Source: an optimization exercise on an open RTL-to-GDS flow (aim: small area, a short achievable clock period and few clock cycles). Production flows keep margins and buffers that such runs may drop. Only simulation tests tie the RTL to the original design; equivalence was not proved. Some runs may be left out. An edit can pass the tests and still lose a function that they never use. The clock port is modelled as an ideal driver; clocking choices that lean on that would not hold on a real chip.

File: flow/run.sh
#!/bin/bash
# synth_recipe.tcl (not shown) runs the flow's synth.tcl, then flattens the netlist and writes it again
# the make line also repeats each setting of config.mk as NAME=value (left out here)
make -C /OpenROAD-flow-scripts/flow DESIGN_CONFIG=/design/flow/config.mk WORK_HOME=/design/flow/orfs CLKGATE_MAP_FILE= SYNTH_SCRIPT=/design/flow/synth_recipe.tcl finish
File: flow/config.mk
export PLATFORM = sky130hd
export DESIGN_NAME = mips_top
export DESIGN_NICKNAME = mips_top
export VERILOG_FILES = /design/flow/design.v
export SDC_FILE = /design/flow/constraint.sdc
export NUM_CORES = 4
export LEC_CHECK = 0
export CAP_MARGIN = 20
export CORE_MARGIN = 2
export CORE_UTILIZATION = 35
export PLACE_DENSITY = 0.5
export SLEW_MARGIN = 20
File: flow/constraint.sdc
create_clock -name core_clock -period 12.0 [get_ports {Clk}]
set_input_delay 2.4000 -clock core_clock [delete_from_list [all_inputs] [get_ports {Clk}]]
set_output_delay 2.4000 -clock core_clock [all_outputs]
set_load 0.01 [all_outputs]
File: flow/design.v
`timescale 1ns / 1ps
module ALU32Bit(ALUControl, A, B, ALUResult, Zero);
	input [3:0] ALUControl;  
	input [31:0] A, B;	     
	output reg [31:0] ALUResult;     
	output Zero;                 
    wire [31:0] sub_result;
    assign sub_result = A - B;
    wire [31:0] right_shifter_out;
    assign right_shifter_out = A >> B[10:6];
    wire [31:0] left_shifter_out;
    assign left_shifter_out = A << B[10:6];
    wire aIsNeg;
    assign aIsNeg = A[31];
    always @(*) begin
        case (ALUControl)
            0: begin
                ALUResult <= A + B;
            end
            1: begin
                ALUResult <= sub_result;
            end
            2: begin
                ALUResult <= A & B;
            end
            3: begin
                ALUResult <= A | B;
            end
            4: begin
                ALUResult <= A * B;
            end
            5: begin
                ALUResult <= ~(A | B);
            end
            6: begin
                ALUResult <= A ^ B;
            end
            7: begin
                ALUResult <= right_shifter_out;
            end
            8: begin
                ALUResult <= left_shifter_out;
            end
            9: begin  
                ALUResult <= {31'b0, sub_result[31]};
            end
            10: begin  
                ALUResult <= aIsNeg;
            end
            11: begin  
                ALUResult <= A == B;
            end
            12: begin  
                ALUResult <= aIsNeg | (A == 32'b0);
            end
            13: begin  
                ALUResult <= (aIsNeg == 32'b0) & ((A == 32'b0) ^ 32'b1);
            end
            14: begin  
                ALUResult <= (aIsNeg == 32'b0);
            end
            15: begin   
                ALUResult <= 0;
            end
            default: begin
                ALUResult <= 32'bX;
            end
        endcase
    end
    assign Zero = (ALUResult == 32'b0);
endmodule
`timescale 1ns / 1ps
module Controller(Instruction, RegWrite, ALUSrc, ALUControl, RegDst, MemWrite, MemRead, Branch, MemToReg, MemSize);
    input [31:0] Instruction;
    output reg RegWrite, ALUSrc, RegDst, MemWrite, MemRead, Branch, MemToReg;
    output reg [3:0] ALUControl;
    output reg [1:0] MemSize;
    always @(*) begin
        case (Instruction)
            32'b0: begin
                RegWrite = 0;
                ALUSrc = 0;
                RegDst = 0;
                MemWrite = 0;
                MemRead = 0;
                Branch = 0;
                MemToReg = 0;
                MemSize = 2'b00;
                ALUControl = 0;
            end
            default: begin
        RegWrite = 0;
        ALUSrc = 0;
        RegDst = 0;
        MemWrite = 0;
        MemRead = 0;
        Branch = 0;
        MemToReg = 0;
        MemSize = 2'b00;
        ALUControl = 0;
        case (Instruction[31:26])  
            6'b00_0000: begin
                RegWrite = 1;
                ALUSrc = 0;
                RegDst = 1;
                MemWrite = 0;
                MemRead = 0;
                Branch = 0;
                MemToReg = 1;
                MemSize = 2'b00;
                case (Instruction[5:0])  
                    6'b10_0000: begin
                        ALUControl = 0;
                    end
                    6'b10_0010: begin  
                        ALUControl = 1;
                    end
                    6'b10_0100: begin  
                        ALUControl = 2;
                    end
                    6'b10_0101: begin  
                        ALUControl = 3;
                    end
                    6'b10_0111: begin  
                        ALUControl = 5;
                    end
                    6'b10_0110: begin  
                        ALUControl = 6;
                    end
                    6'b00_0000: begin  
                        ALUControl = 8;
                        ALUSrc = 1;
                    end
                    6'b10_1010: begin  
                        ALUControl = 9;
                    end
                    6'b00_0010: begin  
                        ALUControl = 7;
                        ALUSrc = 1;
                    end
                    6'b00_1000: begin  
                        ALUSrc = 1'b0;
                        RegWrite = 0;
                        RegDst = 1'b0;
                        ALUControl = 15;
                        MemWrite = 0;
                        MemRead = 0;
                        Branch = 1'b0;
                        MemToReg = 1'b0;
                        MemSize = 2'b00;
                    end
                endcase
            end
            6'b00_0001: begin
                ALUSrc = 0;
                RegWrite = 0;
                RegDst = 1'b0;
                MemWrite = 0;
                MemRead = 0;
                Branch = 1;
                MemToReg = 1'b0;
                MemSize = 2'b00;
                case (Instruction[20:16])
                    5'b0_0001: begin  
                        ALUControl = 10;
                    end
                    5'b0_0000: begin  
                        ALUControl = 14;
                    end
                endcase
            end
            6'b00_0110: begin  
                ALUSrc = 0;
                RegWrite = 0;
                RegDst = 1'b0;
                ALUControl = 13;
                MemWrite = 0;
                MemRead = 0;
                Branch = 1;
                MemToReg = 1'b0;
                MemSize = 2'b00;
            end
            6'b00_0111: begin  
                ALUSrc = 0;
                RegWrite = 0;
                RegDst = 1'b0;
                ALUControl = 12;
                MemWrite = 0;
                MemRead = 0;
                Branch = 1;
                MemToReg = 1'b0;
                MemSize = 2'b00;
            end
            6'b00_0101: begin  
                ALUSrc = 0;
                RegWrite = 0;
                RegDst = 1'b0;
                ALUControl = 11;
                MemWrite = 0;
                MemRead = 0;
                Branch = 1;
                MemToReg = 1'b0;
                MemSize = 2'b00;
            end
            6'b00_0100: begin  
                ALUSrc = 0;
                RegWrite = 0;
                RegDst = 1'b0;
                ALUControl = 6;
                MemWrite = 0;
                MemRead = 0;
                Branch = 1;
                MemToReg = 1'b0;
                MemSize = 2'b00;
            end
            6'b00_1010: begin  
                ALUSrc = 1;
                RegWrite = 1;
                RegDst = 0;
                ALUControl = 9;
                MemWrite = 0;
                MemRead = 0;
                Branch = 0;
                MemToReg = 1;
                MemSize = 2'b00;
            end
            6'b00_1110: begin  
                ALUSrc = 1;
                RegWrite = 1;
                RegDst = 0;
                ALUControl = 6;
                MemWrite = 0;
                MemRead = 0;
                Branch = 0;
                MemToReg = 1;
                MemSize = 2'b00;
            end
            6'b00_1101: begin  
                ALUSrc = 1;
                RegWrite = 1;
                RegDst = 0;
                ALUControl = 3;
                MemWrite = 0;
                MemRead = 0;
                Branch = 0;
                MemToReg = 1;
                MemSize = 2'b00;
            end
            6'b00_1100: begin  
                ALUSrc = 1;
                RegWrite = 1;
                RegDst = 0;
                ALUControl = 2;
                MemWrite = 0;
                MemRead = 0;
                Branch = 0;
                MemToReg = 1;
                MemSize = 2'b00;
            end
            6'b00_1000: begin  
                ALUSrc = 1;
                RegWrite = 1;
                RegDst = 0;
                ALUControl = 0;
                MemWrite = 0;
                MemRead = 0;
                Branch = 0;
                MemToReg = 1;
                MemSize = 2'b00;
            end
            6'b10_0011: begin  
                ALUSrc = 1;
                RegWrite = 1;
                RegDst = 0;
                ALUControl = 0;
                MemWrite = 0;
                MemRead = 1;
                Branch = 0;
                MemToReg = 0;
                MemSize = 0;  
            end
            6'b10_1011: begin  
                ALUSrc = 1;
                RegWrite = 0;
                RegDst = 1'b0;
                ALUControl = 0;
                MemWrite = 1;
                MemRead = 0;
                Branch = 0;
                MemToReg = 1'b0;
                MemSize = 0;  
            end
            6'b10_1000: begin  
                ALUSrc = 1;
                RegWrite = 0;
                RegDst = 1'b0;
                ALUControl = 0;
                MemWrite = 1;
                MemRead = 0;
                Branch = 0;
                MemToReg = 1'b0;
                MemSize = 2;  
            end
            6'b10_0001: begin  
                ALUSrc = 1;
                RegWrite = 1;
                RegDst = 0;
                ALUControl = 0;
                MemWrite = 0;
                MemRead = 1;
                Branch = 0;
                MemToReg = 0;
                MemSize = 1;  
            end
            6'b10_0000: begin  
                ALUSrc = 1;
                RegWrite = 1;
                RegDst = 0;
                ALUControl = 0;
                MemWrite = 0;
                MemRead = 1;
                Branch = 0;
                MemToReg = 0;
                MemSize = 2;  
            end
            6'b10_1001: begin  
                ALUSrc = 1;
                RegWrite = 0;
                RegDst = 1'b0;
                ALUControl = 0;
                MemWrite = 1;
                MemRead = 0;
                Branch = 0;
                MemToReg = 1'b0;
                MemSize = 1;  
            end
            6'b011100: begin  
                if (Instruction[5:0] == 2) begin
                    RegWrite = 1;
                    ALUSrc = 0;
                    RegDst = 1;
                    MemWrite = 0;
                    MemRead = 0;
                    Branch = 0;
                    MemToReg = 1;
                    ALUControl = 4;
                    MemSize = 2'b00;
                end else begin
                    RegWrite = 1'b0;
                    ALUSrc = 1'b0;
                    RegDst = 1'b0;
                    MemWrite = 1'b0;
                    MemRead = 1'b0;
                    Branch = 1'b0;
                    MemToReg = 1'b0;
                    ALUControl = 4'b0000;
                    MemSize = 2'b00;
                end
            end
            6'b00_0010: begin  
                ALUSrc = 1'b0;
                RegWrite = 0;
                RegDst = 1'b0;
                ALUControl = 15;
                MemWrite = 0;
                MemRead = 0;
                Branch = 0;
                MemToReg = 1'b0;
                MemSize = 2'b00;
            end
            6'b00_0011: begin  
                ALUSrc = 1'b0;
                RegWrite = 1;
                RegDst = 1'b0;
                ALUControl = 15;
                MemWrite = 0;
                MemRead = 0;
                Branch = 1'b0;
                MemToReg = 1;
                MemSize = 2'b00;
            end
            default: begin
                RegWrite = 1'b0;
                ALUSrc = 1'b0;
                RegDst = 1'b0;
                MemWrite = 1'b0;
                MemRead = 1'b0;
                Branch = 1'b0;
                MemToReg = 1'b0;
                ALUControl = 4'b0000;
                MemSize = 2'b00;
            end
        endcase
            end
        endcase
    end
endmodule
`timescale 1ns / 1ps
module HazardUnit(PCWrite, IF_ID_Write, ID_ControlMux, IF_Flush,
                  ID_rs, ID_rt, ID_Branch, ID_ALUControl,
                  EX_regWrite, EX_RegDstMux, EX_Branch,
                  MEM_regWrite, MEM_RegDstMux, MEM_Branch,
                  ID_opcode);
    output reg PCWrite, IF_ID_Write, ID_ControlMux, IF_Flush;
    input [4:0] ID_rs, ID_rt;
    input ID_Branch;
    input [3:0] ID_ALUControl;
    input EX_regWrite, MEM_regWrite;
    input [4:0] EX_RegDstMux, MEM_RegDstMux;
    input EX_Branch, MEM_Branch;
    input [5:0] ID_opcode;
    wire readData2Important = ~(ID_opcode == 8 ||    
                                ID_opcode == 35 ||   
                                ID_opcode == 33 ||   
                                ID_opcode == 32 ||   
                                ID_opcode == 12 ||   
                                ID_opcode == 13 ||   
                                ID_opcode == 14 ||   
                                ID_opcode == 10 ||   
                                ID_opcode == 1);     
    always @(*) begin
        PCWrite = 1;
        IF_ID_Write = 1;
        ID_ControlMux = 1;
        IF_Flush = 0;
        if (EX_regWrite == 1 &&
            (EX_RegDstMux == ID_rs || (EX_RegDstMux == ID_rt && readData2Important))) begin
            PCWrite = 0;
            IF_ID_Write = 0;
            ID_ControlMux = 0;
            IF_Flush = 0;
        end
        else if (MEM_regWrite == 1 &&
            (MEM_RegDstMux == ID_rs || MEM_RegDstMux == ID_rt && readData2Important)) begin
            PCWrite = 0;
            IF_ID_Write = 0;
            ID_ControlMux = 0;
            IF_Flush = 0;
        end
        else if (ID_Branch) begin
            PCWrite = 0;
            IF_ID_Write = 1;
            ID_ControlMux = 1;
            IF_Flush = 1;
        end
        else if (EX_Branch) begin
            PCWrite = 0;
            IF_ID_Write = 0;
            ID_ControlMux = 0;
            IF_Flush = 0;
        end
        else if (MEM_Branch) begin
            PCWrite = 1;
            IF_ID_Write = 0;
            ID_ControlMux = 0;
            IF_Flush = 0;
        end
        else if (ID_ALUControl == 15) begin  
            PCWrite = 1;
            IF_ID_Write = 1;
            ID_ControlMux = 1;
            IF_Flush = 1;
        end
    end
endmodule
`timescale 1ns / 1ps
module RegisterFile(ReadRegister1, ReadRegister2, WriteRegister, WriteData, RegWrite, Clk, ReadData1, ReadData2, Rst,
                    ReadData3, ReadData4);
    input [4:0] ReadRegister1;
    input [4:0] ReadRegister2;
    input [4:0] WriteRegister;
    input [31:0] WriteData;
    input RegWrite;
    input Clk, Rst;
    output reg [31:0] ReadData1;
    output reg [31:0] ReadData2;
    output reg [31:0] ReadData3;
    output reg [31:0] ReadData4;
    reg [31:0] registers [1:31];
    integer i;
    always @(posedge Clk or posedge Rst) begin
        if (Rst) begin
            for (i = 1; i < 32; i = i + 1) begin
                registers[i] <= 0;
            end
        end else if (RegWrite && WriteRegister != 0) begin
            registers[WriteRegister] <= WriteData;
        end
    end
    wire bypass1 = RegWrite && WriteRegister != 0 && WriteRegister == ReadRegister1;
    wire bypass2 = RegWrite && WriteRegister != 0 && WriteRegister == ReadRegister2;
    always @(*) begin
        ReadData1 = (ReadRegister1 == 0) ? 32'b0 : (bypass1 ? WriteData : registers[ReadRegister1]);
        ReadData2 = (ReadRegister2 == 0) ? 32'b0 : (bypass2 ? WriteData : registers[ReadRegister2]);
        ReadData3 = registers[2];
        ReadData4 = registers[3];
    end
endmodule
`timescale 1ns / 1ps
module ProgramCounter(Address, PCResult, Reset, Clk, PCWrite);
	input [31:0] Address;
	input Reset, Clk;
    input PCWrite;
	output reg [31:0] PCResult;
    always @(posedge Clk or posedge Reset) begin
        if (Reset) begin
            PCResult <= 0;
        end
        else begin
            if (PCWrite) begin
                PCResult <= Address;
            end
        end
    end
endmodule
`timescale 1ns / 1ps
module IF_ID_Register(Clk, Rst, IF_ID_Write, Instruction, PC, Instruction_out, PC_out, myPC, myPC_out);
    input Clk, Rst;
    input IF_ID_Write;
    input [31:0] Instruction;
    input [31:0] PC;
    input [31:0] myPC;
    output reg [31:0] Instruction_out;
    output reg [31:0] PC_out;
    output reg [31:0] myPC_out;
    always @(posedge Clk or posedge Rst) begin
        if (Rst) begin
            Instruction_out <= 0;
            PC_out <= 0;
            myPC_out <= 0;
        end else begin
            if (IF_ID_Write) begin
                PC_out <= PC;
                Instruction_out <= Instruction;
                myPC_out <= myPC;
            end
        end
    end
endmodule
`timescale 1ns / 1ps
module ID_EX_Register(Clk, Rst,
                      regDst_in, regDst_out,
                      aluSrc_in, aluSrc_out,
                      aluControl_in, aluControl_out,
                      memSize_in, memSize_out,
                      memRead_in, memRead_out,
                      memWrite_in, memWrite_out,
                      branch_in, branch_out,
                      regWrite_in, regWrite_out,
                      memToReg_in, memToReg_out,
                      pc_in, pc_out,
                      regRead1_in, regRead1_out,
                      regRead2_in, regRead2_out,
                      signExtend_in, signExtend_out,
                      instruction20_16_in, instruction20_16_out,
                      instruction15_11_in, instruction15_11_out,
                      myPC_in, myPC_out);
    input Clk, Rst;
    input regDst_in; output reg regDst_out;
    input aluSrc_in; output reg aluSrc_out;
    input [3:0] aluControl_in; output reg [3:0] aluControl_out;
    input [1:0] memSize_in; output reg [1:0] memSize_out;
    input memRead_in; output reg memRead_out;
    input memWrite_in; output reg memWrite_out;
    input branch_in; output reg branch_out;
    input regWrite_in; output reg regWrite_out;
    input memToReg_in; output reg memToReg_out;
    input [31:0] pc_in; output reg [31:0] pc_out;
    input [31:0] regRead1_in; output reg [31:0] regRead1_out;
    input [31:0] regRead2_in; output reg [31:0] regRead2_out;
    input [31:0] signExtend_in; output reg [31:0] signExtend_out;
    input [4:0] instruction20_16_in; output reg [4:0] instruction20_16_out;
    input [4:0] instruction15_11_in; output reg [4:0] instruction15_11_out;
    input [31:0] myPC_in; output reg [31:0] myPC_out;
    always @(posedge Clk or posedge Rst) begin
        if (Rst) begin
            regDst_out <= 0;
            aluSrc_out <= 0;
            aluControl_out <= 0;
            memSize_out <= 0;
            memRead_out <= 0;
            memWrite_out <= 0;
            branch_out <= 0;
            regWrite_out <= 0;
            memToReg_out <= 0;
            pc_out <= 0; 
            regRead1_out <= 0;
            regRead2_out <= 0;
            signExtend_out <= 0;
            instruction20_16_out <= 0;
            instruction15_11_out <= 0;
            myPC_out <= 0;
        end else begin
            regDst_out <= regDst_in;
            aluSrc_out <= aluSrc_in;
            aluControl_out <= aluControl_in;
            memSize_out <= memSize_in;
            memRead_out <= memRead_in;
            memWrite_out <= memWrite_in;
            branch_out <= branch_in;
            regWrite_out <= regWrite_in;
            memToReg_out <= memToReg_in;
            pc_out <= pc_in; 
            regRead1_out <= regRead1_in;
            regRead2_out <= regRead2_in;
            signExtend_out <= signExtend_in;
            instruction20_16_out <= instruction20_16_in;
            instruction15_11_out <= instruction15_11_in;
            myPC_out <= myPC_in;
        end
    end
endmodule
`timescale 1ns / 1ps
module EX_MEM_Register(Clk, Rst,
                       memRead_in, memRead_out,
                       memWrite_in, memWrite_out,
                       branch_in, branch_out,
                       regWrite_in, regWrite_out,
                       regRead2_in, regRead2_out,
                       ALUZero_in, ALUZero_out,
                       regDstMux_in, regDstMux_out,
                       memToReg_in, memToReg_out,
                       ALUResult_in, ALUResult_out,
                       memSize_in, memSize_out,
                       myPC_in, myPC_out,
                       pc_in, pc_out);
    input Clk, Rst;
    input memRead_in; output reg memRead_out;
    input memWrite_in; output reg memWrite_out;
    input branch_in; output reg branch_out;
    input regWrite_in; output reg regWrite_out;
    input [31:0] regRead2_in; output reg [31:0] regRead2_out;
    input ALUZero_in; output reg ALUZero_out;
    input [4:0] regDstMux_in; output reg [4:0] regDstMux_out;
    input memToReg_in; output reg memToReg_out;
    input [31:0] ALUResult_in; output reg [31:0] ALUResult_out;
    input [1:0] memSize_in; output reg [1:0] memSize_out;
    input [31:0] myPC_in; output reg [31:0] myPC_out;
    input [31:0] pc_in; output reg [31:0] pc_out;
    always @(posedge Clk or posedge Rst) begin
        if (Rst) begin
            memRead_out <= 0; 
            memWrite_out <= 0;
            branch_out <= 0;
            regWrite_out <= 0;
            regRead2_out <= 0;
            ALUZero_out <= 0;
            regDstMux_out <= 0;
            memToReg_out <= 0;
            ALUResult_out <= 0;
            memSize_out <= 0;
            myPC_out <= 0;
            pc_out <= 0;
        end else begin
            memRead_out <= memRead_in; 
            memWrite_out <= memWrite_in;
            branch_out <= branch_in;
            regWrite_out <= regWrite_in;
            regRead2_out <= regRead2_in;
            ALUZero_out <= ALUZero_in;
            regDstMux_out <= regDstMux_in;
            memToReg_out <= memToReg_in;
            ALUResult_out <= ALUResult_in;
            memSize_out <= memSize_in;
            myPC_out <= myPC_in;
            pc_out <= pc_in;
        end
    end
endmodule
`timescale 1ns / 1ps
module MEM_WB_Register(Clk, Rst,
                       regWrite_in, regWrite_out,
                       memToReg_in, memToReg_out,
                       readData_in, readData_out,
                       ALUResult_in, ALUResult_out,
                       regDstMux_in, regDstMux_out,
                       myPC_in, myPC_out);
    input Clk, Rst;
    input regWrite_in; output reg regWrite_out;
    input memToReg_in; output reg memToReg_out;
    input [31:0] readData_in; output reg [31:0] readData_out;
    input [31:0] ALUResult_in; output reg [31:0] ALUResult_out;
    input [4:0] regDstMux_in; output reg [4:0] regDstMux_out;
    input [31:0] myPC_in; output reg [31:0] myPC_out;
    always @(posedge Clk or posedge Rst)begin
        if (Rst) begin
            regWrite_out <= 0;
            memToReg_out <= 0;
            readData_out <= 0;
            ALUResult_out <= 0;
            regDstMux_out <= 0;
            myPC_out <= 0;
        end else begin
            regWrite_out <= regWrite_in;
            memToReg_out <= memToReg_in;
            readData_out <= readData_in;
            ALUResult_out <= ALUResult_in;
            regDstMux_out <= regDstMux_in;
            myPC_out <= myPC_in;
        end
    end
endmodule
`timescale 1ns / 1ps
module PCAdder(PCResult, PCAddResult);
    input [31:0] PCResult;
    output [31:0] PCAddResult;
    assign PCAddResult = PCResult + 4;
endmodule
`timescale 1ns / 1ps
module SignExtension(in, out);
    input [15:0] in;
    output [31:0] out;
    assign out = {{16{in[15]}}, in};
endmodule
`timescale 1ns / 1ps
module Mux32Bit2To1(out, inA, inB, sel);
    output reg [31:0] out;
    input [31:0] inA;
    input [31:0] inB;
    input sel;
    always @(*) begin
        if (sel == 1'b0) begin
            out = inA;  
        end else begin
            out = inB;  
        end
    end 
endmodule
`timescale 1ns / 1ps
module mips_top(Clk, Rst, imem_addr, imem_rdata,
                dmem_addr, dmem_wdata, dmem_wstrb, dmem_rdata,
                RegFileV0, RegFileV1);
    input Clk, Rst;
    output wire [31:0] imem_addr;
    input [31:0] imem_rdata;
    output wire [31:0] dmem_addr;
    output wire [31:0] dmem_wdata;
    output wire [3:0] dmem_wstrb;
    input [31:0] dmem_rdata;
    output wire [31:0] RegFileV0, RegFileV1;
    wire [31:0] WB_myPC, WB_WriteData;
    wire [31:0] IF_instr;
    wire [31:0] IF_pcAddResult;
    wire [31:0] IF_nextPC;
    wire [31:0] IF_realNextPC;
    wire [31:0] IF_tempInstr;
    wire [31:0] IF_myPC;
    wire [31:0] IF_curPC;
    wire [31:0] ID_instr;
    wire [31:0] ID_pc;
    wire [31:0] ID_readData1, ID_readData2;
    wire [31:0] ID_32imm;
    wire ID_regWrite, ID_ALUSrc, ID_RegDst, ID_MemWrite, ID_MemRead, ID_Branch, ID_MemToReg;
    wire [3:0] ID_ALUControl;
    wire [1:0] ID_MemSize;
    wire [31:0] ID_jumpAddr;
    wire [31:0] ID_myPC;
    wire PCWrite, IF_ID_Write, ID_ControlMux, IF_Flush;
    wire EX_RegDst;
    wire EX_ALUSrc;
    wire [3:0] EX_ALUControl;
    wire [1:0] EX_MemSize;
    wire EX_MemRead;
    wire EX_MemWrite;
    wire EX_Branch;
    wire EX_regWrite;
    wire EX_MemToReg;
    wire [31:0] EX_pc;
    wire [31:0] EX_readData1;
    wire [31:0] EX_readData2;
    wire [31:0] EX_32imm;
    wire [4:0] EX_instr20_16;
    wire [4:0] EX_instr15_11;
    wire [31:0] EX_ALUResult;
    wire EX_ALUZero;
    wire [31:0] EX_aluA;
    wire [31:0] EX_aluB;
    wire [4:0] EX_RegDstMux;
    wire [4:0] EX_tempRegDstMux;
    wire [31:0] EX_pcAddResult;
    wire [31:0] EX_tempALUResult;
    wire [31:0] EX_myPC;
    wire MEM_MemRead;
    wire MEM_MemWrite;
    wire MEM_Branch;
    wire MEM_regWrite;
    wire [31:0] MEM_readData2;
    wire MEM_ALUZero;
    wire [4:0] MEM_RegDstMux;
    wire MEM_MemToReg;
    wire [31:0] MEM_ALUResult;
    wire [1:0] MEM_MemSize;
    wire MEM_PCSrc;
    wire [31:0] MEM_ReadData;
    wire [31:0] MEM_myPC;
    wire [31:0] MEM_pc;
    wire WB_regWrite;
    wire WB_MemToReg;
    wire [31:0] WB_ReadData;
    wire [31:0] WB_ALUResult;
    wire [4:0] WB_RegDstMux;
    IF_ID_Register IF_ID_reg(Clk, Rst, IF_ID_Write,
                             IF_instr & {32{~IF_Flush}},
                             IF_pcAddResult & {32{~IF_Flush}},
                             ID_instr,
                             ID_pc,
                             IF_myPC & {32{~IF_Flush}},
                             ID_myPC);
    ID_EX_Register ID_EX_reg(Clk, Rst,
                             ID_RegDst & {1{ID_ControlMux}}, EX_RegDst,
                             ID_ALUSrc & {1{ID_ControlMux}}, EX_ALUSrc,
                             ID_ALUControl & {4{ID_ControlMux}}, EX_ALUControl,
                             ID_MemSize & {2{ID_ControlMux}}, EX_MemSize,
                             ID_MemRead & {1{ID_ControlMux}}, EX_MemRead,
                             ID_MemWrite & {1{ID_ControlMux}}, EX_MemWrite,
                             ID_Branch & {1{ID_ControlMux}}, EX_Branch,
                             ID_regWrite & {1{ID_ControlMux}}, EX_regWrite,
                             ID_MemToReg & {1{ID_ControlMux}}, EX_MemToReg,
                             ID_pc & {32{ID_ControlMux}}, EX_pc,
                             ID_readData1 & {32{ID_ControlMux}}, EX_readData1,
                             ID_readData2 & {32{ID_ControlMux}}, EX_readData2,
                             ID_32imm & {32{ID_ControlMux}}, EX_32imm,
                             ID_instr[20:16] & {5{ID_ControlMux}}, EX_instr20_16,
                             ID_instr[15:11] & {5{ID_ControlMux}}, EX_instr15_11,
                             ID_myPC & {32{ID_ControlMux}}, EX_myPC);
    EX_MEM_Register EX_MEM_reg(Clk, Rst,
                               EX_MemRead, MEM_MemRead,
                               EX_MemWrite, MEM_MemWrite,
                               EX_Branch, MEM_Branch,
                               EX_regWrite, MEM_regWrite,
                               EX_readData2, MEM_readData2,
                               EX_ALUZero, MEM_ALUZero,
                               EX_RegDstMux, MEM_RegDstMux,
                               EX_MemToReg, MEM_MemToReg,
                               EX_ALUResult, MEM_ALUResult,
                               EX_MemSize, MEM_MemSize,
                               EX_myPC, MEM_myPC,
                               EX_pcAddResult, MEM_pc);
    MEM_WB_Register MEM_WB_reg(Clk, Rst,
                               MEM_regWrite, WB_regWrite,
                               MEM_MemToReg, WB_MemToReg,
                               MEM_ReadData, WB_ReadData,
                               MEM_ALUResult, WB_ALUResult,
                               MEM_RegDstMux, WB_RegDstMux,
                               MEM_myPC, WB_myPC);
    assign IF_nextPC = ({32{~MEM_PCSrc}} & IF_pcAddResult) | ({32{MEM_PCSrc}} & MEM_pc);
    Mux32Bit2To1 IF_jumpMux(IF_realNextPC, IF_nextPC, ID_jumpAddr, ID_ALUControl == 15);
    ProgramCounter IF_pc_reg(IF_realNextPC, IF_curPC, Rst, Clk, PCWrite & (~MEM_Branch | MEM_PCSrc));
    assign imem_addr = IF_curPC;
    assign IF_tempInstr = imem_rdata;
    assign IF_instr = IF_tempInstr & {32{ID_ALUControl != 15}};
    PCAdder IF_pcadder(IF_curPC, IF_pcAddResult);
    assign IF_myPC = IF_curPC;
    Mux32Bit2To1 ID_jumpAddrMux(ID_jumpAddr, ID_readData1, {ID_pc[31:28], ID_instr[25:0], 2'b0}, ID_instr[31:26] == 2 | ID_instr[31:26] == 3);
    RegisterFile ID_regfile(ID_instr[25:21], ID_instr[20:16],
                            WB_RegDstMux, WB_WriteData, WB_regWrite, Clk,
                            ID_readData1, ID_readData2, Rst,
                            RegFileV0, RegFileV1);
    SignExtension ID_signEx(ID_instr[15:0], ID_32imm);
    Controller ID_controller(ID_instr, ID_regWrite, ID_ALUSrc, ID_ALUControl,
                             ID_RegDst, ID_MemWrite, ID_MemRead, ID_Branch,
                             ID_MemToReg, ID_MemSize);
    HazardUnit ID_hazardUnit(PCWrite, IF_ID_Write, ID_ControlMux, IF_Flush,
                             ID_instr[25:21], ID_instr[20:16], ID_Branch, ID_ALUControl,
                             EX_regWrite, EX_RegDstMux, EX_Branch,
                             MEM_regWrite, MEM_RegDstMux, MEM_Branch,
                             ID_instr[31:26]);
    Mux32Bit2To1 EX_shiftMux(EX_aluA, EX_readData1, EX_readData2, EX_ALUControl == 7 | EX_ALUControl == 8);
    assign EX_aluB = ({32{~EX_ALUSrc}} & EX_readData2) | ({32{EX_ALUSrc}} & EX_32imm);
    assign EX_tempRegDstMux = ({5{~EX_RegDst}} & EX_instr20_16) | ({5{EX_RegDst}} & EX_instr15_11);
    assign EX_pcAddResult = EX_pc + {EX_32imm[29:0], 2'b0};
    ALU32Bit EX_alu(EX_ALUControl, EX_aluA, EX_aluB, EX_tempALUResult, EX_ALUZero);
    Mux32Bit2To1 EX_ALUResultMux(EX_ALUResult, EX_tempALUResult, EX_pc, EX_ALUControl == 15);
    assign EX_RegDstMux = (EX_tempRegDstMux & {5{EX_ALUControl != 15}}) | (31 & {5{EX_ALUControl == 15}});
    assign MEM_PCSrc = MEM_Branch & MEM_ALUZero;
    assign dmem_addr = MEM_ALUResult;
    assign dmem_wdata = (MEM_MemSize == 2) ? {4{MEM_readData2[7:0]}} :
                        (MEM_MemSize == 1) ? {2{MEM_readData2[15:0]}} :
                                             MEM_readData2;
    assign dmem_wstrb = ~MEM_MemWrite ? 4'b0000 :
                        (MEM_MemSize == 2) ? (4'b0001 << MEM_ALUResult[1:0]) :
                        (MEM_MemSize == 1) ? (MEM_ALUResult[1] ? 4'b1100 : 4'b0011) :
                                             4'b1111;
    wire [15:0] MEM_half = MEM_ALUResult[1] ? dmem_rdata[31:16] : dmem_rdata[15:0];
    reg [7:0] MEM_byte;
    always @(*) begin
        case (MEM_ALUResult[1:0])
            2'd0: MEM_byte = dmem_rdata[7:0];
            2'd1: MEM_byte = dmem_rdata[15:8];
            2'd2: MEM_byte = dmem_rdata[23:16];
            default: MEM_byte = dmem_rdata[31:24];
        endcase
    end
    assign MEM_ReadData = ~MEM_MemRead ? 32'b0 :
                          (MEM_MemSize == 2) ? {{24{MEM_byte[7]}}, MEM_byte} :
                          (MEM_MemSize == 1) ? {{16{MEM_half[15]}}, MEM_half} :
                                               dmem_rdata;
    assign WB_WriteData = {32{WB_regWrite}} & (({32{~WB_MemToReg}} & WB_ReadData) | ({32{WB_MemToReg}} & WB_ALUResult));
endmodule
Figure 1. PDN straps and rails (run 1).
Pins as bars on the die edge.
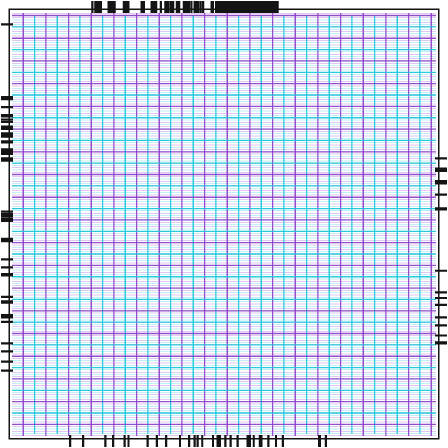
[VSS] purple
[VDD] cyan
met1 rails: 187
met5 straps: 37
met4 straps: 37
Core Area: 256900 sq um

Figure 2. Placement by cell class (run 1).
Bar = 200 microns.
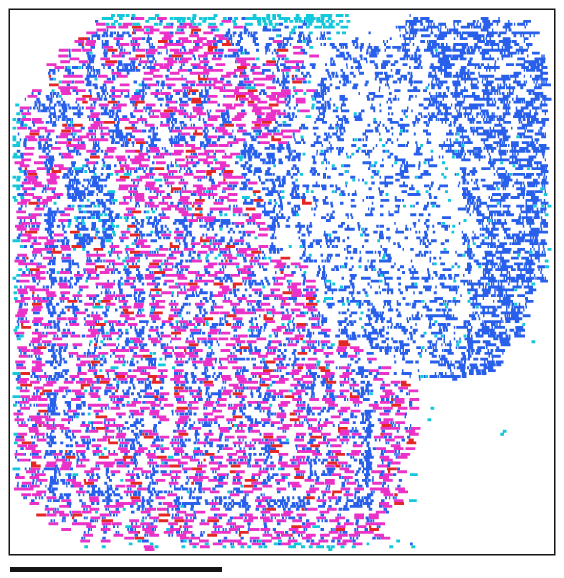
[flops] magenta | cells: 1398 | share of their area: 36%
[other buffers and delay cells] cyan | cells: 580 | share of their area: 5.2%
[clock drivers and dummy loads] red | cells: 274 | share of their area: 5.2%
[combinational and other logic] blue | cells: 7853 | share of their area: 54%
Final Core Density: 0.3998
fraction of area in registers: 0.3407
Final Instance Area: 102700 sq um
cell row count: 186

==> flow_summary.ini, run 1 <==
[run_status]
status = no timing/DRC/antenna violations

[routing]
drcViolationCount = 0
wl_met1_mm = 200.8
wl_met3_mm = 61.32
route.antenna.remaining_nets = 0
drt_iter0_drc = 14110
dr.pass1.iters = 10
wl_met2_mm = 222.1
viasPerCell = 6.603

[sta]
slew_violations = 0
max_slew_margin = 0.1427
setup_ws_ps = 619.2
setup-violations-final = 0
whs_ps = 365.2
layout_min_cycle_time_ps = 11380
tns_ps = 0
final.period_utilization = 0.9484

[final_layout]
n_all_inverters = 512
antenna_cells = 24
mostFrequentLayoutCells = 1523 x nand2_1, 1392 x dfrtp_1, 1193 x o21ai_0
final-clk-cell-share = 0.05001
area_growth_pct = 13.49
fillCellCount = 25660
comb.multi_input.count = 7341
multi_input_area_sq_um = 51240
bufAreaShareNonClock = 0.04996

[worst_setup_path]
crit_path_end_kind = flop
cp-start-kind = flop
critPathKind = flop to flop
path_buf_inv = 5

[synthesis]
synth_common_cells = 1555 x nand2_1, 1398 x dfrtp_1, 1194 x o21ai_0, 778 x nor2_1, 738 x clkbuf_1
synth_ff_type = dfrtp_1
synth_area_leaders = dfrtp_1 39%, fa_1 9.1%, o21ai_0 6.6%, nand2_1 6.4%, a22oi_1 3.4%
synth_cells = 10120
syn_area_per_cell_sq_um = 8.947
synth.distinct_cells = 91
synth_area_sq_um = 90510
synthArstFlopShare = 1.000
synth-edff-count = 0
ys_ff_latch = 1398

[global_route]
overflow = 0
grt_max_degree = 179
gr-max-usage-layer = met2

[min_path]
min_path_type = flop to flop

[floorplan]
die_w_microns = 512.5
ioPinCount = 230
die_h_microns = 512.5

[clock_tree]
cts_root_buf = clkbuf_16
clk_latency_ps = 850
path_clk_slew_ps = 60
cts_resized = 0

[place]
place_area_sq_um = 97430
pre_cts_slack_ps = 592.4
Testbench counts for the RTL of run 1, summed over its fixed seeds: cycles 567,410.
Figure 3. Clock distribution (run 1).
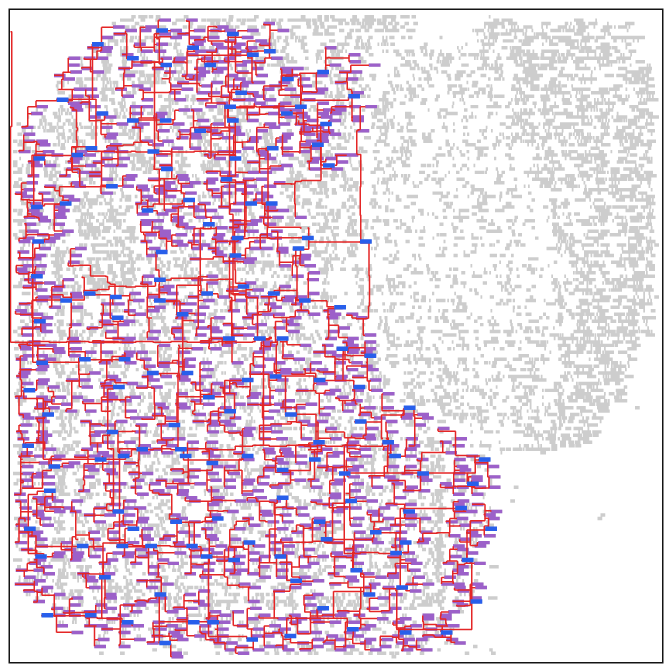
[flip-flops] purple | count: 1398
[clock drivers] blue | count: 149
[clock wires] red | length: 19500 microns
routed clock nets: 150
Worst Clk Skew: 49.21 ps

run 1: sequential cells by signal, indices dropped and copies added (netlist names), 2 cells and up, named ones only:
| signal | count |
|---|---|
| MEM_WB_reg.regDstMux_out | 5 |
| ID_EX_reg.signExtend_out | 12 |
| EX_MEM_reg.regRead2_out | 32 |
| EX_MEM_reg.regDstMux_out | 5 |
| IF_pc_reg.PCResult | 30 |
| ID_EX_reg.regRead1_out | 32 |
| ID_EX_reg.instruction20_16_out | 5 |
| MEM_WB_reg.ALUResult_out | 32 |
| ID_EX_reg.instruction15_11_out | 4 |
| MEM_WB_reg.readData_out | 32 |
| ID_EX_reg.pc_out | 32 |
| ID_EX_reg.aluControl_out | 4 |
| EX_MEM_reg.ALUResult_out | 32 |
| EX_MEM_reg.memSize_out | 2 |
| ID_EX_reg.regRead2_out | 32 |
| ID_regfile.registers | 992 |
| EX_MEM_reg.pc_out | 32 |
| IF_ID_reg.Instruction_out | 32 |
| ID_EX_reg.memSize_out | 2 |
| IF_ID_reg.PC_out | 32 |
run 1: worst reg2reg max path: cells and delay by family, from the launching register on:
family                     cells  cell delay (ps)
AOI/OAI and AO/OA             10             2920
adders and majority gates      9             4410
buffers and inverters          5             1550
DFF                            1              610
and+or+nand+nor                7             1790
run 1: cells by family after synthesis:
| family | after synthesis | synth area share |
|---|---|---|
| flops | 1398 | 0.3865 |
| simple gates | 3248 | 0.1593 |
| xor+xnor | 184 | 0.01796 |
| buf+inv | 1377 | 0.05861 |
| mux | 175 | 0.02635 |
| fa+ha+maj | 660 | 0.1253 |
| compound gates | 3074 | 0.2259 |
run 1: worst paths after layout:
path | from | slack, ps | depth (start not counted) | endpoint
min | ID_EX_reg.memRead_out$_DFF_PP0_ | 370 | 0 | EX_MEM_reg.memRead_out$_DFF_PP0_
min in group asynchronous | Rst | 1970 | 2 | ID_regfile.registers[24][0]$_DFFE_PP0P_
max in group asynchronous | Rst | 7370 | 5 | ID_regfile.registers[1][13]$_DFFE_PP0P_
min reg2reg | ID_EX_reg.memRead_out$_DFF_PP0_ | 370 | 0 | EX_MEM_reg.memRead_out$_DFF_PP0_
max | ID_EX_reg.aluControl_out[3]$_DFF_PP0_ | 620 | 31 | EX_MEM_reg.ALUZero_out$_DFF_PP0_
max reg2reg | ID_EX_reg.aluControl_out[3]$_DFF_PP0_ | 620 | 31 | EX_MEM_reg.ALUZero_out$_DFF_PP0_
==> run 2: a larger rewrite; changed files in full <==
==> flow/design.v <==
`timescale 1ns / 1ps
module mips_top(Clk, Rst, imem_addr, imem_rdata,
                dmem_addr, dmem_wdata, dmem_wstrb, dmem_rdata,
                RegFileV0, RegFileV1);
    input Clk, Rst;
    output wire [31:0] imem_addr;
    input [31:0] imem_rdata;
    output wire [31:0] dmem_addr;
    output wire [31:0] dmem_wdata;
    output wire [3:0] dmem_wstrb;
    input [31:0] dmem_rdata;
    output wire [31:0] RegFileV0, RegFileV1;
    wire        wen;
    wire [4:0]  wa;
    wire [31:0] wd;
    wire [31:0] R [0:31];
    assign R[0] = 32'b0;
    genvar gi;
    generate
        for (gi = 1; gi < 32; gi = gi + 1) begin : regs
            reg [31:0] q;
            always @(posedge Clk)
                if (Rst) q <= 32'b0;
                else if (wen && wa == gi) q <= wd;
            assign R[gi] = q;
        end
    endgenerate
    assign RegFileV0 = R[2];
    assign RegFileV1 = R[3];
    reg  [9:0] pc;
    wire [31:0] ir = imem_rdata;
    wire [5:0] op = ir[31:26];
    wire [4:0] rs = ir[25:21];
    wire [4:0] rt = ir[20:16];
    wire [4:0] rd = ir[15:11];
    wire [5:0] fn = ir[5:0];
    wire rtype  = (op == 6'h00);
    wire d_add  = rtype & (fn == 6'h20);
    wire d_sub  = rtype & (fn == 6'h22);
    wire d_and  = rtype & (fn == 6'h24);
    wire d_or   = rtype & (fn == 6'h25);
    wire d_xor  = rtype & (fn == 6'h26);
    wire d_nor  = rtype & (fn == 6'h27);
    wire d_slt  = rtype & (fn == 6'h2A);
    wire d_sll  = rtype & (fn == 6'h00);
    wire d_srl  = rtype & (fn == 6'h02);
    wire d_jr   = rtype & (fn == 6'h08);
    wire d_mul  = (op == 6'h1C) & (fn == 6'h02);
    wire d_addi = (op == 6'h08);
    wire d_slti = (op == 6'h0A);
    wire d_andi = (op == 6'h0C);
    wire d_ori  = (op == 6'h0D);
    wire d_xori = (op == 6'h0E);
    wire d_lw   = (op == 6'h23);
    wire d_lh   = (op == 6'h21);
    wire d_lb   = (op == 6'h20);
    wire d_sw   = (op == 6'h2B);
    wire d_sh   = (op == 6'h29);
    wire d_sb   = (op == 6'h28);
    wire d_beq  = (op == 6'h04);
    wire d_bne  = (op == 6'h05);
    wire d_blez = (op == 6'h06);
    wire d_bgtz = (op == 6'h07);
    wire d_bltz = (op == 6'h01) & (rt == 5'd0);
    wire d_bgez = (op == 6'h01) & (rt == 5'd1);
    wire d_j    = (op == 6'h02);
    wire d_jal  = (op == 6'h03);
    wire d_ld   = d_lw | d_lh | d_lb;
    wire d_st   = d_sw | d_sh | d_sb;
    wire d_imm  = d_addi | d_slti | d_andi | d_ori | d_xori | d_ld | d_st;
    wire d_bz   = d_blez | d_bgtz;
    wire [4:0] d_dst = d_jal ? 5'd31 : rtype | d_mul ? rd : rt;
    wire d_wr   = (d_add | d_sub | d_and | d_or | d_xor | d_nor | d_slt | d_sll |
                   d_srl | d_mul | d_addi | d_slti | d_andi | d_ori | d_xori |
                   d_ld | d_jal) & (d_dst != 5'd0);
    wire [31:0] simm = {{16{ir[15]}}, ir[15:0]};
    reg        e_wr, e_st, e_br, e_jr, e_mul, mph;
    reg [4:0]  e_dst;
    reg        e_sub, e_ld;
    reg [1:0]  e_sz;        
    reg        e_beq, e_bne, e_blez, e_bgtz, e_bltz, e_bgez;
    reg        r_add, r_slt, r_and, r_or, r_xor, r_nor, r_sll, r_srl, r_link;
    reg [4:0]  e_sh;
    reg [10:0] e_pcv;       
    reg [31:0] ea, eb, esd;
    reg [31:0] m_lo;
    reg [15:0] m_hi;
    wire [31:0] bx  = e_sub ? ~eb : eb;
    wire [32:0] s33 = {ea, 1'b1} + {bx, e_sub};
    wire [31:0] sum = s33[32:1];
    wire eq = (ea == eb);
    wire taken = (e_beq & eq) | (e_bne & ~eq) | (e_blez & (ea[31] | eq)) |
                 (e_bgtz & ~ea[31] & ~eq) | (e_bltz & ea[31]) | (e_bgez & ~ea[31]);
    wire redirect = (e_br & taken) | e_jr;
    wire [9:0] target = e_jr ? ea[11:2] : e_pcv[9:0];
    wire stall = e_mul & ~mph;
    wire [31:0] mres = m_lo + {m_hi, 16'b0};
    wire [15:0] ld_half = sum[1] ? dmem_rdata[31:16] : dmem_rdata[15:0];
    reg  [7:0]  ld_byte;
    always @(*) begin
        case (sum[1:0])
            2'd0: ld_byte = dmem_rdata[7:0];
            2'd1: ld_byte = dmem_rdata[15:8];
            2'd2: ld_byte = dmem_rdata[23:16];
            default: ld_byte = dmem_rdata[31:24];
        endcase
    end
    wire [31:0] ld_data = (e_sz == 2'd2) ? {{24{ld_byte[7]}}, ld_byte} :
                          (e_sz == 2'd1) ? {{16{ld_half[15]}}, ld_half} :
                                           dmem_rdata;
    wire [31:0] ex_res =
        ({32{r_add}}  & sum) |
        ({32{r_slt}}  & {31'b0, sum[31]}) |
        ({32{r_and}}  & (ea & eb)) |
        ({32{r_or}}   & (ea | eb)) |
        ({32{r_xor}}  & (ea ^ eb)) |
        ({32{r_nor}}  & ~(ea | eb)) |
        ({32{r_sll}}  & (eb << e_sh)) |
        ({32{r_srl}}  & (eb >> e_sh)) |
        ({32{r_link}} & {19'b0, e_pcv, 2'b0}) |
        ({32{e_mul}}  & mres) |
        ({32{e_ld}}   & ld_data);
    assign wen = e_wr & ~stall;
    assign wa  = e_dst;
    assign wd  = ex_res;
    assign dmem_addr  = {16'b0, sum[15:0]};
    assign dmem_wdata = esd;
    assign dmem_wstrb = ~e_st ? 4'b0000 :
                        (e_sz == 2'd2) ? (4'b0001 << sum[1:0]) :
                        (e_sz == 2'd1) ? (sum[1] ? 4'b1100 : 4'b0011) :
                                         4'b1111;
    wire fa = e_wr & (e_dst == rs);
    wire fb = e_wr & (e_dst == rt);
    wire [31:0] va = fa ? ex_res : R[rs];
    wire [31:0] vb = fb ? ex_res : R[rt];
    wire [10:0] pc1 = {1'b0, pc} + 11'd1;
    wire valid_d = ~redirect;
    assign imem_addr = {20'b0, pc, 2'b0};
    always @(posedge Clk or posedge Rst) begin
        if (Rst) begin
            pc <= 10'd0;
            e_wr <= 1'b0; e_st <= 1'b0; e_br <= 1'b0; e_jr <= 1'b0;
            e_mul <= 1'b0; mph <= 1'b0;
        end else if (stall) begin
            mph <= 1'b1;
        end else begin
            mph <= 1'b0;
            pc <= redirect ? target : (d_j | d_jal) ? ir[9:0] : pc1[9:0];
            e_wr  <= valid_d & d_wr;
            e_st  <= valid_d & d_st;
            e_br  <= valid_d & (d_beq | d_bne | d_bz | d_bltz | d_bgez);
            e_jr  <= valid_d & d_jr;
            e_mul <= valid_d & d_mul;
        end
    end
    always @(posedge Clk) begin
        if (stall) begin
            m_lo <= ea * eb[15:0];
            m_hi <= ea[15:0] * eb[31:16];
        end else begin
            e_dst <= d_dst;
            e_sub <= d_sub | d_slt | d_slti;
            e_ld  <= valid_d & d_ld;
            e_sz  <= (d_lb | d_sb) ? 2'd2 : (d_lh | d_sh) ? 2'd1 : 2'd0;
            e_beq <= d_beq; e_bne <= d_bne; e_blez <= d_blez; e_bgtz <= d_bgtz;
            e_bltz <= d_bltz; e_bgez <= d_bgez;
            r_add <= d_add | d_sub | d_addi;
            r_slt <= d_slt | d_slti;
            r_and <= d_and | d_andi;
            r_or  <= d_or | d_ori;
            r_xor <= d_xor | d_xori;
            r_nor <= d_nor;
            r_sll <= d_sll;
            r_srl <= d_srl;
            r_link <= d_jal;
            e_sh  <= ir[10:6];
            e_pcv <= d_jal ? pc1 : {1'b0, pc1[9:0] + ir[9:0]};
            ea    <= va;
            eb    <= d_imm ? simm : d_bz ? 32'b0 : vb;
            esd   <= d_sb ? {4{vb[7:0]}} : d_sh ? {2{vb[15:0]}} : vb;
        end
    end
endmodule
Figure 4. Clock distribution (run 2).
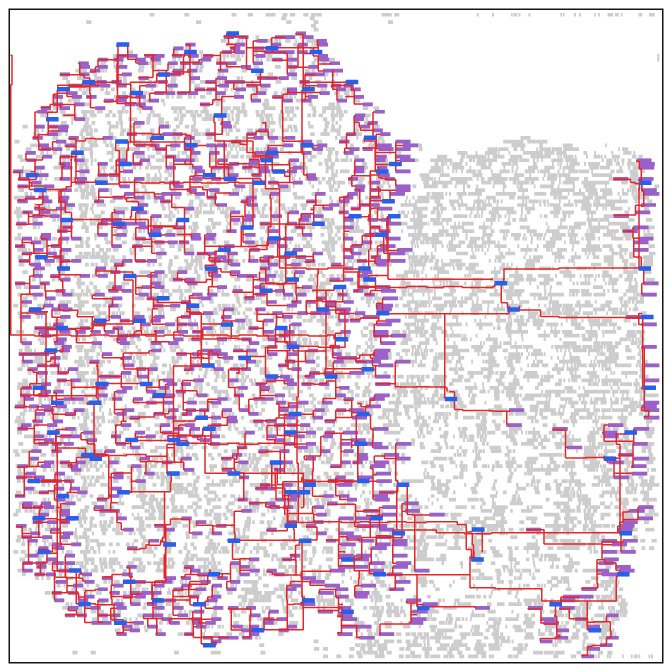
[flip-flops] purple | count: 1192
[clock drivers] blue | count: 140
[clock wires] red | length: 18000 microns
routed clock nets: 141
worst skew pair latency: 850 ps
Worst Clk Skew: 58.89 ps

Figure 5. Critical path on the layout (run 2).
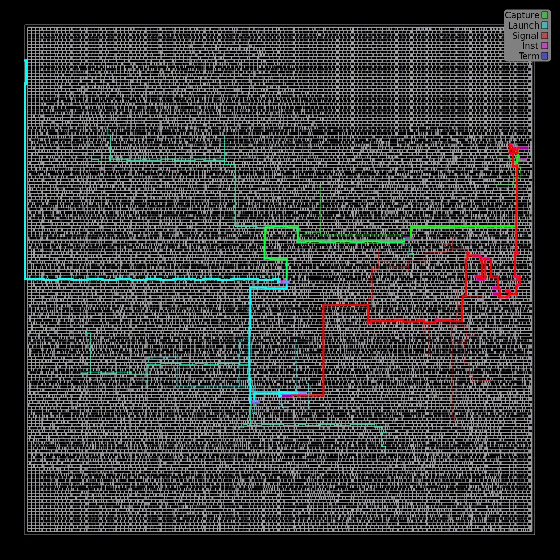
final setup margin: 4058 ps
Setup TNS Final: 0 ps
crit path time final: 7942 ps
Layout Cells excl Fill: 11770
Final Core Density: 0.3962

==> run 2 against run 1 <==
Synthesized cell count fell by 12%. Sequential share of layout area fell by 4.7 points. Critical path depth decreased by 9. Worst setup slack improved by 3400 ps. Still clean. Critical path type unchanged. Area after synthesis down 14%. Design area down 15%. Via count fell by 13%.
==> flow_summary.ini, run 2 <==
[sta]
final.period_utilization = 0.6618
slew_violations = 0
setup-violations-final = 0
max_slew_margin = 0.1308
whs_ps = 518.0

[routing]
dr.pass1.iters = 13
viasPerCell = 6.578
route.antenna.remaining_nets = 0
drt_iter0_drc = 11880

[floorplan]
die_w_microns = 475.4
placementRows = 173

[global_route]
grt_max_degree = 182
antenna_found_initial = 20
overflow = 0

[clock_tree]
cts_root_buf = clkbuf_16
postCtsHoldBufs = 0
path_clk_slew_ps = 60
clock_sinks = 1192
cts_resized = 0

[synthesis]
synth_area_sq_um = 77770
synth_ff_type = dfxtp_1
yosys_warnings = 1
synth-seq-area-share = 0.3315
synth_common_cells = 1386 x nor2_1, 992 x dfxtp_1, 940 x a211oi_1, 683 x clkbuf_1, 653 x a22oi_1
synth.distinct_cells = 97
synth_cells = 8916
synth-edff-count = 184
synthArstFlopShare = 0.01342
synth_area_leaders = dfxtp_1 26%, fa_1 9.9%, a211oi_1 9.1%, edfxtp_1 7.1%, nor2_1 6.7%
ys_ff_latch = 1192
syn_area_per_cell_sq_um = 8.723

[worst_setup_path]
path_buf_inv = 6
crit_family = adder cells
worstPathArrival_ps = 8530
critPathKind = flop to flop
crit_path_end_kind = flop
cp-start-kind = flop

[run_status]
status = no timing/DRC/antenna violations

[final_layout]
largest_reg_flops = 992
top_register = regs.q
mostFrequentLayoutCells = 1304 x nor2_1, 992 x dfxtp_1, 938 x a211oi_1
fin_area_sq_um = 87820
area_growth_pct = 12.91
fillCellCount = 22350

[place]
pre_cts_slack_ps = 4203
place_area_sq_um = 82830

[min_path]
min_path_type = flop to flop
Testbench counts for the RTL of run 2, summed over its fixed seeds: cycles 271,171.
Figure 6. PDN straps and rails (run 2).
Pins as bars on the die edge.
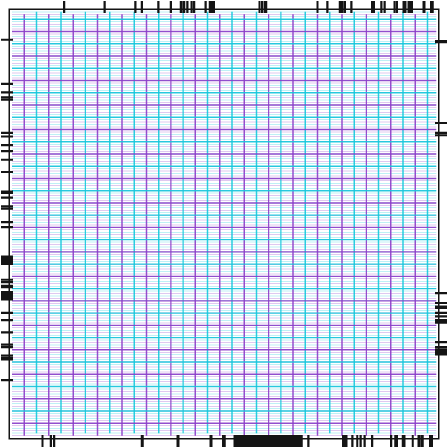
[VDD] cyan
[VSS] purple
met5 straps: 34
met1 rails: 174
met4 straps: 34
die height: 475.4 microns
Core Area: 221700 sq um

Figure 7. Routed metal, one color a layer (run 2).
Two of the layers only.
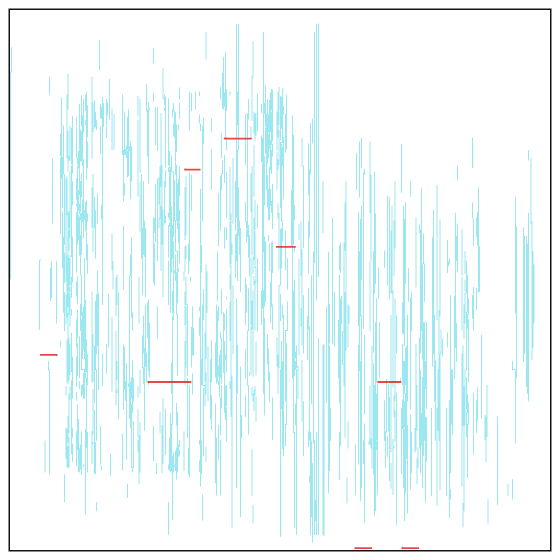
[metal 4] cyan | wire length: 37.8 mm
[metal 5] red | wire length: 149 microns
WL per Instance: 37.37 microns
all-layer global routing usage: 0.3780
Vias: 77400
total wire length: 439.7 mm

[run 2: cell count changes in the layout (fill, tap and decap cells not counted), moves of 129 or more]
cell      previous run  this run
a22o_1             260       131
dfxtp_1              0       992
dfrtp_1           1392        16
nand2_1           1523       572
o21ai_0           1193       199
a221oi_1           282       137
nor2_1             709      1304
a22oi_1            414       653
a211oi_1            88       938
edfxtp_1             0       184
[run 2: worst paths after layout]
check	from	to	slack [ps]	cells past startpoint
worst max-delay path	ea[1]$_DFFE_PN_	m_lo[30]$_DFFE_PP_	4060	22
worst min-delay path	regs[10].q[28]$_SDFFE_PP0P_	regs[10].q[28]$_SDFFE_PP0P_	520	2
worst max register to register	ea[1]$_DFFE_PN_	m_lo[30]$_DFFE_PP_	4060	22
worst min register to register	regs[10].q[28]$_SDFFE_PP0P_	regs[10].q[28]$_SDFFE_PP0P_	520	2
max in group asynchronous	Rst	e_jr$_DFFE_PP0N_	9630	2
min in group asynchronous	Rst	e_wr$_DFFE_PP0N_	1960	2
[run 2: routing by layer]
metal  up-vias  track usage  wire length [microns]
li1      31830            -                      -
met1     37740       0.4631                 163200
met2      5977       0.5659                 186600
met3      1839       0.1124                  51930
met4        16       0.2679                  37820
met5         -    0.0008529                    149
[run 2: cell type report]
class                           count  area [sq um]  area share
Multi-Input combinational cell   6326         47360      0.5393
Sequential cell                  1192         25780      0.2936
Clock buffer                      198          4108     0.04678
Timing Repair Buffer              454          3944     0.04491
Tap cell                         2975          3722     0.04239
Inverter                          546          2049     0.02334
Clock inverter                     61         813.3    0.009261
Antenna cell                       14         35.03   0.0003989
[run 2: kinds of logic (layout without fill, tap and decap cells)]
kind of cell,after synthesis,in the layout,synth area share
buffers and inverters,1435,1259,0.07318
AOI/OAI and AO/OA,2654,2654,0.2526
DFF,1192,1192,0.3315
muxes,237,237,0.04281
xor gates and xnor gates,178,178,0.02014
other,1,52,0.00004822
and+or+nand+nor,2599,2599,0.1427
adders and majority gates,620,620,0.1370
[run 2: through the flow]
step                        util
after floorplan                -
after global placement    0.3733
after detailed placement  0.3737
after CTS                 0.3959
after global routing      0.3961
final                     0.3962
## Run 3: files that changed since run 2, shown whole
removed: flow/run.sh
==> flow/design.v <==
`timescale 1ns / 1ps
module mips_top(Clk, Rst, imem_addr, imem_rdata,
                dmem_addr, dmem_wdata, dmem_wstrb, dmem_rdata,
                RegFileV0, RegFileV1);
    input Clk, Rst;
    output wire [31:0] imem_addr;
    input [31:0] imem_rdata;
    output wire [31:0] dmem_addr;
    output wire [31:0] dmem_wdata;
    output wire [3:0] dmem_wstrb;
    input [31:0] dmem_rdata;
    output wire [31:0] RegFileV0, RegFileV1;
    wire        wen;
    wire [4:0]  wa;
    wire [31:0] wd;
    wire [31:0] R [0:31];
    wire [31:0] wdr = wd & {32{~Rst}};
    assign R[0] = 32'b0;
    genvar gi;
    generate
        for (gi = 1; gi < 32; gi = gi + 1) begin : regs
            reg [31:0] q;
            always @(posedge Clk)
                if (Rst | (wen && wa == gi)) q <= wdr;
            assign R[gi] = q;
        end
    endgenerate
    assign RegFileV0 = R[2];
    assign RegFileV1 = R[3];
    reg  [9:0] pc;
    wire [31:0] ir = imem_rdata;
    wire [5:0] op = ir[31:26];
    wire [4:0] rs = ir[25:21];
    wire [4:0] rt = ir[20:16];
    wire [4:0] rd = ir[15:11];
    wire [5:0] fn = ir[5:0];
    wire rtype  = (op == 6'h00);
    wire d_add  = rtype & (fn == 6'h20);
    wire d_sub  = rtype & (fn == 6'h22);
    wire d_and  = rtype & (fn == 6'h24);
    wire d_or   = rtype & (fn == 6'h25);
    wire d_xor  = rtype & (fn == 6'h26);
    wire d_nor  = rtype & (fn == 6'h27);
    wire d_slt  = rtype & (fn == 6'h2A);
    wire d_sll  = rtype & (fn == 6'h00);
    wire d_srl  = rtype & (fn == 6'h02);
    wire d_jr   = rtype & (fn == 6'h08);
    wire d_mul  = (op == 6'h1C) & (fn == 6'h02);
    wire d_addi = (op == 6'h08);
    wire d_slti = (op == 6'h0A);
    wire d_andi = (op == 6'h0C);
    wire d_ori  = (op == 6'h0D);
    wire d_xori = (op == 6'h0E);
    wire d_lw   = (op == 6'h23);
    wire d_lh   = (op == 6'h21);
    wire d_lb   = (op == 6'h20);
    wire d_sw   = (op == 6'h2B);
    wire d_sh   = (op == 6'h29);
    wire d_sb   = (op == 6'h28);
    wire d_beq  = (op == 6'h04);
    wire d_bne  = (op == 6'h05);
    wire d_blez = (op == 6'h06);
    wire d_bgtz = (op == 6'h07);
    wire d_bltz = (op == 6'h01) & (rt == 5'd0);
    wire d_bgez = (op == 6'h01) & (rt == 5'd1);
    wire d_j    = (op == 6'h02);
    wire d_jal  = (op == 6'h03);
    wire d_ld   = d_lw | d_lh | d_lb;
    wire d_st   = d_sw | d_sh | d_sb;
    wire d_imm  = d_addi | d_slti | d_andi | d_ori | d_xori | d_ld | d_st;
    wire d_bz   = d_blez | d_bgtz;
    wire [4:0] d_dst = d_jal ? 5'd31 : (rtype | d_mul) ? rd : rt;
    wire d_wr   = (d_add | d_sub | d_and | d_or | d_xor | d_nor | d_slt | d_sll |
                   d_srl | d_mul | d_addi | d_slti | d_andi | d_ori | d_xori |
                   d_ld | d_jal) & (d_dst != 5'd0);
    wire use_rs = ~(d_j | d_jal);
    wire use_rt = rtype | d_mul | d_beq | d_bne | d_st;
    wire [31:0] simm = {{16{ir[15]}}, ir[15:0]};
    reg        e_wr, e_st, e_br, e_jr, e_mul, e_ld;
    reg [2:0]  mcnt;
    reg [4:0]  e_dst;
    reg        e_sub;
    reg [1:0]  e_sz;        
    reg        e_beq, e_bne, e_blez, e_bgtz, e_bltz, e_bgez;
    reg        r_add, r_slt, r_and, r_or, r_xor, r_nor, r_sll, r_srl, r_link;
    reg [4:0]  e_sh;
    reg [10:0] e_pcv;       
    reg [31:0] ea, eb, esd;
    reg        m_wr, m_ld, m_mul;
    reg [3:0]  m_wstrb;
    reg [4:0]  m_dst;
    reg [1:0]  m_sz;
    reg [31:0] m_res, m_wdata;
    wire [31:0] bx  = e_sub ? ~eb : eb;
    wire [32:0] s33 = {ea, 1'b1} + {bx, e_sub};
    wire [31:0] sum = s33[32:1];
    wire eq = (ea == eb);
    wire taken = (e_beq & eq) | (e_bne & ~eq) | (e_blez & (ea[31] | eq)) |
                 (e_bgtz & ~ea[31] & ~eq) | (e_bltz & ea[31]) | (e_bgez & ~ea[31]);
    wire redirect = (e_br & taken) | e_jr;
    wire [9:0] target = e_jr ? ea[11:2] : e_pcv[9:0];
    function [31:0] rev32(input [31:0] x);
        integer i;
        begin
            for (i = 0; i < 32; i = i + 1) rev32[i] = x[31 - i];
        end
    endfunction
    wire [31:0] shr = (r_sll ? rev32(eb) : eb) >> e_sh;
    wire [31:0] ex_res =
        ({32{r_add}}  & sum) |
        ({32{r_slt}}  & {31'b0, sum[31]}) |
        ({32{r_and}}  & (ea & eb)) |
        ({32{r_or}}   & (ea | eb)) |
        ({32{r_xor}}  & (ea ^ eb)) |
        ({32{r_nor}}  & ~(ea | eb)) |
        ({32{r_sll}}  & rev32(shr)) |
        ({32{r_srl}}  & shr) |
        ({32{r_link}} & {19'b0, e_pcv, 2'b0});
    wire [3:0] wstrb = ~e_st ? 4'b0000 :
                       (e_sz == 2'd2) ? (4'b0001 << sum[1:0]) :
                       (e_sz == 2'd1) ? (sum[1] ? 4'b1100 : 4'b0011) :
                                        4'b1111;
    reg [3:0] mnib;
    always @(*) begin
        case (mcnt)
            3'd0: mnib = eb[31:28];
            3'd1: mnib = eb[27:24];
            3'd2: mnib = eb[23:20];
            3'd3: mnib = eb[19:16];
            3'd4: mnib = eb[15:12];
            3'd5: mnib = eb[11:8];
            3'd6: mnib = eb[7:4];
            default: mnib = eb[3:0];
        endcase
    end
    wire        mfirst = (mcnt == 3'd0);
    wire [31:0] acc_s = mfirst ? 32'b0 : {m_res[27:0], 4'b0};
    wire [31:0] acc_c = mfirst ? 32'b0 : {m_wdata[27:0], 4'b0};
    wire [31:0] pp0 = ea & {32{mnib[0]}};
    wire [31:0] pp1 = {ea[30:0], 1'b0} & {32{mnib[1]}};
    wire [31:0] pp2 = {ea[29:0], 2'b0} & {32{mnib[2]}};
    wire [31:0] pp3 = {ea[28:0], 3'b0} & {32{mnib[3]}};
    wire [31:0] s1 = pp0 ^ pp1 ^ pp2;
    wire [31:0] c1 = {((pp0 & pp1) | (pp0 & pp2) | (pp1 & pp2)), 1'b0};
    wire [31:0] s2 = pp3 ^ acc_s ^ acc_c;
    wire [31:0] c2 = {((pp3 & acc_s) | (pp3 & acc_c) | (acc_s & acc_c)), 1'b0};
    wire [31:0] s3 = s1 ^ c1 ^ s2;
    wire [31:0] c3 = {((s1 & c1) | (s1 & s2) | (c1 & s2)), 1'b0};
    wire [31:0] ms = s3 ^ c3 ^ c2;
    wire [31:0] mc = {((s3 & c3) | (s3 & c2) | (c3 & c2)), 1'b0};
    wire mbusy = e_mul & (mcnt != 3'd7);
    wire [15:0] ld_half = m_res[1] ? dmem_rdata[31:16] : dmem_rdata[15:0];
    reg  [7:0]  ld_byte;
    always @(*) begin
        case (m_res[1:0])
            2'd0: ld_byte = dmem_rdata[7:0];
            2'd1: ld_byte = dmem_rdata[15:8];
            2'd2: ld_byte = dmem_rdata[23:16];
            default: ld_byte = dmem_rdata[31:24];
        endcase
    end
    wire [31:0] ld_data = (m_sz == 2'd2) ? {{24{ld_byte[7]}}, ld_byte} :
                          (m_sz == 2'd1) ? {{16{ld_half[15]}}, ld_half} :
                                           dmem_rdata;
    wire [31:0] m_val = m_ld ? ld_data : m_mul ? m_res + m_wdata : m_res;
    assign wen = m_wr;
    assign wa  = m_dst;
    assign wd  = m_val;
    assign dmem_addr  = {16'b0, m_res[15:0]};
    assign dmem_wdata = m_wdata;
    assign dmem_wstrb = m_wstrb;
    wire fa_e = e_wr & (e_dst == rs);
    wire fb_e = e_wr & (e_dst == rt);
    wire fa_m = m_wr & (m_dst == rs);
    wire fb_m = m_wr & (m_dst == rt);
    wire [31:0] va = fa_e ? ex_res : fa_m ? m_val : R[rs];
    wire [31:0] vb = fb_e ? ex_res : fb_m ? m_val : R[rt];
    wire luse = (e_ld | e_mul) & ((fa_e & use_rs) | (fb_e & use_rt));
    wire [10:0] pc1 = {1'b0, pc} + 11'd1;
    wire hold_d = mbusy | luse;             
    wire bub_e  = luse | redirect;          
    assign imem_addr = {20'b0, pc, 2'b0};
    always @(posedge Clk or posedge Rst) begin
        if (Rst) begin
            pc <= 10'd0;
            e_wr <= 1'b0; e_st <= 1'b0; e_br <= 1'b0; e_jr <= 1'b0;
            e_mul <= 1'b0; e_ld <= 1'b0; mcnt <= 3'd0;
            m_wr <= 1'b0; m_wstrb <= 4'b0;
        end else begin
            m_wr    <= e_wr & ~mbusy;
            m_wstrb <= wstrb;
            mcnt <= mbusy ? mcnt + 3'd1 : 3'd0;
            if (!mbusy) begin
                e_wr  <= ~bub_e & d_wr;
                e_st  <= ~bub_e & d_st;
                e_br  <= ~bub_e & (d_beq | d_bne | d_bz | d_bltz | d_bgez);
                e_jr  <= ~bub_e & d_jr;
                e_mul <= ~bub_e & d_mul;
                e_ld  <= ~bub_e & d_ld;
            end
            if (!hold_d)
                pc <= redirect ? target : (d_j | d_jal) ? ir[9:0] : pc1[9:0];
        end
    end
    always @(posedge Clk) begin
        m_dst   <= e_dst;
        m_ld    <= e_ld;
        m_sz    <= e_sz;
        m_mul   <= e_mul;
        m_res   <= e_mul ? ms : ex_res;
        m_wdata <= e_mul ? mc : (e_sz == 2'd2) ? {4{esd[7:0]}} :
                                 (e_sz == 2'd1) ? {2{esd[15:0]}} : esd;
        if (!mbusy) begin
            e_dst <= d_dst;
            ea    <= va;
            eb    <= d_imm ? simm : d_bz ? 32'b0 : vb;
        end
        esd   <= vb;
        e_sub <= d_sub | d_slt | d_slti;
        e_sz  <= (d_lb | d_sb) ? 2'd2 : (d_lh | d_sh) ? 2'd1 : 2'd0;
        e_beq <= d_beq; e_bne <= d_bne; e_blez <= d_blez; e_bgtz <= d_bgtz;
        e_bltz <= d_bltz; e_bgez <= d_bgez;
        r_add <= d_add | d_sub | d_addi | d_ld | d_st;
        r_slt <= d_slt | d_slti;
        r_and <= d_and | d_andi;
        r_or  <= d_or | d_ori;
        r_xor <= d_xor | d_xori;
        r_nor <= d_nor;
        r_sll <= d_sll;
        r_srl <= d_srl;
        r_link <= d_jal;
        e_sh  <= ir[10:6];
        e_pcv <= d_jal ? pc1 : {1'b0, pc1[9:0] + ir[9:0]};
    end
endmodule
==> flow/flow/run.sh <==
#!/bin/bash
# Standard ORFS layout, with timing repair asked to leave extra setup slack
# (the SDC and its clock period are unchanged).
set -euo pipefail
bash standard.sh SETUP_SLACK_MARGIN=8 finish > standard_make.log 2>&1
==> flow/standard.sh <==
#!/bin/bash
# synth_recipe.tcl (not shown) runs the flow's synth.tcl, then flattens the netlist and writes it again
# the make line also repeats each setting of config.mk as NAME=value (left out here)
make -C /OpenROAD-flow-scripts/flow DESIGN_CONFIG=/design/flow/config.mk WORK_HOME=/design/flow/orfs CLKGATE_MAP_FILE= SYNTH_SCRIPT=/design/flow/synth_recipe.tcl "${@:-finish}"
Figure 8. PDN straps and rails (run 3).
Pins as bars on the die edge.
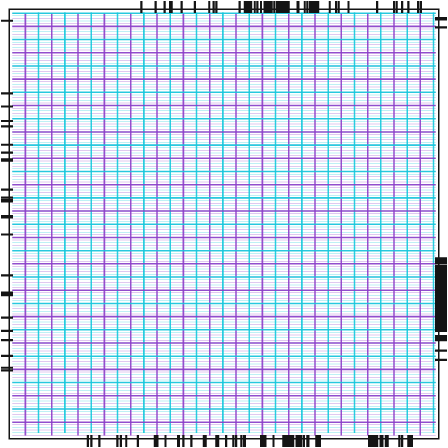
[VSS] purple
[VDD] cyan
met4 straps: 32
met1 rails: 161
signal pins: 230
rows: 160
met5 straps: 32
die height: 441.2 microns
Core Area: 190000 sq um
die width: 441.2 microns

Figure 9. Supply voltage drop heat map (run 3).
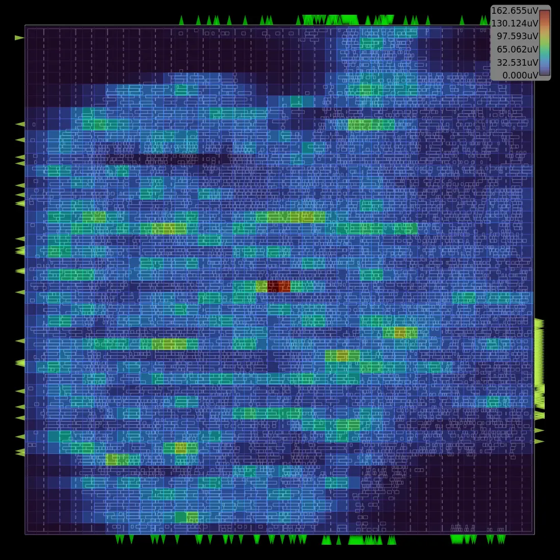

==> run 3 against run 2 <==
Still clean. Worst setup slack better by 3500 ps. Global-route usage up 0.96 points. Cell count down 22%. Synthesized cell count down 34%. Area after synthesis down 14%. First-iteration DRC count up 5.0%. Via count down 17%. Core utilization up 7.1 points. Critical path type is now primary input to flop. Critical endpoint is now eb[24]$_DFFE_PN_.
==> flow_summary.ini, run 3 <==
[synthesis]
synth-seq-area-share = 0.5268
synth.distinct_cells = 86
synth_area_sq_um = 66900
synth_xor_area_frac = 0.01545
synth-edff-count = 1061
synth-simple-area-share = 0.1091
synth_top_family_by_area = compound AO/OA/AOI/OAI gates
synth-compound-area-share = 0.1905
synth_area_leaders = edfxtp_1 48%, a22oi_1 9.7%, dfxtp_1 4.2%, fa_1 3.4%, nand2_1 3.1%
ys_ff_latch = 1224
synth_common_cells = 1061 x edfxtp_1, 868 x a22oi_1, 551 x nand2_1, 368 x clkbuf_1, 250 x nor2_1
muxShareOfSynthArea = 0.05237

[routing]
vias = 64160
drcViolationCount = 0
drt_iter0_drc = 12470
routedWlPerCell_microns = 43.02
dr.pass1.iters = 15

[global_route]
met2_usage = 0.5610
use_met1 = 0.4596
gr-max-usage-layer = met2
grt_max_degree = 76
grt_util_all_layers = 0.3876
overflow = 0
grtUsageMet3 = 0.1611
antenna_found_initial = 31

[worst_setup_path]
r2r-end = eb[31]$_DFFE_PN_
cp-start-kind = primary input
worstPathArrival_ps = 5010
reg2reg_from = m_res[22]$_DFF_P_
critPathKind = primary input to flop
r2r_cells = 10
crit_path_end_kind = flop
rrSetupSlack_ps = 7940

[min_path]
min_path_type = flop to flop
hold_end = m_ld$_DFF_P_

[sta]
max_slew_margin = 0.2015
setup-violations-final = 0
clock_skew_ps = 47.32
slew_violations = 0

[clock_tree]
clock_sinks = 1224
clk_latency_ps = 850

[final_layout]
mostFrequentLayoutCells = 1061 x edfxtp_1, 774 x a22oi_1, 517 x nand2_1
top_register = regs.q
fillCellCount = 16970

[floorplan]
ioPinCount = 230

[run_status]
status = no timing/DRC/antenna violations
Testbench counts for the RTL of run 3, summed over its fixed seeds: cycles 295,693.
Figure 10. Placement by cell class (run 3).
Bar = 100 microns.
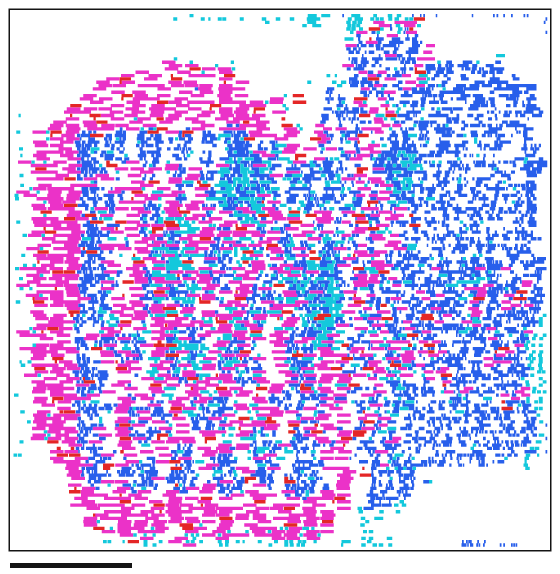
[flops] magenta | cells: 1224 | share of their area: 41%
[combinational and other logic] blue | cells: 4225 | share of their area: 40%
[other buffers and delay cells] cyan | cells: 995 | share of their area: 13%
[clock drivers and dummy loads] red | cells: 254 | share of their area: 5.4%
cell row count: 160
Final Core Density: 0.4675
Final Instance Area: 88820 sq um
fraction of area in registers: 0.3983

Figure 11. Critical path on the layout (run 3).
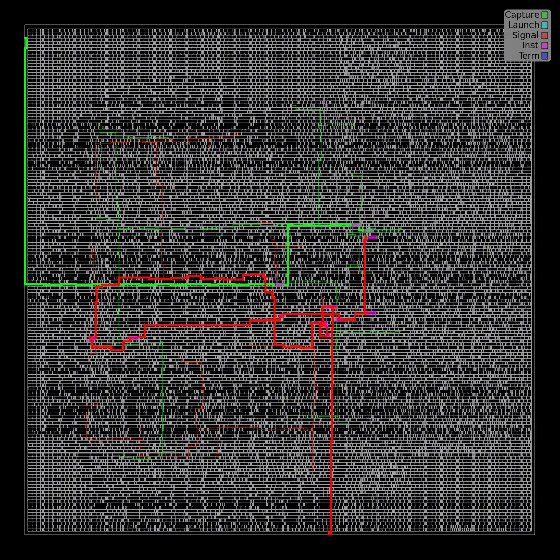
Layout Cells excl Fill: 9229
final setup margin: 7530 ps
crit path time final: 4470 ps

run 3: changes by cell type after synthesis, moves of 86 or more:
cell	previous run	this run
a211oi_1	940	33
a22o_1	131	42
a22oi_1	653	868
and2_1	16	213
clkbuf_1	683	368
dfxtp_1	992	139
edfxtp_1	184	1061
fa_1	386	112
inv_1	525	249
nand3_1	215	129
nor2_1	1386	250
run 3: metrics by stage:
step           setup slack (ps)  hold slack [ps]  cell area, sq um  utilization
6_report                   7530            429.8             88820       0.4675
5_1_grt                    7668            428.8             88770       0.4673
4_1_cts                    7734            415.9             84850       0.4466
3_5_place_dp               4846            402.5             73000       0.3843
3_3_place_gp               4441            392.2             72940       0.3839
2_1_floorplan              7412            329.0             69000            -
run 3: repair_timing:
item	4_1_cts	5_1_grt
resized for setup	918	466
hold buffers	0	0
pin swaps	172	267
hold endpoints to repair	0	0
gates cloned	42	21
endpoints found under the setup margin	2058	826
buffers inserted	385	167
run 3: logic make-up after synthesis:
logic type | after synthesis
AO/OA/AOI/OAI | 1763
AND/OR/NAND/NOR | 1516
flip-flops | 1224
buffers and inverters | 729
adder cells (fa/ha/maj) | 261
multiplexers | 256
XOR/XNOR | 118
other | 1
run 3: how the worst max path moves through the flow:
stage                       endpoint
finish              eb[24]$_DFFE_PN_
global route        eb[24]$_DFFE_PN_
CTS                 eb[11]$_DFFE_PN_
detailed placement  eb[24]$_DFFE_PN_
global placement    eb[24]$_DFFE_PN_
floorplan           eb[19]$_DFFE_PN_
run 3: cell type report:
cell class,count,area share
Sequential cell,1224,0.3983
Multi-Input combinational cell,3971,0.3739
Timing Repair Buffer,995,0.1292
Clock buffer,171,0.04143
Tap cell,2511,0.03537
Inverter,254,0.01086
Clock inverter,83,0.01038
Antenna cell,20,0.0005635
run 3: worst max-delay path, cell delays in order:
cell	delay [ps]
buf_16	90
nand3b_1	190
nor2_4	70
buf_12	220
a222oi_1	380
nand3_1	250
nor4_4	600
buf_4	250
nor2_4	50
a2111oi_4	340
a311oi_1	80
run 3: layer usage:
| layer | part of all wire | vias up |
|---|---|---|
| met3 | 0.15 | 2038 |
| met5 | 0.0021 | - |
| met1 | 0.34 | 31600 |
| li1 | - | 24150 |
| met2 | 0.41 | 6340 |
| met4 | 0.098 | 32 |
==> run 3 -> run 4 <==
--- a/flow/design.v
+++ b/flow/design.v
@@ -80,2 +80,3 @@
     reg [2:0]  mcnt;
+    reg        mrun;
     reg [4:0]  e_dst;
@@ -135,5 +136,13 @@
     end
-    wire        mfirst = (mcnt == 3'd0);
-    wire [31:0] acc_s = mfirst ? 32'b0 : {m_res[27:0], 4'b0};
-    wire [31:0] acc_c = mfirst ? 32'b0 : {m_wdata[27:0], 4'b0};
+    wire [31:0] acc_s = {m_res[27:0], 4'b0};
+    wire [31:0] acc_c = {m_wdata[27:0], 4'b0};
+    wire [7:0] nz;
+    genvar ni;
+    generate
+        for (ni = 0; ni < 8; ni = ni + 1) begin : nzs
+            assign nz[ni] = |eb[31 - 4 * ni -: 4];
+        end
+    endgenerate
+    wire [2:0] mlz = nz[0] ? 3'd0 : nz[1] ? 3'd1 : nz[2] ? 3'd2 : nz[3] ? 3'd3 :
+                     nz[4] ? 3'd4 : nz[5] ? 3'd5 : nz[6] ? 3'd6 : 3'd7;
     wire [31:0] pp0 = ea & {32{mnib[0]}};
@@ -150,3 +159,3 @@
     wire [31:0] mc = {((s3 & c3) | (s3 & c2) | (c3 & c2)), 1'b0};
-    wire mbusy = e_mul & (mcnt != 3'd7);
+    wire mbusy = e_mul & ~(mrun & (mcnt == 3'd7));
     wire [15:0] ld_half = m_res[1] ? dmem_rdata[31:16] : dmem_rdata[15:0];
@@ -186,3 +195,3 @@
             e_wr <= 1'b0; e_st <= 1'b0; e_br <= 1'b0; e_jr <= 1'b0;
-            e_mul <= 1'b0; e_ld <= 1'b0; mcnt <= 3'd0;
+            e_mul <= 1'b0; e_ld <= 1'b0; mcnt <= 3'd0; mrun <= 1'b0;
             m_wr <= 1'b0; m_wstrb <= 4'b0;
@@ -191,3 +200,4 @@
             m_wstrb <= wstrb;
-            mcnt <= mbusy ? mcnt + 3'd1 : 3'd0;
+            mrun <= mbusy;
+            mcnt <= ~mrun ? mlz : mcnt + 3'd1;
             if (!mbusy) begin
@@ -209,4 +219,4 @@
         m_mul   <= e_mul;
-        m_res   <= e_mul ? ms : ex_res;
-        m_wdata <= e_mul ? mc : (e_sz == 2'd2) ? {4{esd[7:0]}} :
+        m_res   <= e_mul ? (mrun ? ms : 32'b0) : ex_res;
+        m_wdata <= e_mul ? (mrun ? mc : 32'b0) : (e_sz == 2'd2) ? {4{esd[7:0]}} :
                                  (e_sz == 2'd1) ? {2{esd[15:0]}} : esd;
==> flow/flow/run.sh (replaced) <==
#!/bin/bash
set -euo pipefail
M1=8
bash standard.sh SETUP_SLACK_MARGIN=$M1 cts > make_to_cts.log 2>&1
R=orfs/reports/sky130hd/mips_top/base/4_cts_final.rpt
S=$(awk '/report_worst_slack/{f=1} f && /worst slack max/{print $4; exit}' $R)
M2=$(awk -v s="$S" -v m="$M1" 'BEGIN{x = s - 0.05; if (x > m) x = m; if (x < 0) x = 0; printf "%.2f", x}')
echo "cts worst slack $S, margin after cts $M2" > margins.log
bash standard.sh SETUP_SLACK_MARGIN=$M2 finish > make_finish.log 2>&1
--- a/flow/config.mk
+++ b/flow/config.mk
@@ -9,4 +9,5 @@
 export CORE_MARGIN = 2
-export CORE_UTILIZATION = 35
-export PLACE_DENSITY = 0.5
+export CORE_UTILIZATION = 55
+export CTS_BUF_LIST = sky130_fd_sc_hd__clkbuf_8
+export PLACE_DENSITY = 0.7
 export SLEW_MARGIN = 20
Figure 12. Critical path on the layout (run 4).
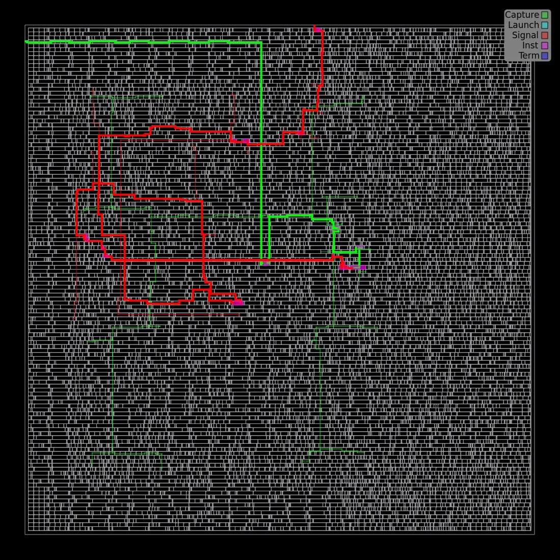
final setup margin: 7553 ps
Layout Cells excl Fill: 7893
crit path time final: 4447 ps

Figure 13. Routed metal, one color a layer (run 4).
Two of the layers only.
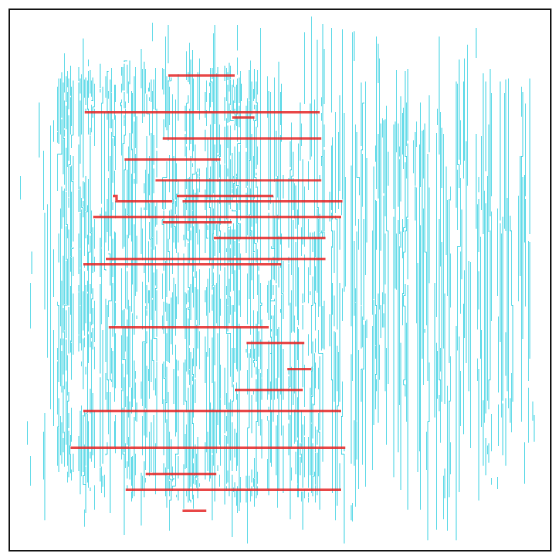
[metal 4] cyan | wire length: 41.5 mm
[metal 5] red | wire length: 1950 microns
WL per Instance: 43.15 microns
Vias: 62010
total wire length: 340.6 mm
all-layer global routing usage: 0.5419

==> run 4 against run 3 <==
Design area fell by 10%. Sequential share of layout area rose by 4.6 points. Register-to-register slack got worse by 270 ps. Area after synthesis fell by 1.5%. Critical endpoint unchanged.
==> flow_summary.ini, run 4 <==
[run_status]
status = no timing/DRC/antenna violations

[synthesis]
synthArstFlopShare = 0.02041
synth_area_sq_um = 65910
synth_ff_type = edfxtp_1
ys_ff_latch = 1225
synth_cells = 5660
synth_common_cells = 1061 x edfxtp_1, 748 x a22oi_1, 435 x nand2_1, 366 x clkbuf_1, 291 x nor2_1
synth_area_leaders = edfxtp_1 48%, a22oi_1 8.5%, dfxtp_1 4.2%, fa_1 3.4%, ha_1 2.8%
synth.distinct_cells = 93

[sta]
final.period_utilization = 0.3706
tns_ps = 0
slew_violations = 0
clock_skew_ps = 74.61

[global_route]
antenna_found_initial = 23
grt_max_degree = 73

[clock_tree]
clock_sinks = 1225
postCtsHoldBufs = 0
cts_root_buf = clkbuf_8
path_clk_slew_ps = 60
clk_latency_ps = 960

[place]
place_area_sq_um = 70870

[floorplan]
ioPinCount = 230
core_sq_um = 119300
placementRows = 127

[routing]
drt_iter0_drc = 14020
route.antenna.remaining_nets = 0
viasPerCell = 7.857
drcViolationCount = 0

[worst_setup_path]
crit_top_cell = o211ai_1
path_buf_inv = 4
path_cells = buf_6 > or3_4 > nor2_4 > buf_4 > buf_12 > a22oi_1 > nand4_1 > nor3_1 > a21oi_2 > nor2_1 > inv_1 > o211ai_1 > o211ai_1
worst_path_max_delay_cell = or3_4
critPathKind = primary input to flop
max_stage_delay_ps = 480
crit_family = simple AND/OR/NAND/NOR gates

[final_layout]
fin_area_sq_um = 79810
area_growth_pct = 21.08
largest_reg_flops = 992
fillCellCount = 8770
top_register = regs.q
mostFrequentLayoutCells = 1061 x edfxtp_1, 728 x a22oi_1, 414 x nand2_1
Testbench counts for the RTL of run 4, summed over its fixed seeds: cycles 286,609.
Figure 14. Supply voltage drop heat map (run 4).
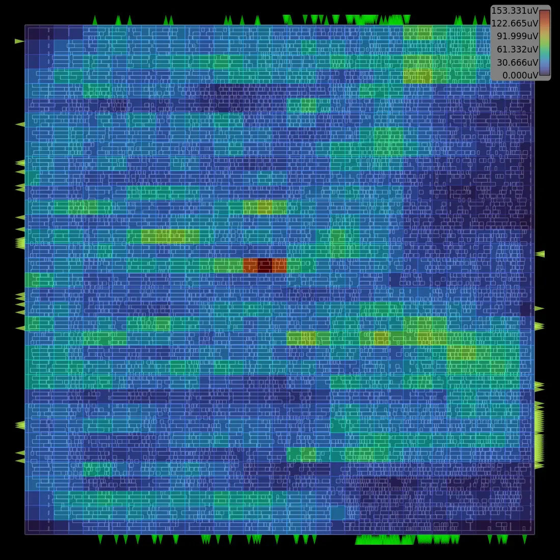

Figure 15. PDN straps and rails (run 4).
Pins as bars on the die edge.
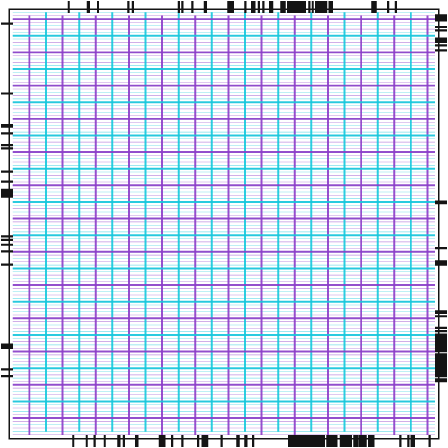
[VDD] cyan
[VSS] purple
signal pins: 230
met1 rails: 128
die height: 350.2 microns
die width: 350.2 microns

==> run 4: changes by cell type after synthesis, moves of 56 or more <==
cell / delta
a22oi_1: -120
nand2_1: -116
a221oi_1: +72
and2_1: -68
inv_1: -61
a22o_1: +56
==> run 4: cell type report <==
type                    count  area [sq um]  area share
flip-flops and latches   1225         35440      0.4441
multi-input cells        3804         30890      0.3870
repair buffers            693          7107     0.08905
clock buffers             203          2794     0.03501
well taps                1612          2017     0.02527
clock inverters           139         769.5    0.009642
inverters                 195         740.7    0.009281
diodes                     22         55.05   0.0006898
==> run 4: cell families (layout without fill, tap and decap cells) <==
kind of cell	after synthesis	count (layout)	synth area share
compound gates	1784	1788	0.1978
xor+xnor	119	119	0.01581
fa+ha+maj	261	261	0.06230
buf+inv	679	1230	0.04299
flops	1225	1225	0.5351
mux	209	209	0.04520
other cells	1	60	0.00005689
simple gates	1382	1389	0.1008
==> run 4: metrics by stage <==
step / hold slack [ps] / util / setup WS, ps
3_5_place_dp: 409.8 / 0.5939 / 5108
5_1_grt: 431.8 / 0.6685 / 7642
4_1_cts: 425.4 / 0.6630 / 7798
3_3_place_gp: 403.1 / 0.5938 / 5165
6_report: 431.0 / 0.6688 / 7553
2_1_floorplan: 329.0 / - / 7514
==> run 4: timing repair <==
action	in CTS	in global routing
setup buffers	290	26
endpoints found under the hold margin	0	0
endpoints found under the setup margin	1917	94
cloned	23	6
resized for setup	1002	58
pin swaps	71	21
==> run 4: worst paths after layout <==
check                                   from                end  cells after the start  slack (ps)
hold / removal              e_ld$_DFFE_PP0N_       m_ld$_DFF_P_                      0         430
min in group asynchronous                Rst     m_wr$_DFF_PP0_                      3        1910
hold reg to reg             e_ld$_DFFE_PP0N_       m_ld$_DFF_P_                      0         430
setup reg to reg           mcnt[1]$_DFF_PP0_  m_res[26]$_DFF_P_                     12        7670
setup / recovery              imem_rdata[18]   eb[24]$_DFFE_PN_                     13        7550
max in group asynchronous                Rst  pc[6]$_DFFE_PP0N_                      3        9670
==> run 4: per-layer routing <==
layer,vias to the layer above,wire length [microns],global-route usage
li1,23120,-,-
met1,29490,105100,0.6203
met2,6844,133400,0.7355
met3,2517,58620,0.2750
met4,46,41520,0.4760
met5,-,1949,0.07104
==> run 4 -> run 5 <==
--- a/flow/design.v
+++ b/flow/design.v
@@ -79,3 +79,3 @@
     reg        e_wr, e_st, e_br, e_jr, e_mul, e_ld;
-    reg [2:0]  mcnt;
+    reg [3:0]  mcnt;
     reg        mrun;
@@ -123,39 +123,19 @@
                                         4'b1111;
-    reg [3:0] mnib;
+    wire [1:0] mdig = esd[2 * (15 - mcnt) +: 2];
+    wire [31:0] acc_s = {m_res[29:0], 2'b0};
+    wire [31:0] acc_c = {m_wdata[29:0], 2'b0};
+    reg [3:0] mlz;
+    integer di;
     always @(*) begin
-        case (mcnt)
-            3'd0: mnib = eb[31:28];
-            3'd1: mnib = eb[27:24];
-            3'd2: mnib = eb[23:20];
-            3'd3: mnib = eb[19:16];
-            3'd4: mnib = eb[15:12];
-            3'd5: mnib = eb[11:8];
-            3'd6: mnib = eb[7:4];
-            default: mnib = eb[3:0];
-        endcase
-    end
-    wire [31:0] acc_s = {m_res[27:0], 4'b0};
-    wire [31:0] acc_c = {m_wdata[27:0], 4'b0};
-    wire [7:0] nz;
-    genvar ni;
-    generate
-        for (ni = 0; ni < 8; ni = ni + 1) begin : nzs
-            assign nz[ni] = |eb[31 - 4 * ni -: 4];
-        end
-    endgenerate
-    wire [2:0] mlz = nz[0] ? 3'd0 : nz[1] ? 3'd1 : nz[2] ? 3'd2 : nz[3] ? 3'd3 :
-                     nz[4] ? 3'd4 : nz[5] ? 3'd5 : nz[6] ? 3'd6 : 3'd7;
-    wire [31:0] pp0 = ea & {32{mnib[0]}};
-    wire [31:0] pp1 = {ea[30:0], 1'b0} & {32{mnib[1]}};
-    wire [31:0] pp2 = {ea[29:0], 2'b0} & {32{mnib[2]}};
-    wire [31:0] pp3 = {ea[28:0], 3'b0} & {32{mnib[3]}};
-    wire [31:0] s1 = pp0 ^ pp1 ^ pp2;
-    wire [31:0] c1 = {((pp0 & pp1) | (pp0 & pp2) | (pp1 & pp2)), 1'b0};
-    wire [31:0] s2 = pp3 ^ acc_s ^ acc_c;
-    wire [31:0] c2 = {((pp3 & acc_s) | (pp3 & acc_c) | (acc_s & acc_c)), 1'b0};
-    wire [31:0] s3 = s1 ^ c1 ^ s2;
-    wire [31:0] c3 = {((s1 & c1) | (s1 & s2) | (c1 & s2)), 1'b0};
-    wire [31:0] ms = s3 ^ c3 ^ c2;
-    wire [31:0] mc = {((s3 & c3) | (s3 & c2) | (c3 & c2)), 1'b0};
-    wire mbusy = e_mul & ~(mrun & (mcnt == 3'd7));
+        mlz = 4'd15;
+        for (di = 14; di >= 0; di = di - 1)
+            if (|esd[2 * (15 - di) +: 2]) mlz = di[3:0];
+    end
+    wire [31:0] pp0 = ea & {32{mdig[0]}};
+    wire [31:0] pp1 = {ea[30:0], 1'b0} & {32{mdig[1]}};
+    wire [31:0] s1 = pp0 ^ pp1 ^ acc_s;
+    wire [31:0] c1 = {((pp0 & pp1) | (pp0 & acc_s) | (pp1 & acc_s)), 1'b0};
+    wire [31:0] ms = s1 ^ c1 ^ acc_c;
+    wire [31:0] mc = {((s1 & c1) | (s1 & acc_c) | (c1 & acc_c)), 1'b0};
+    wire mbusy = e_mul & ~(mrun & (mcnt == 4'd15));
     wire [15:0] ld_half = m_res[1] ? dmem_rdata[31:16] : dmem_rdata[15:0];
@@ -188,2 +168,5 @@
     wire [10:0] pc1 = {1'b0, pc} + 11'd1;
+    wire [9:0] d_btgt = pc1[9:0] + ir[9:0];
+    wire fuse   = (d_beq | d_bne) & (rt == 5'd0) & fa_e & r_slt & ~e_mul;
+    wire ftaken = fuse & (d_beq ? ~sum[31] : sum[31]);
     wire hold_d = mbusy | luse;             
@@ -195,3 +178,3 @@
             e_wr <= 1'b0; e_st <= 1'b0; e_br <= 1'b0; e_jr <= 1'b0;
-            e_mul <= 1'b0; e_ld <= 1'b0; mcnt <= 3'd0; mrun <= 1'b0;
+            e_mul <= 1'b0; e_ld <= 1'b0; mcnt <= 4'd0; mrun <= 1'b0;
             m_wr <= 1'b0; m_wstrb <= 4'b0;
@@ -201,3 +184,3 @@
             mrun <= mbusy;
-            mcnt <= ~mrun ? mlz : mcnt + 3'd1;
+            mcnt <= ~mrun ? mlz : mcnt + 4'd1;
             if (!mbusy) begin
@@ -205,3 +188,3 @@
                 e_st  <= ~bub_e & d_st;
-                e_br  <= ~bub_e & (d_beq | d_bne | d_bz | d_bltz | d_bgez);
+                e_br  <= ~bub_e & ~fuse & (d_beq | d_bne | d_bz | d_bltz | d_bgez);
                 e_jr  <= ~bub_e & d_jr;
@@ -211,3 +194,3 @@
             if (!hold_d)
-                pc <= redirect ? target : (d_j | d_jal) ? ir[9:0] : pc1[9:0];
+                pc <= redirect ? target : ftaken ? d_btgt : (d_j | d_jal) ? ir[9:0] : pc1[9:0];
         end
@@ -225,5 +208,5 @@
             ea    <= va;
-            eb    <= d_imm ? simm : d_bz ? 32'b0 : vb;
-        end
-        esd   <= vb;
+            esd   <= vb;
+        end
+        eb    <= d_imm ? simm : d_bz ? 32'b0 : vb;
         e_sub <= d_sub | d_slt | d_slti;
@@ -242,3 +225,3 @@
         e_sh  <= ir[10:6];
-        e_pcv <= d_jal ? pc1 : {1'b0, pc1[9:0] + ir[9:0]};
+        e_pcv <= d_jal ? pc1 : {1'b0, d_btgt};
     end
Figure 16. Routed metal, one color a layer (run 5).
Two of the layers only.
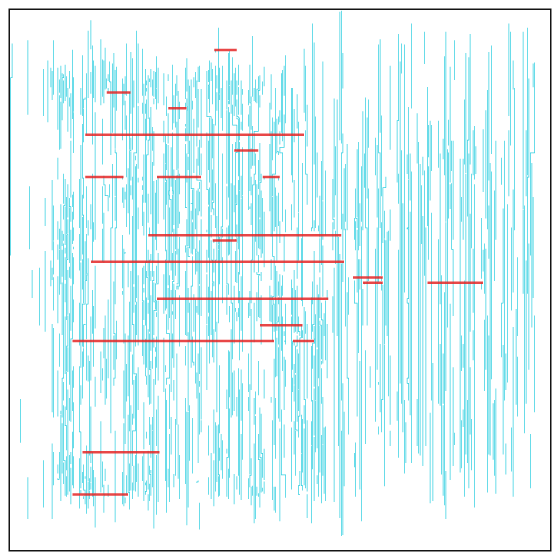
[metal 4] cyan | wire length: 38.7 mm
[metal 5] red | wire length: 964 microns
WL per Instance: 43.45 microns
all-layer global routing usage: 0.5356
Vias: 60600

Figure 17. Critical path on the layout (run 5).
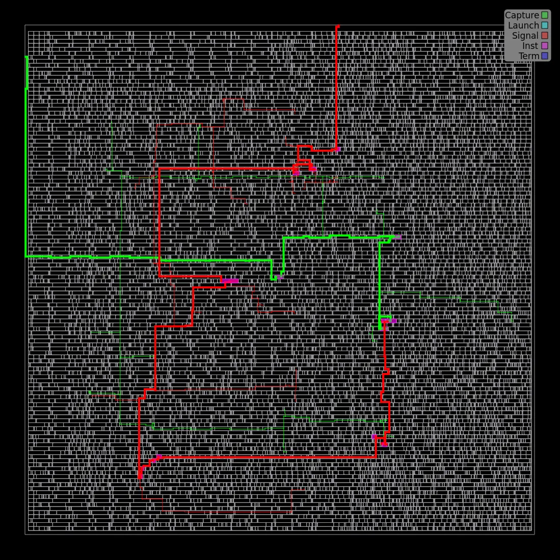
final setup margin: 7606 ps
Layout Cells excl Fill: 7614

==> run 5 against run 4 <==
Global-route usage decreased by 0.63 points. Hold slack worse by 3.4 ps. Wire length decreased by 2.9%. Core utilization decreased by 0.60 points. Still clean on timing, DRC and antenna. Critical path type unchanged. Non-clock buffer count is 105 lower. Area after synthesis is 1.8% lower. Highest routed layer unchanged. Critical path depth decreased by 2. Fmax increased by 1.2%. Register-to-register slack better by 100 ps.
==> flow_summary.ini, run 5 <==
[run_status]
status = no timing/DRC/antenna violations

[synthesis]
synthArstFlopShare = 0.02121
synth_cells = 5539
synth.distinct_cells = 111
synth_ff_type = edfxtp_1
synth-seq-area-share = 0.5452
synth_area_leaders = edfxtp_1 49%, a22oi_1 7.1%, dfxtp_1 4.3%, ha_1 2.7%, nand2_1 2.7%
yosys_warnings = 1
synth-edff-count = 1061
synth_area_sq_um = 64730
syn_area_per_cell_sq_um = 11.69

[sta]
final.period_utilization = 0.3661
layout_min_cycle_time_ps = 4394
slew_violations = 0
max_slew_margin = 0.1911
tns_ps = 0

[place]
place_area_sq_um = 69240

[clock_tree]
clock_sinks = 1226
cts_root_buf = clkbuf_8
path_clk_slew_ps = 60
postCtsHoldBufs = 0

[routing]
route.antenna.remaining_nets = 0
drt_iter0_drc = 12890
dr.pass1.iters = 15
drcViolationCount = 0
wirelength_mm = 330.9

[worst_setup_path]
worstPathArrival_ps = 5240
r2r_cells = 11
crit_path_end_kind = flop
reg2reg_from = m_res[0]$_DFF_P_
rrSetupSlack_ps = 7770
cp-start-kind = primary input
crit_path_end = eb[29]$_DFF_P_
worstSetupStartpoint = imem_rdata[19]
r2r-end = regs[5].q[19]$_DFFE_PP_

[final_layout]
largest_reg_flops = 992
area_growth_pct = 19.30
mostFrequentLayoutCells = 1061 x edfxtp_1, 582 x a22oi_1, 444 x nand2_1
top_register = regs.q

[floorplan]
ioPinCount = 230
placementRows = 125
die_h_microns = 347.1
die_w_microns = 347.1

[min_path]
min_path_type = flop to flop

[global_route]
antenna_found_initial = 34
grt_max_degree = 63
Testbench counts for the RTL of run 5, summed over its fixed seeds: cycles 274,469.
Figure 18. Placement by cell class (run 5).
Bar = 100 microns.
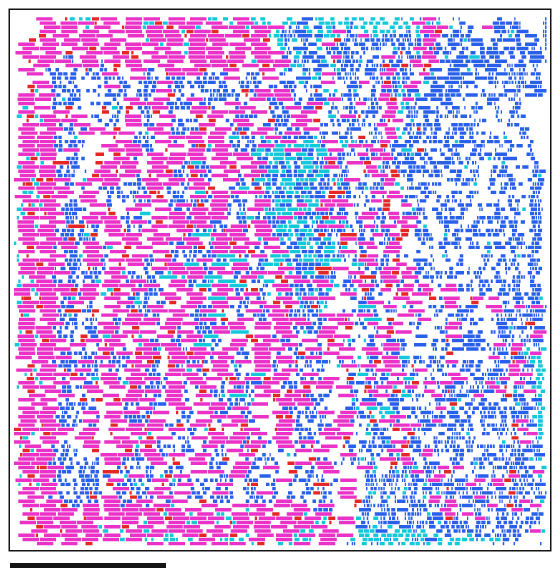
[flops] magenta | cells: 1226 | share of their area: 47%
[clock drivers and dummy loads] red | cells: 351 | share of their area: 5.0%
[combinational and other logic] blue | cells: 3902 | share of their area: 40%
[other buffers and delay cells] cyan | cells: 588 | share of their area: 8.2%
Final Core Density: 0.6628
Core Area: 116500 sq um

Figure 19. Clock distribution (run 5).
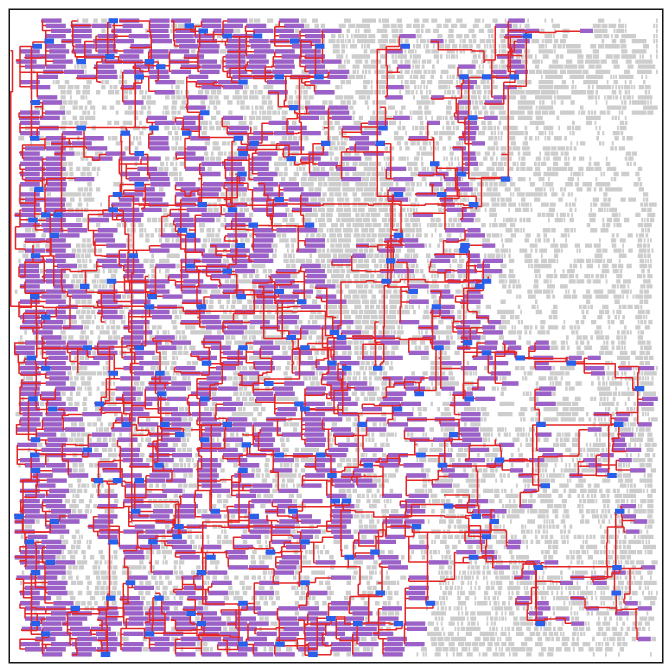
[clock wires] red | length: 15900 microns
[flip-flops] purple | count: 1226
[clock drivers] blue | count: 197
flops lie: all over the die
Worst Clk Skew: 72.93 ps
worst skew pair latency: 960 ps

-- run 5: what timing repair did --
action | in CTS | in global routing
cloned | 24 | 0
pin swaps | 78 | 7
resized for setup | 798 | 9
setup endpoints to repair | 2030 | 20
setup buffers | 218 | 1
-- run 5: final cells by class --
class                   count  area, sq um
diodes                     23        57.56
clock buffers             206         2835
clock inverters           145        960.9
fillers                  8800        39290
inverters                 193        730.7
multi-input cells        3709        29150
flip-flops and latches   1226        35410
well taps                1524         1907
repair buffers            588         6177
-- run 5: per-layer routing --
layer	part of all wire	GRT usage
met5	0.0029	0.05442
met4	0.12	0.4586
met3	0.17	0.2693
met2	0.40	0.7370
met1	0.31	0.6118
-- run 5: cell families (layout without fill, tap and decap cells) --
group	Yosys count	after routing	synth area share
buf+inv	647	1132	0.04426
flops	1226	1226	0.5452
mux	216	216	0.04761
fa+ha+maj	201	201	0.04581
simple gates	1342	1346	0.09587
compound gates	1787	1789	0.2050
xor+xnor	119	119	0.01610
other cells	1	61	0.00005793
-- run 5: worst max-delay path: stages --
cell and delay (ps):
buf_4 180, or3b_4 470, nor2_4 390, bufbuf_16 490, a22oi_1 120, nand3_1 110
nor3_1 60, a21oi_2 430, a311oi_1 130, a21oi_2 270, a21o_1 150
-- run 5: how the worst min path moves through the flow --
stage,slack [ps],end,cells after the start,from
after floorplan,330,m_sz[0]$_DFF_P_,0,e_sz[0]$_SDFF_PP0_
after global placement,400,m_ld$_DFF_P_,0,e_ld$_DFFE_PP0N_
after detailed placement,420,m_ld$_DFF_P_,0,e_ld$_DFFE_PP0N_
after CTS,420,m_ld$_DFF_P_,0,e_ld$_DFFE_PP0N_
after global routing,440,m_ld$_DFF_P_,0,e_ld$_DFFE_PP0N_
final,430,m_ld$_DFF_P_,0,e_ld$_DFFE_PP0N_
-- run 5: stage by stage --
step	utilization	hold slack, ps	cells	setup slack (ps)
3_3_place_gp	0.5939	402.1	6993	5401
5_1_grt	0.6624	444.3	7597	7733
3_5_place_dp	0.5942	415.4	6996	5352
4_1_cts	0.6616	421.6	7589	7790
6_report	0.6628	427.6	7614	7606
2_1_floorplan	-	329.0	5576	7437
==> run 5 -> run 6 <==
--- a/flow/design.v
+++ b/flow/design.v
@@ -98,4 +98,5 @@
     wire eq = (ea == eb);
-    wire taken = (e_beq & eq) | (e_bne & ~eq) | (e_blez & (ea[31] | eq)) |
-                 (e_bgtz & ~ea[31] & ~eq) | (e_bltz & ea[31]) | (e_bgez & ~ea[31]);
+    wire az = (ea == 32'b0);
+    wire taken = (e_beq & eq) | (e_bne & ~eq) | (e_blez & (ea[31] | az)) |
+                 (e_bgtz & ~ea[31] & ~az) | (e_bltz & ea[31]) | (e_bgez & ~ea[31]);
     wire redirect = (e_br & taken) | e_jr;
@@ -210,3 +211,3 @@
         end
-        eb    <= d_imm ? simm : d_bz ? 32'b0 : vb;
+        eb    <= d_imm ? simm : vb;
         e_sub <= d_sub | d_slt | d_slti;
--- a/flow/config.mk
+++ b/flow/config.mk
@@ -9,5 +9,5 @@
 export CORE_MARGIN = 2
-export CORE_UTILIZATION = 55
+export CORE_UTILIZATION = 48
 export CTS_BUF_LIST = sky130_fd_sc_hd__clkbuf_8
-export PLACE_DENSITY = 0.7
+export PLACE_DENSITY = 0.65
 export SLEW_MARGIN = 20
Figure 20. Placement by cell class (run 6).
Bar = 100 microns.
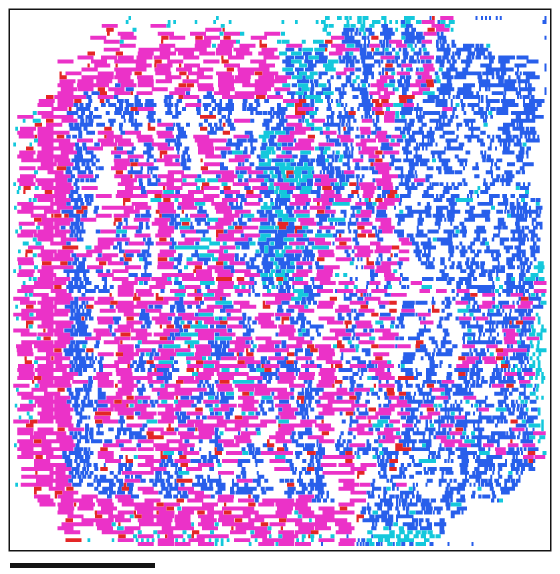
[clock drivers and dummy loads] red | cells: 354 | share of their area: 5.1%
[flops] magenta | cells: 1226 | share of their area: 47%
[combinational and other logic] blue | cells: 3920 | share of their area: 40%
[other buffers and delay cells] cyan | cells: 615 | share of their area: 8.1%
cell row count: 134
fraction of area in registers: 0.4537

Figure 21. Critical path on the layout (run 6).
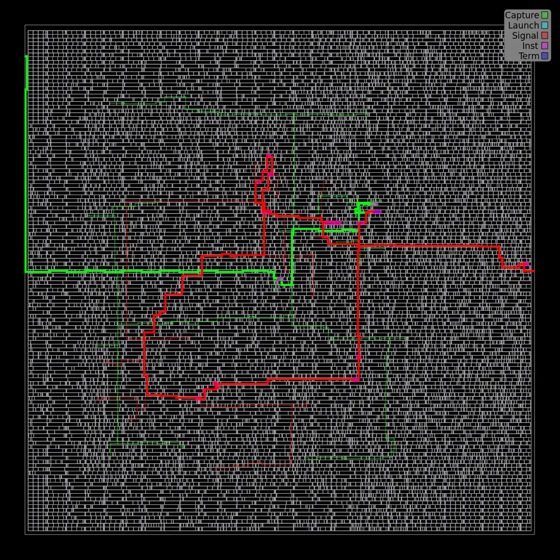
crit path time final: 4361 ps
Final Core Density: 0.5853
final setup margin: 7639 ps
Layout Cells excl Fill: 7903

==> run 6 against run 5 <==
Still clean on timing, DRC and antenna. Global-route usage shrank 4.7 points. Hold slack gained 30 ps. Cell count grew 3.8%. Area after synthesis is essentially flat. Design area grew 1.3%. Core utilization shrank 7.7 points. Critical path depth grew 2. Worst setup slack gained 33 ps. Register-to-register slack gained 80 ps. Die area grew 14%. Largest cell class unchanged.
==> flow_summary.ini, run 6 <==
[worst_setup_path]
cp-start-kind = primary input
critPathKind = primary input to flop
crit_path_end_kind = flop
worstPathArrival_ps = 5250
rrSetupSlack_ps = 7850

[synthesis]
synth_xor_area_frac = 0.01576
synth_top_family_by_area = compound AO/OA/AOI/OAI gates
synth_cells = 5562
synth-compound-area-share = 0.2008
synth_area_leaders = edfxtp_1 49%, a22oi_1 7.4%, dfxtp_1 4.3%, ha_1 2.7%, mux4_2 2.6%
synth_common_cells = 1061 x edfxtp_1, 641 x a22oi_1, 435 x nand2_1, 349 x clkbuf_1, 288 x nor2_1
synth-simple-area-share = 0.09791
synth.distinct_cells = 92
synth_area_sq_um = 64760
synth-seq-area-share = 0.5450
synth_fa_ha_area_frac = 0.04579

[run_status]
status = no timing/DRC/antenna violations

[global_route]
overflow = 0
antenna_found_initial = 22
grt_util_all_layers = 0.4889
grt_max_degree = 112

[sta]
setup-violations-final = 0
tns_ps = 0
max_slew_margin = 0.2596
slew_violations = 0
final.period_utilization = 0.3634
whs_ps = 457.5

[min_path]
min_path_type = flop to flop

[clock_tree]
path_clk_slew_ps = 60
cts_root_buf = clkbuf_8

[routing]
drcViolationCount = 0
vias = 61220
dr.pass1.iters = 14
drt_iter0_drc = 13860
wirelength_mm = 344.1

[final_layout]
area_growth_pct = 20.76
largest_reg_flops = 992
fin_area_sq_um = 78210
fillCellCount = 10940

[place]
place_area_sq_um = 70110
Testbench counts for the RTL of run 6, summed over its fixed seeds: cycles 274,469.
Figure 22. PDN straps and rails (run 6).
Pins as bars on the die edge.
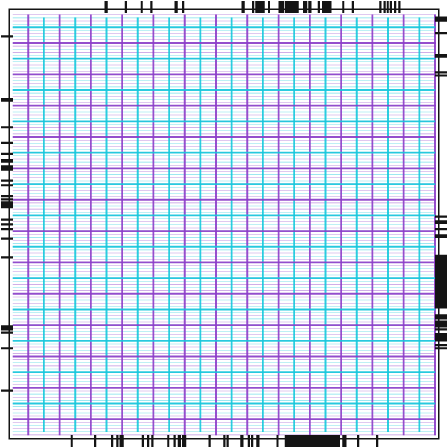
[VSS] purple
[VDD] cyan
met4 straps: 27
met1 rails: 135
signal pins: 230
die height: 371.3 microns
Core Area: 133600 sq um
die width: 371.3 microns

Figure 23. Clock distribution (run 6).
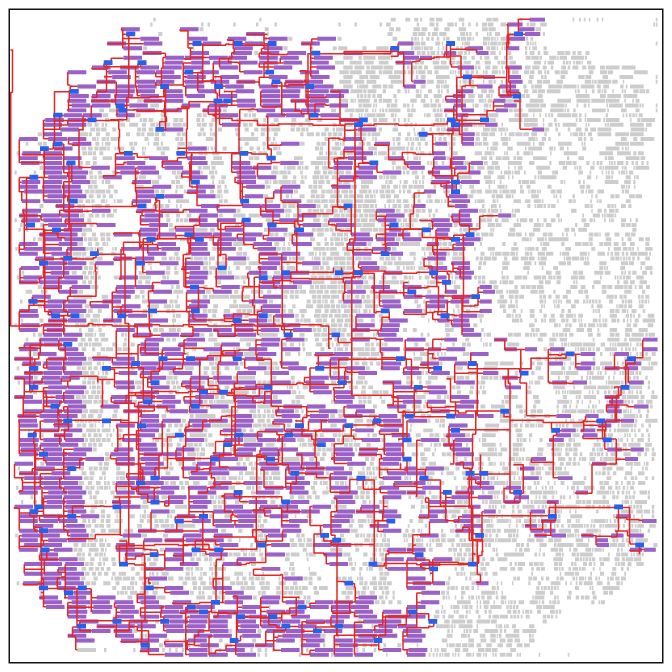
[clock wires] red | length: 16000 microns
[flip-flops] purple | count: 1226
[clock drivers] blue | count: 197
flops lie: all over the die
worst skew pair latency: 1010 ps
Worst Clk Skew: 79.78 ps

[run 6: cell types whose count changed in the layout (fill, tap and decap cells not counted), sizes merged, moves of 15 or more]
| cell | change |
|---|---|
| buf | +114 |
| clkdlybuf4s15 | -57 |
| nand2 | -35 |
| dlygate4sd2 | -32 |
| a22oi | +31 |
| mux2 | +27 |
| nand3 | +21 |
| a22o | -19 |
| a21o | -17 |
| o22ai | -16 |
| nor4 | +15 |
| o21a | +15 |
[run 6: critical path, stage by stage]
cell       delay (ps)
buf_6             130
bufbuf_16         280
nand3b_1          200
buf_4             190
nor2_4            430
buf_12            290
a222oi_1          150
nand3_1           140
nor3_1             70
a21oi_2           340
a211oi_2           90
a21oi_2           280
mux2_4            210
[run 6: repair_timing]
action,CTS,global route
resized for setup,1079,23
gates cloned,25,1
setup endpoints to repair,2045,127
pin swaps,91,13
setup buffers,232,1
[run 6: path summary, 6_finish.rpt]
path | to | startpoint | cells after the start
max in group asynchronous | pc[0]$_DFFE_PP0N_ | Rst | 4
worst min-delay path | m_dst[1]$_DFF_P_ | e_dst[1]$_DFFE_PN_ | 0
min in group asynchronous | mcnt[2]$_DFF_PP0_ | Rst | 3
worst max register to register | eb[13]$_DFF_P_ | m_res[3]$_DFF_P_ | 12
worst min register to register | m_dst[1]$_DFF_P_ | e_dst[1]$_DFFE_PN_ | 0
worst max-delay path | eb[12]$_DFF_P_ | imem_rdata[19] | 13
[run 6: layer usage]
metal  track usage  wire [microns]  vias up
met5       0.01888             457        -
met4        0.3883           37100       22
met3        0.2509           59610     2292
met2        0.6753          136400     6873
met1        0.5664          110600    29190
li1              -               -    22850
[run 6: area by class of cell]
cell class,instances,area (sq um),area share
diodes,20,50.05,0.0006399
clock inverters,140,944.7,0.01208
clock buffers,214,2945,0.03766
inverters,200,757.0,0.009678
flip-flops and latches,1226,35480,0.4537
well taps,1768,2212,0.02828
multi-input cells,3720,29670,0.3794
repair buffers,615,6147,0.07860
[run 6: stage by stage]
step           cells  utilization
2_1_floorplan   5599            -
3_3_place_gp    7268       0.5245
3_5_place_dp    7269       0.5247
4_1_cts         7880       0.5842
5_1_grt         7891       0.5851
6_report        7903       0.5853

==> screenshots <==
Supply voltage drop heat map.
picture 1
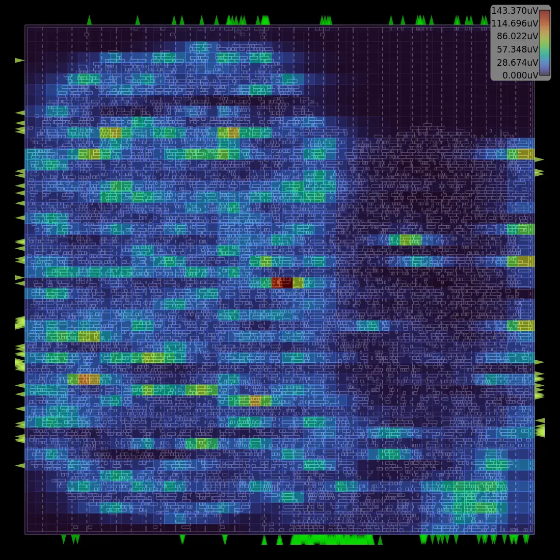
picture 2
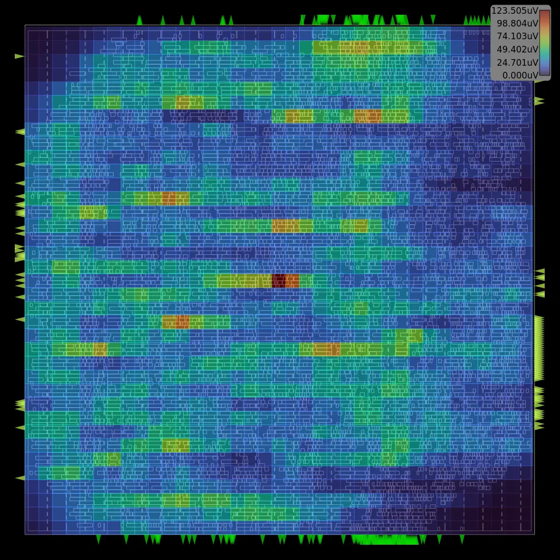
picture 3
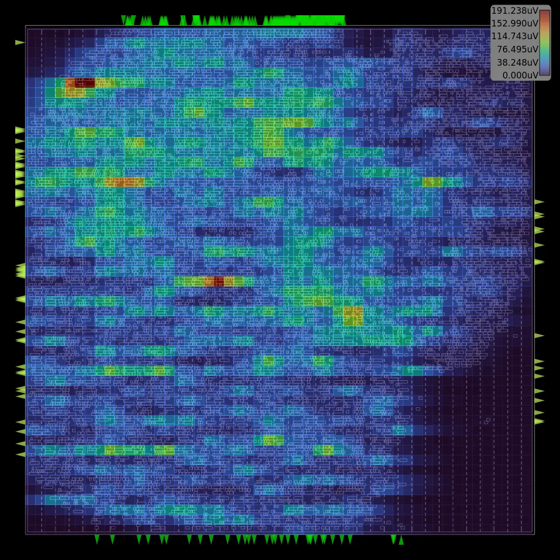
- picture 2 = run 6
- picture 1 = run 2
- picture 3 = run 1


==> screenshots <==
Routed metal, one color a layer.
Two of the layers only.
shot_01.png
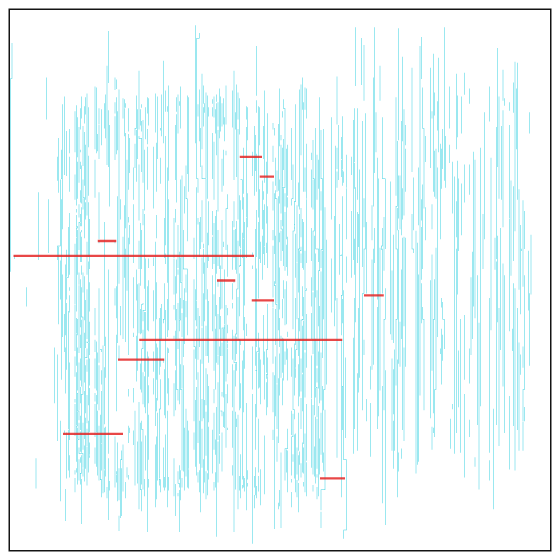
shot_02.png
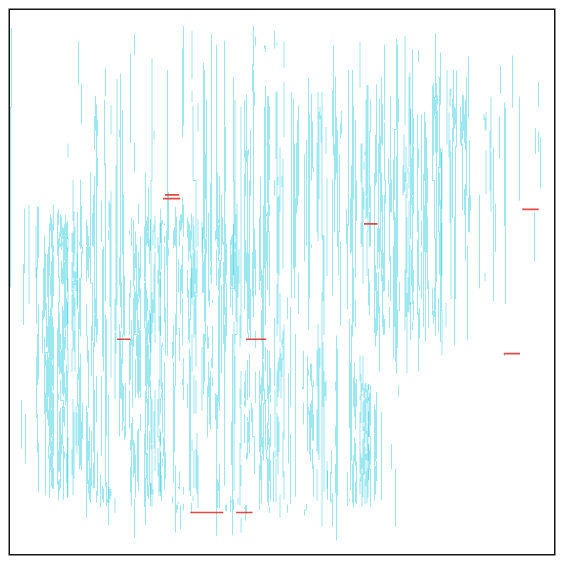
shot_03.png
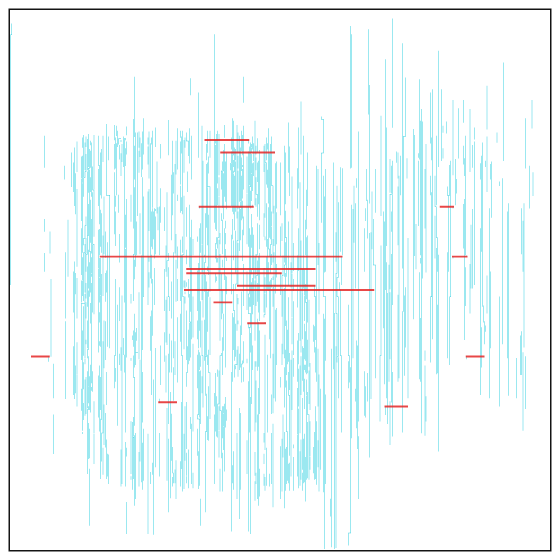
- least wire: shot_01.png
- most wire: shot_02.png
shot_02.png: run 1
shot_03.png: run 3
shot_01.png: run 6

[separate check: timing with driven ports]
In the flow no input, the clock included, has a driving cell. The finished layouts below were timed again as built, in two steps. Step 1 (the two cells are an assumption about what drives the block):
set clk [get_ports {Clk}]
set_driving_cell -lib_cell sky130_fd_sc_hd__clkbuf_16 $clk
set_driving_cell -lib_cell sky130_fd_sc_hd__buf_2 [delete_from_list [all_inputs] $clk]
Step 2 times the ports against the registers' clock, not the clock port: input delays grow and output delays shrink by t, the midpoint of the rising clock arrivals with the driver on. Three values: no drivers, after step 1, after step 2; two values: the first two.
run | shift t [ns] | slack for setup (ns) | pins driven straight from the clock port
run 1 | 0.917 | 0.619 / 0.619 / 0.619 | 1
run 2 | 0.913 | 4.058 / 4.058 / 3.939 | 1
run 3 | 0.915 | 7.530 / 7.373 / 6.457 | 1
run 4 | 1.002 | 7.553 / 7.449 / 6.446 | 1
run 5 | 0.999 | 7.606 / 7.533 / 6.534 | 1
run 6 | 1.052 | 7.639 / 7.570 / 6.518 | 1
After both steps every run listed still meets setup and hold. The setup slack of run 6, which loses most, moves by -0.069 ns with the drivers and by -1.121 ns with both steps.
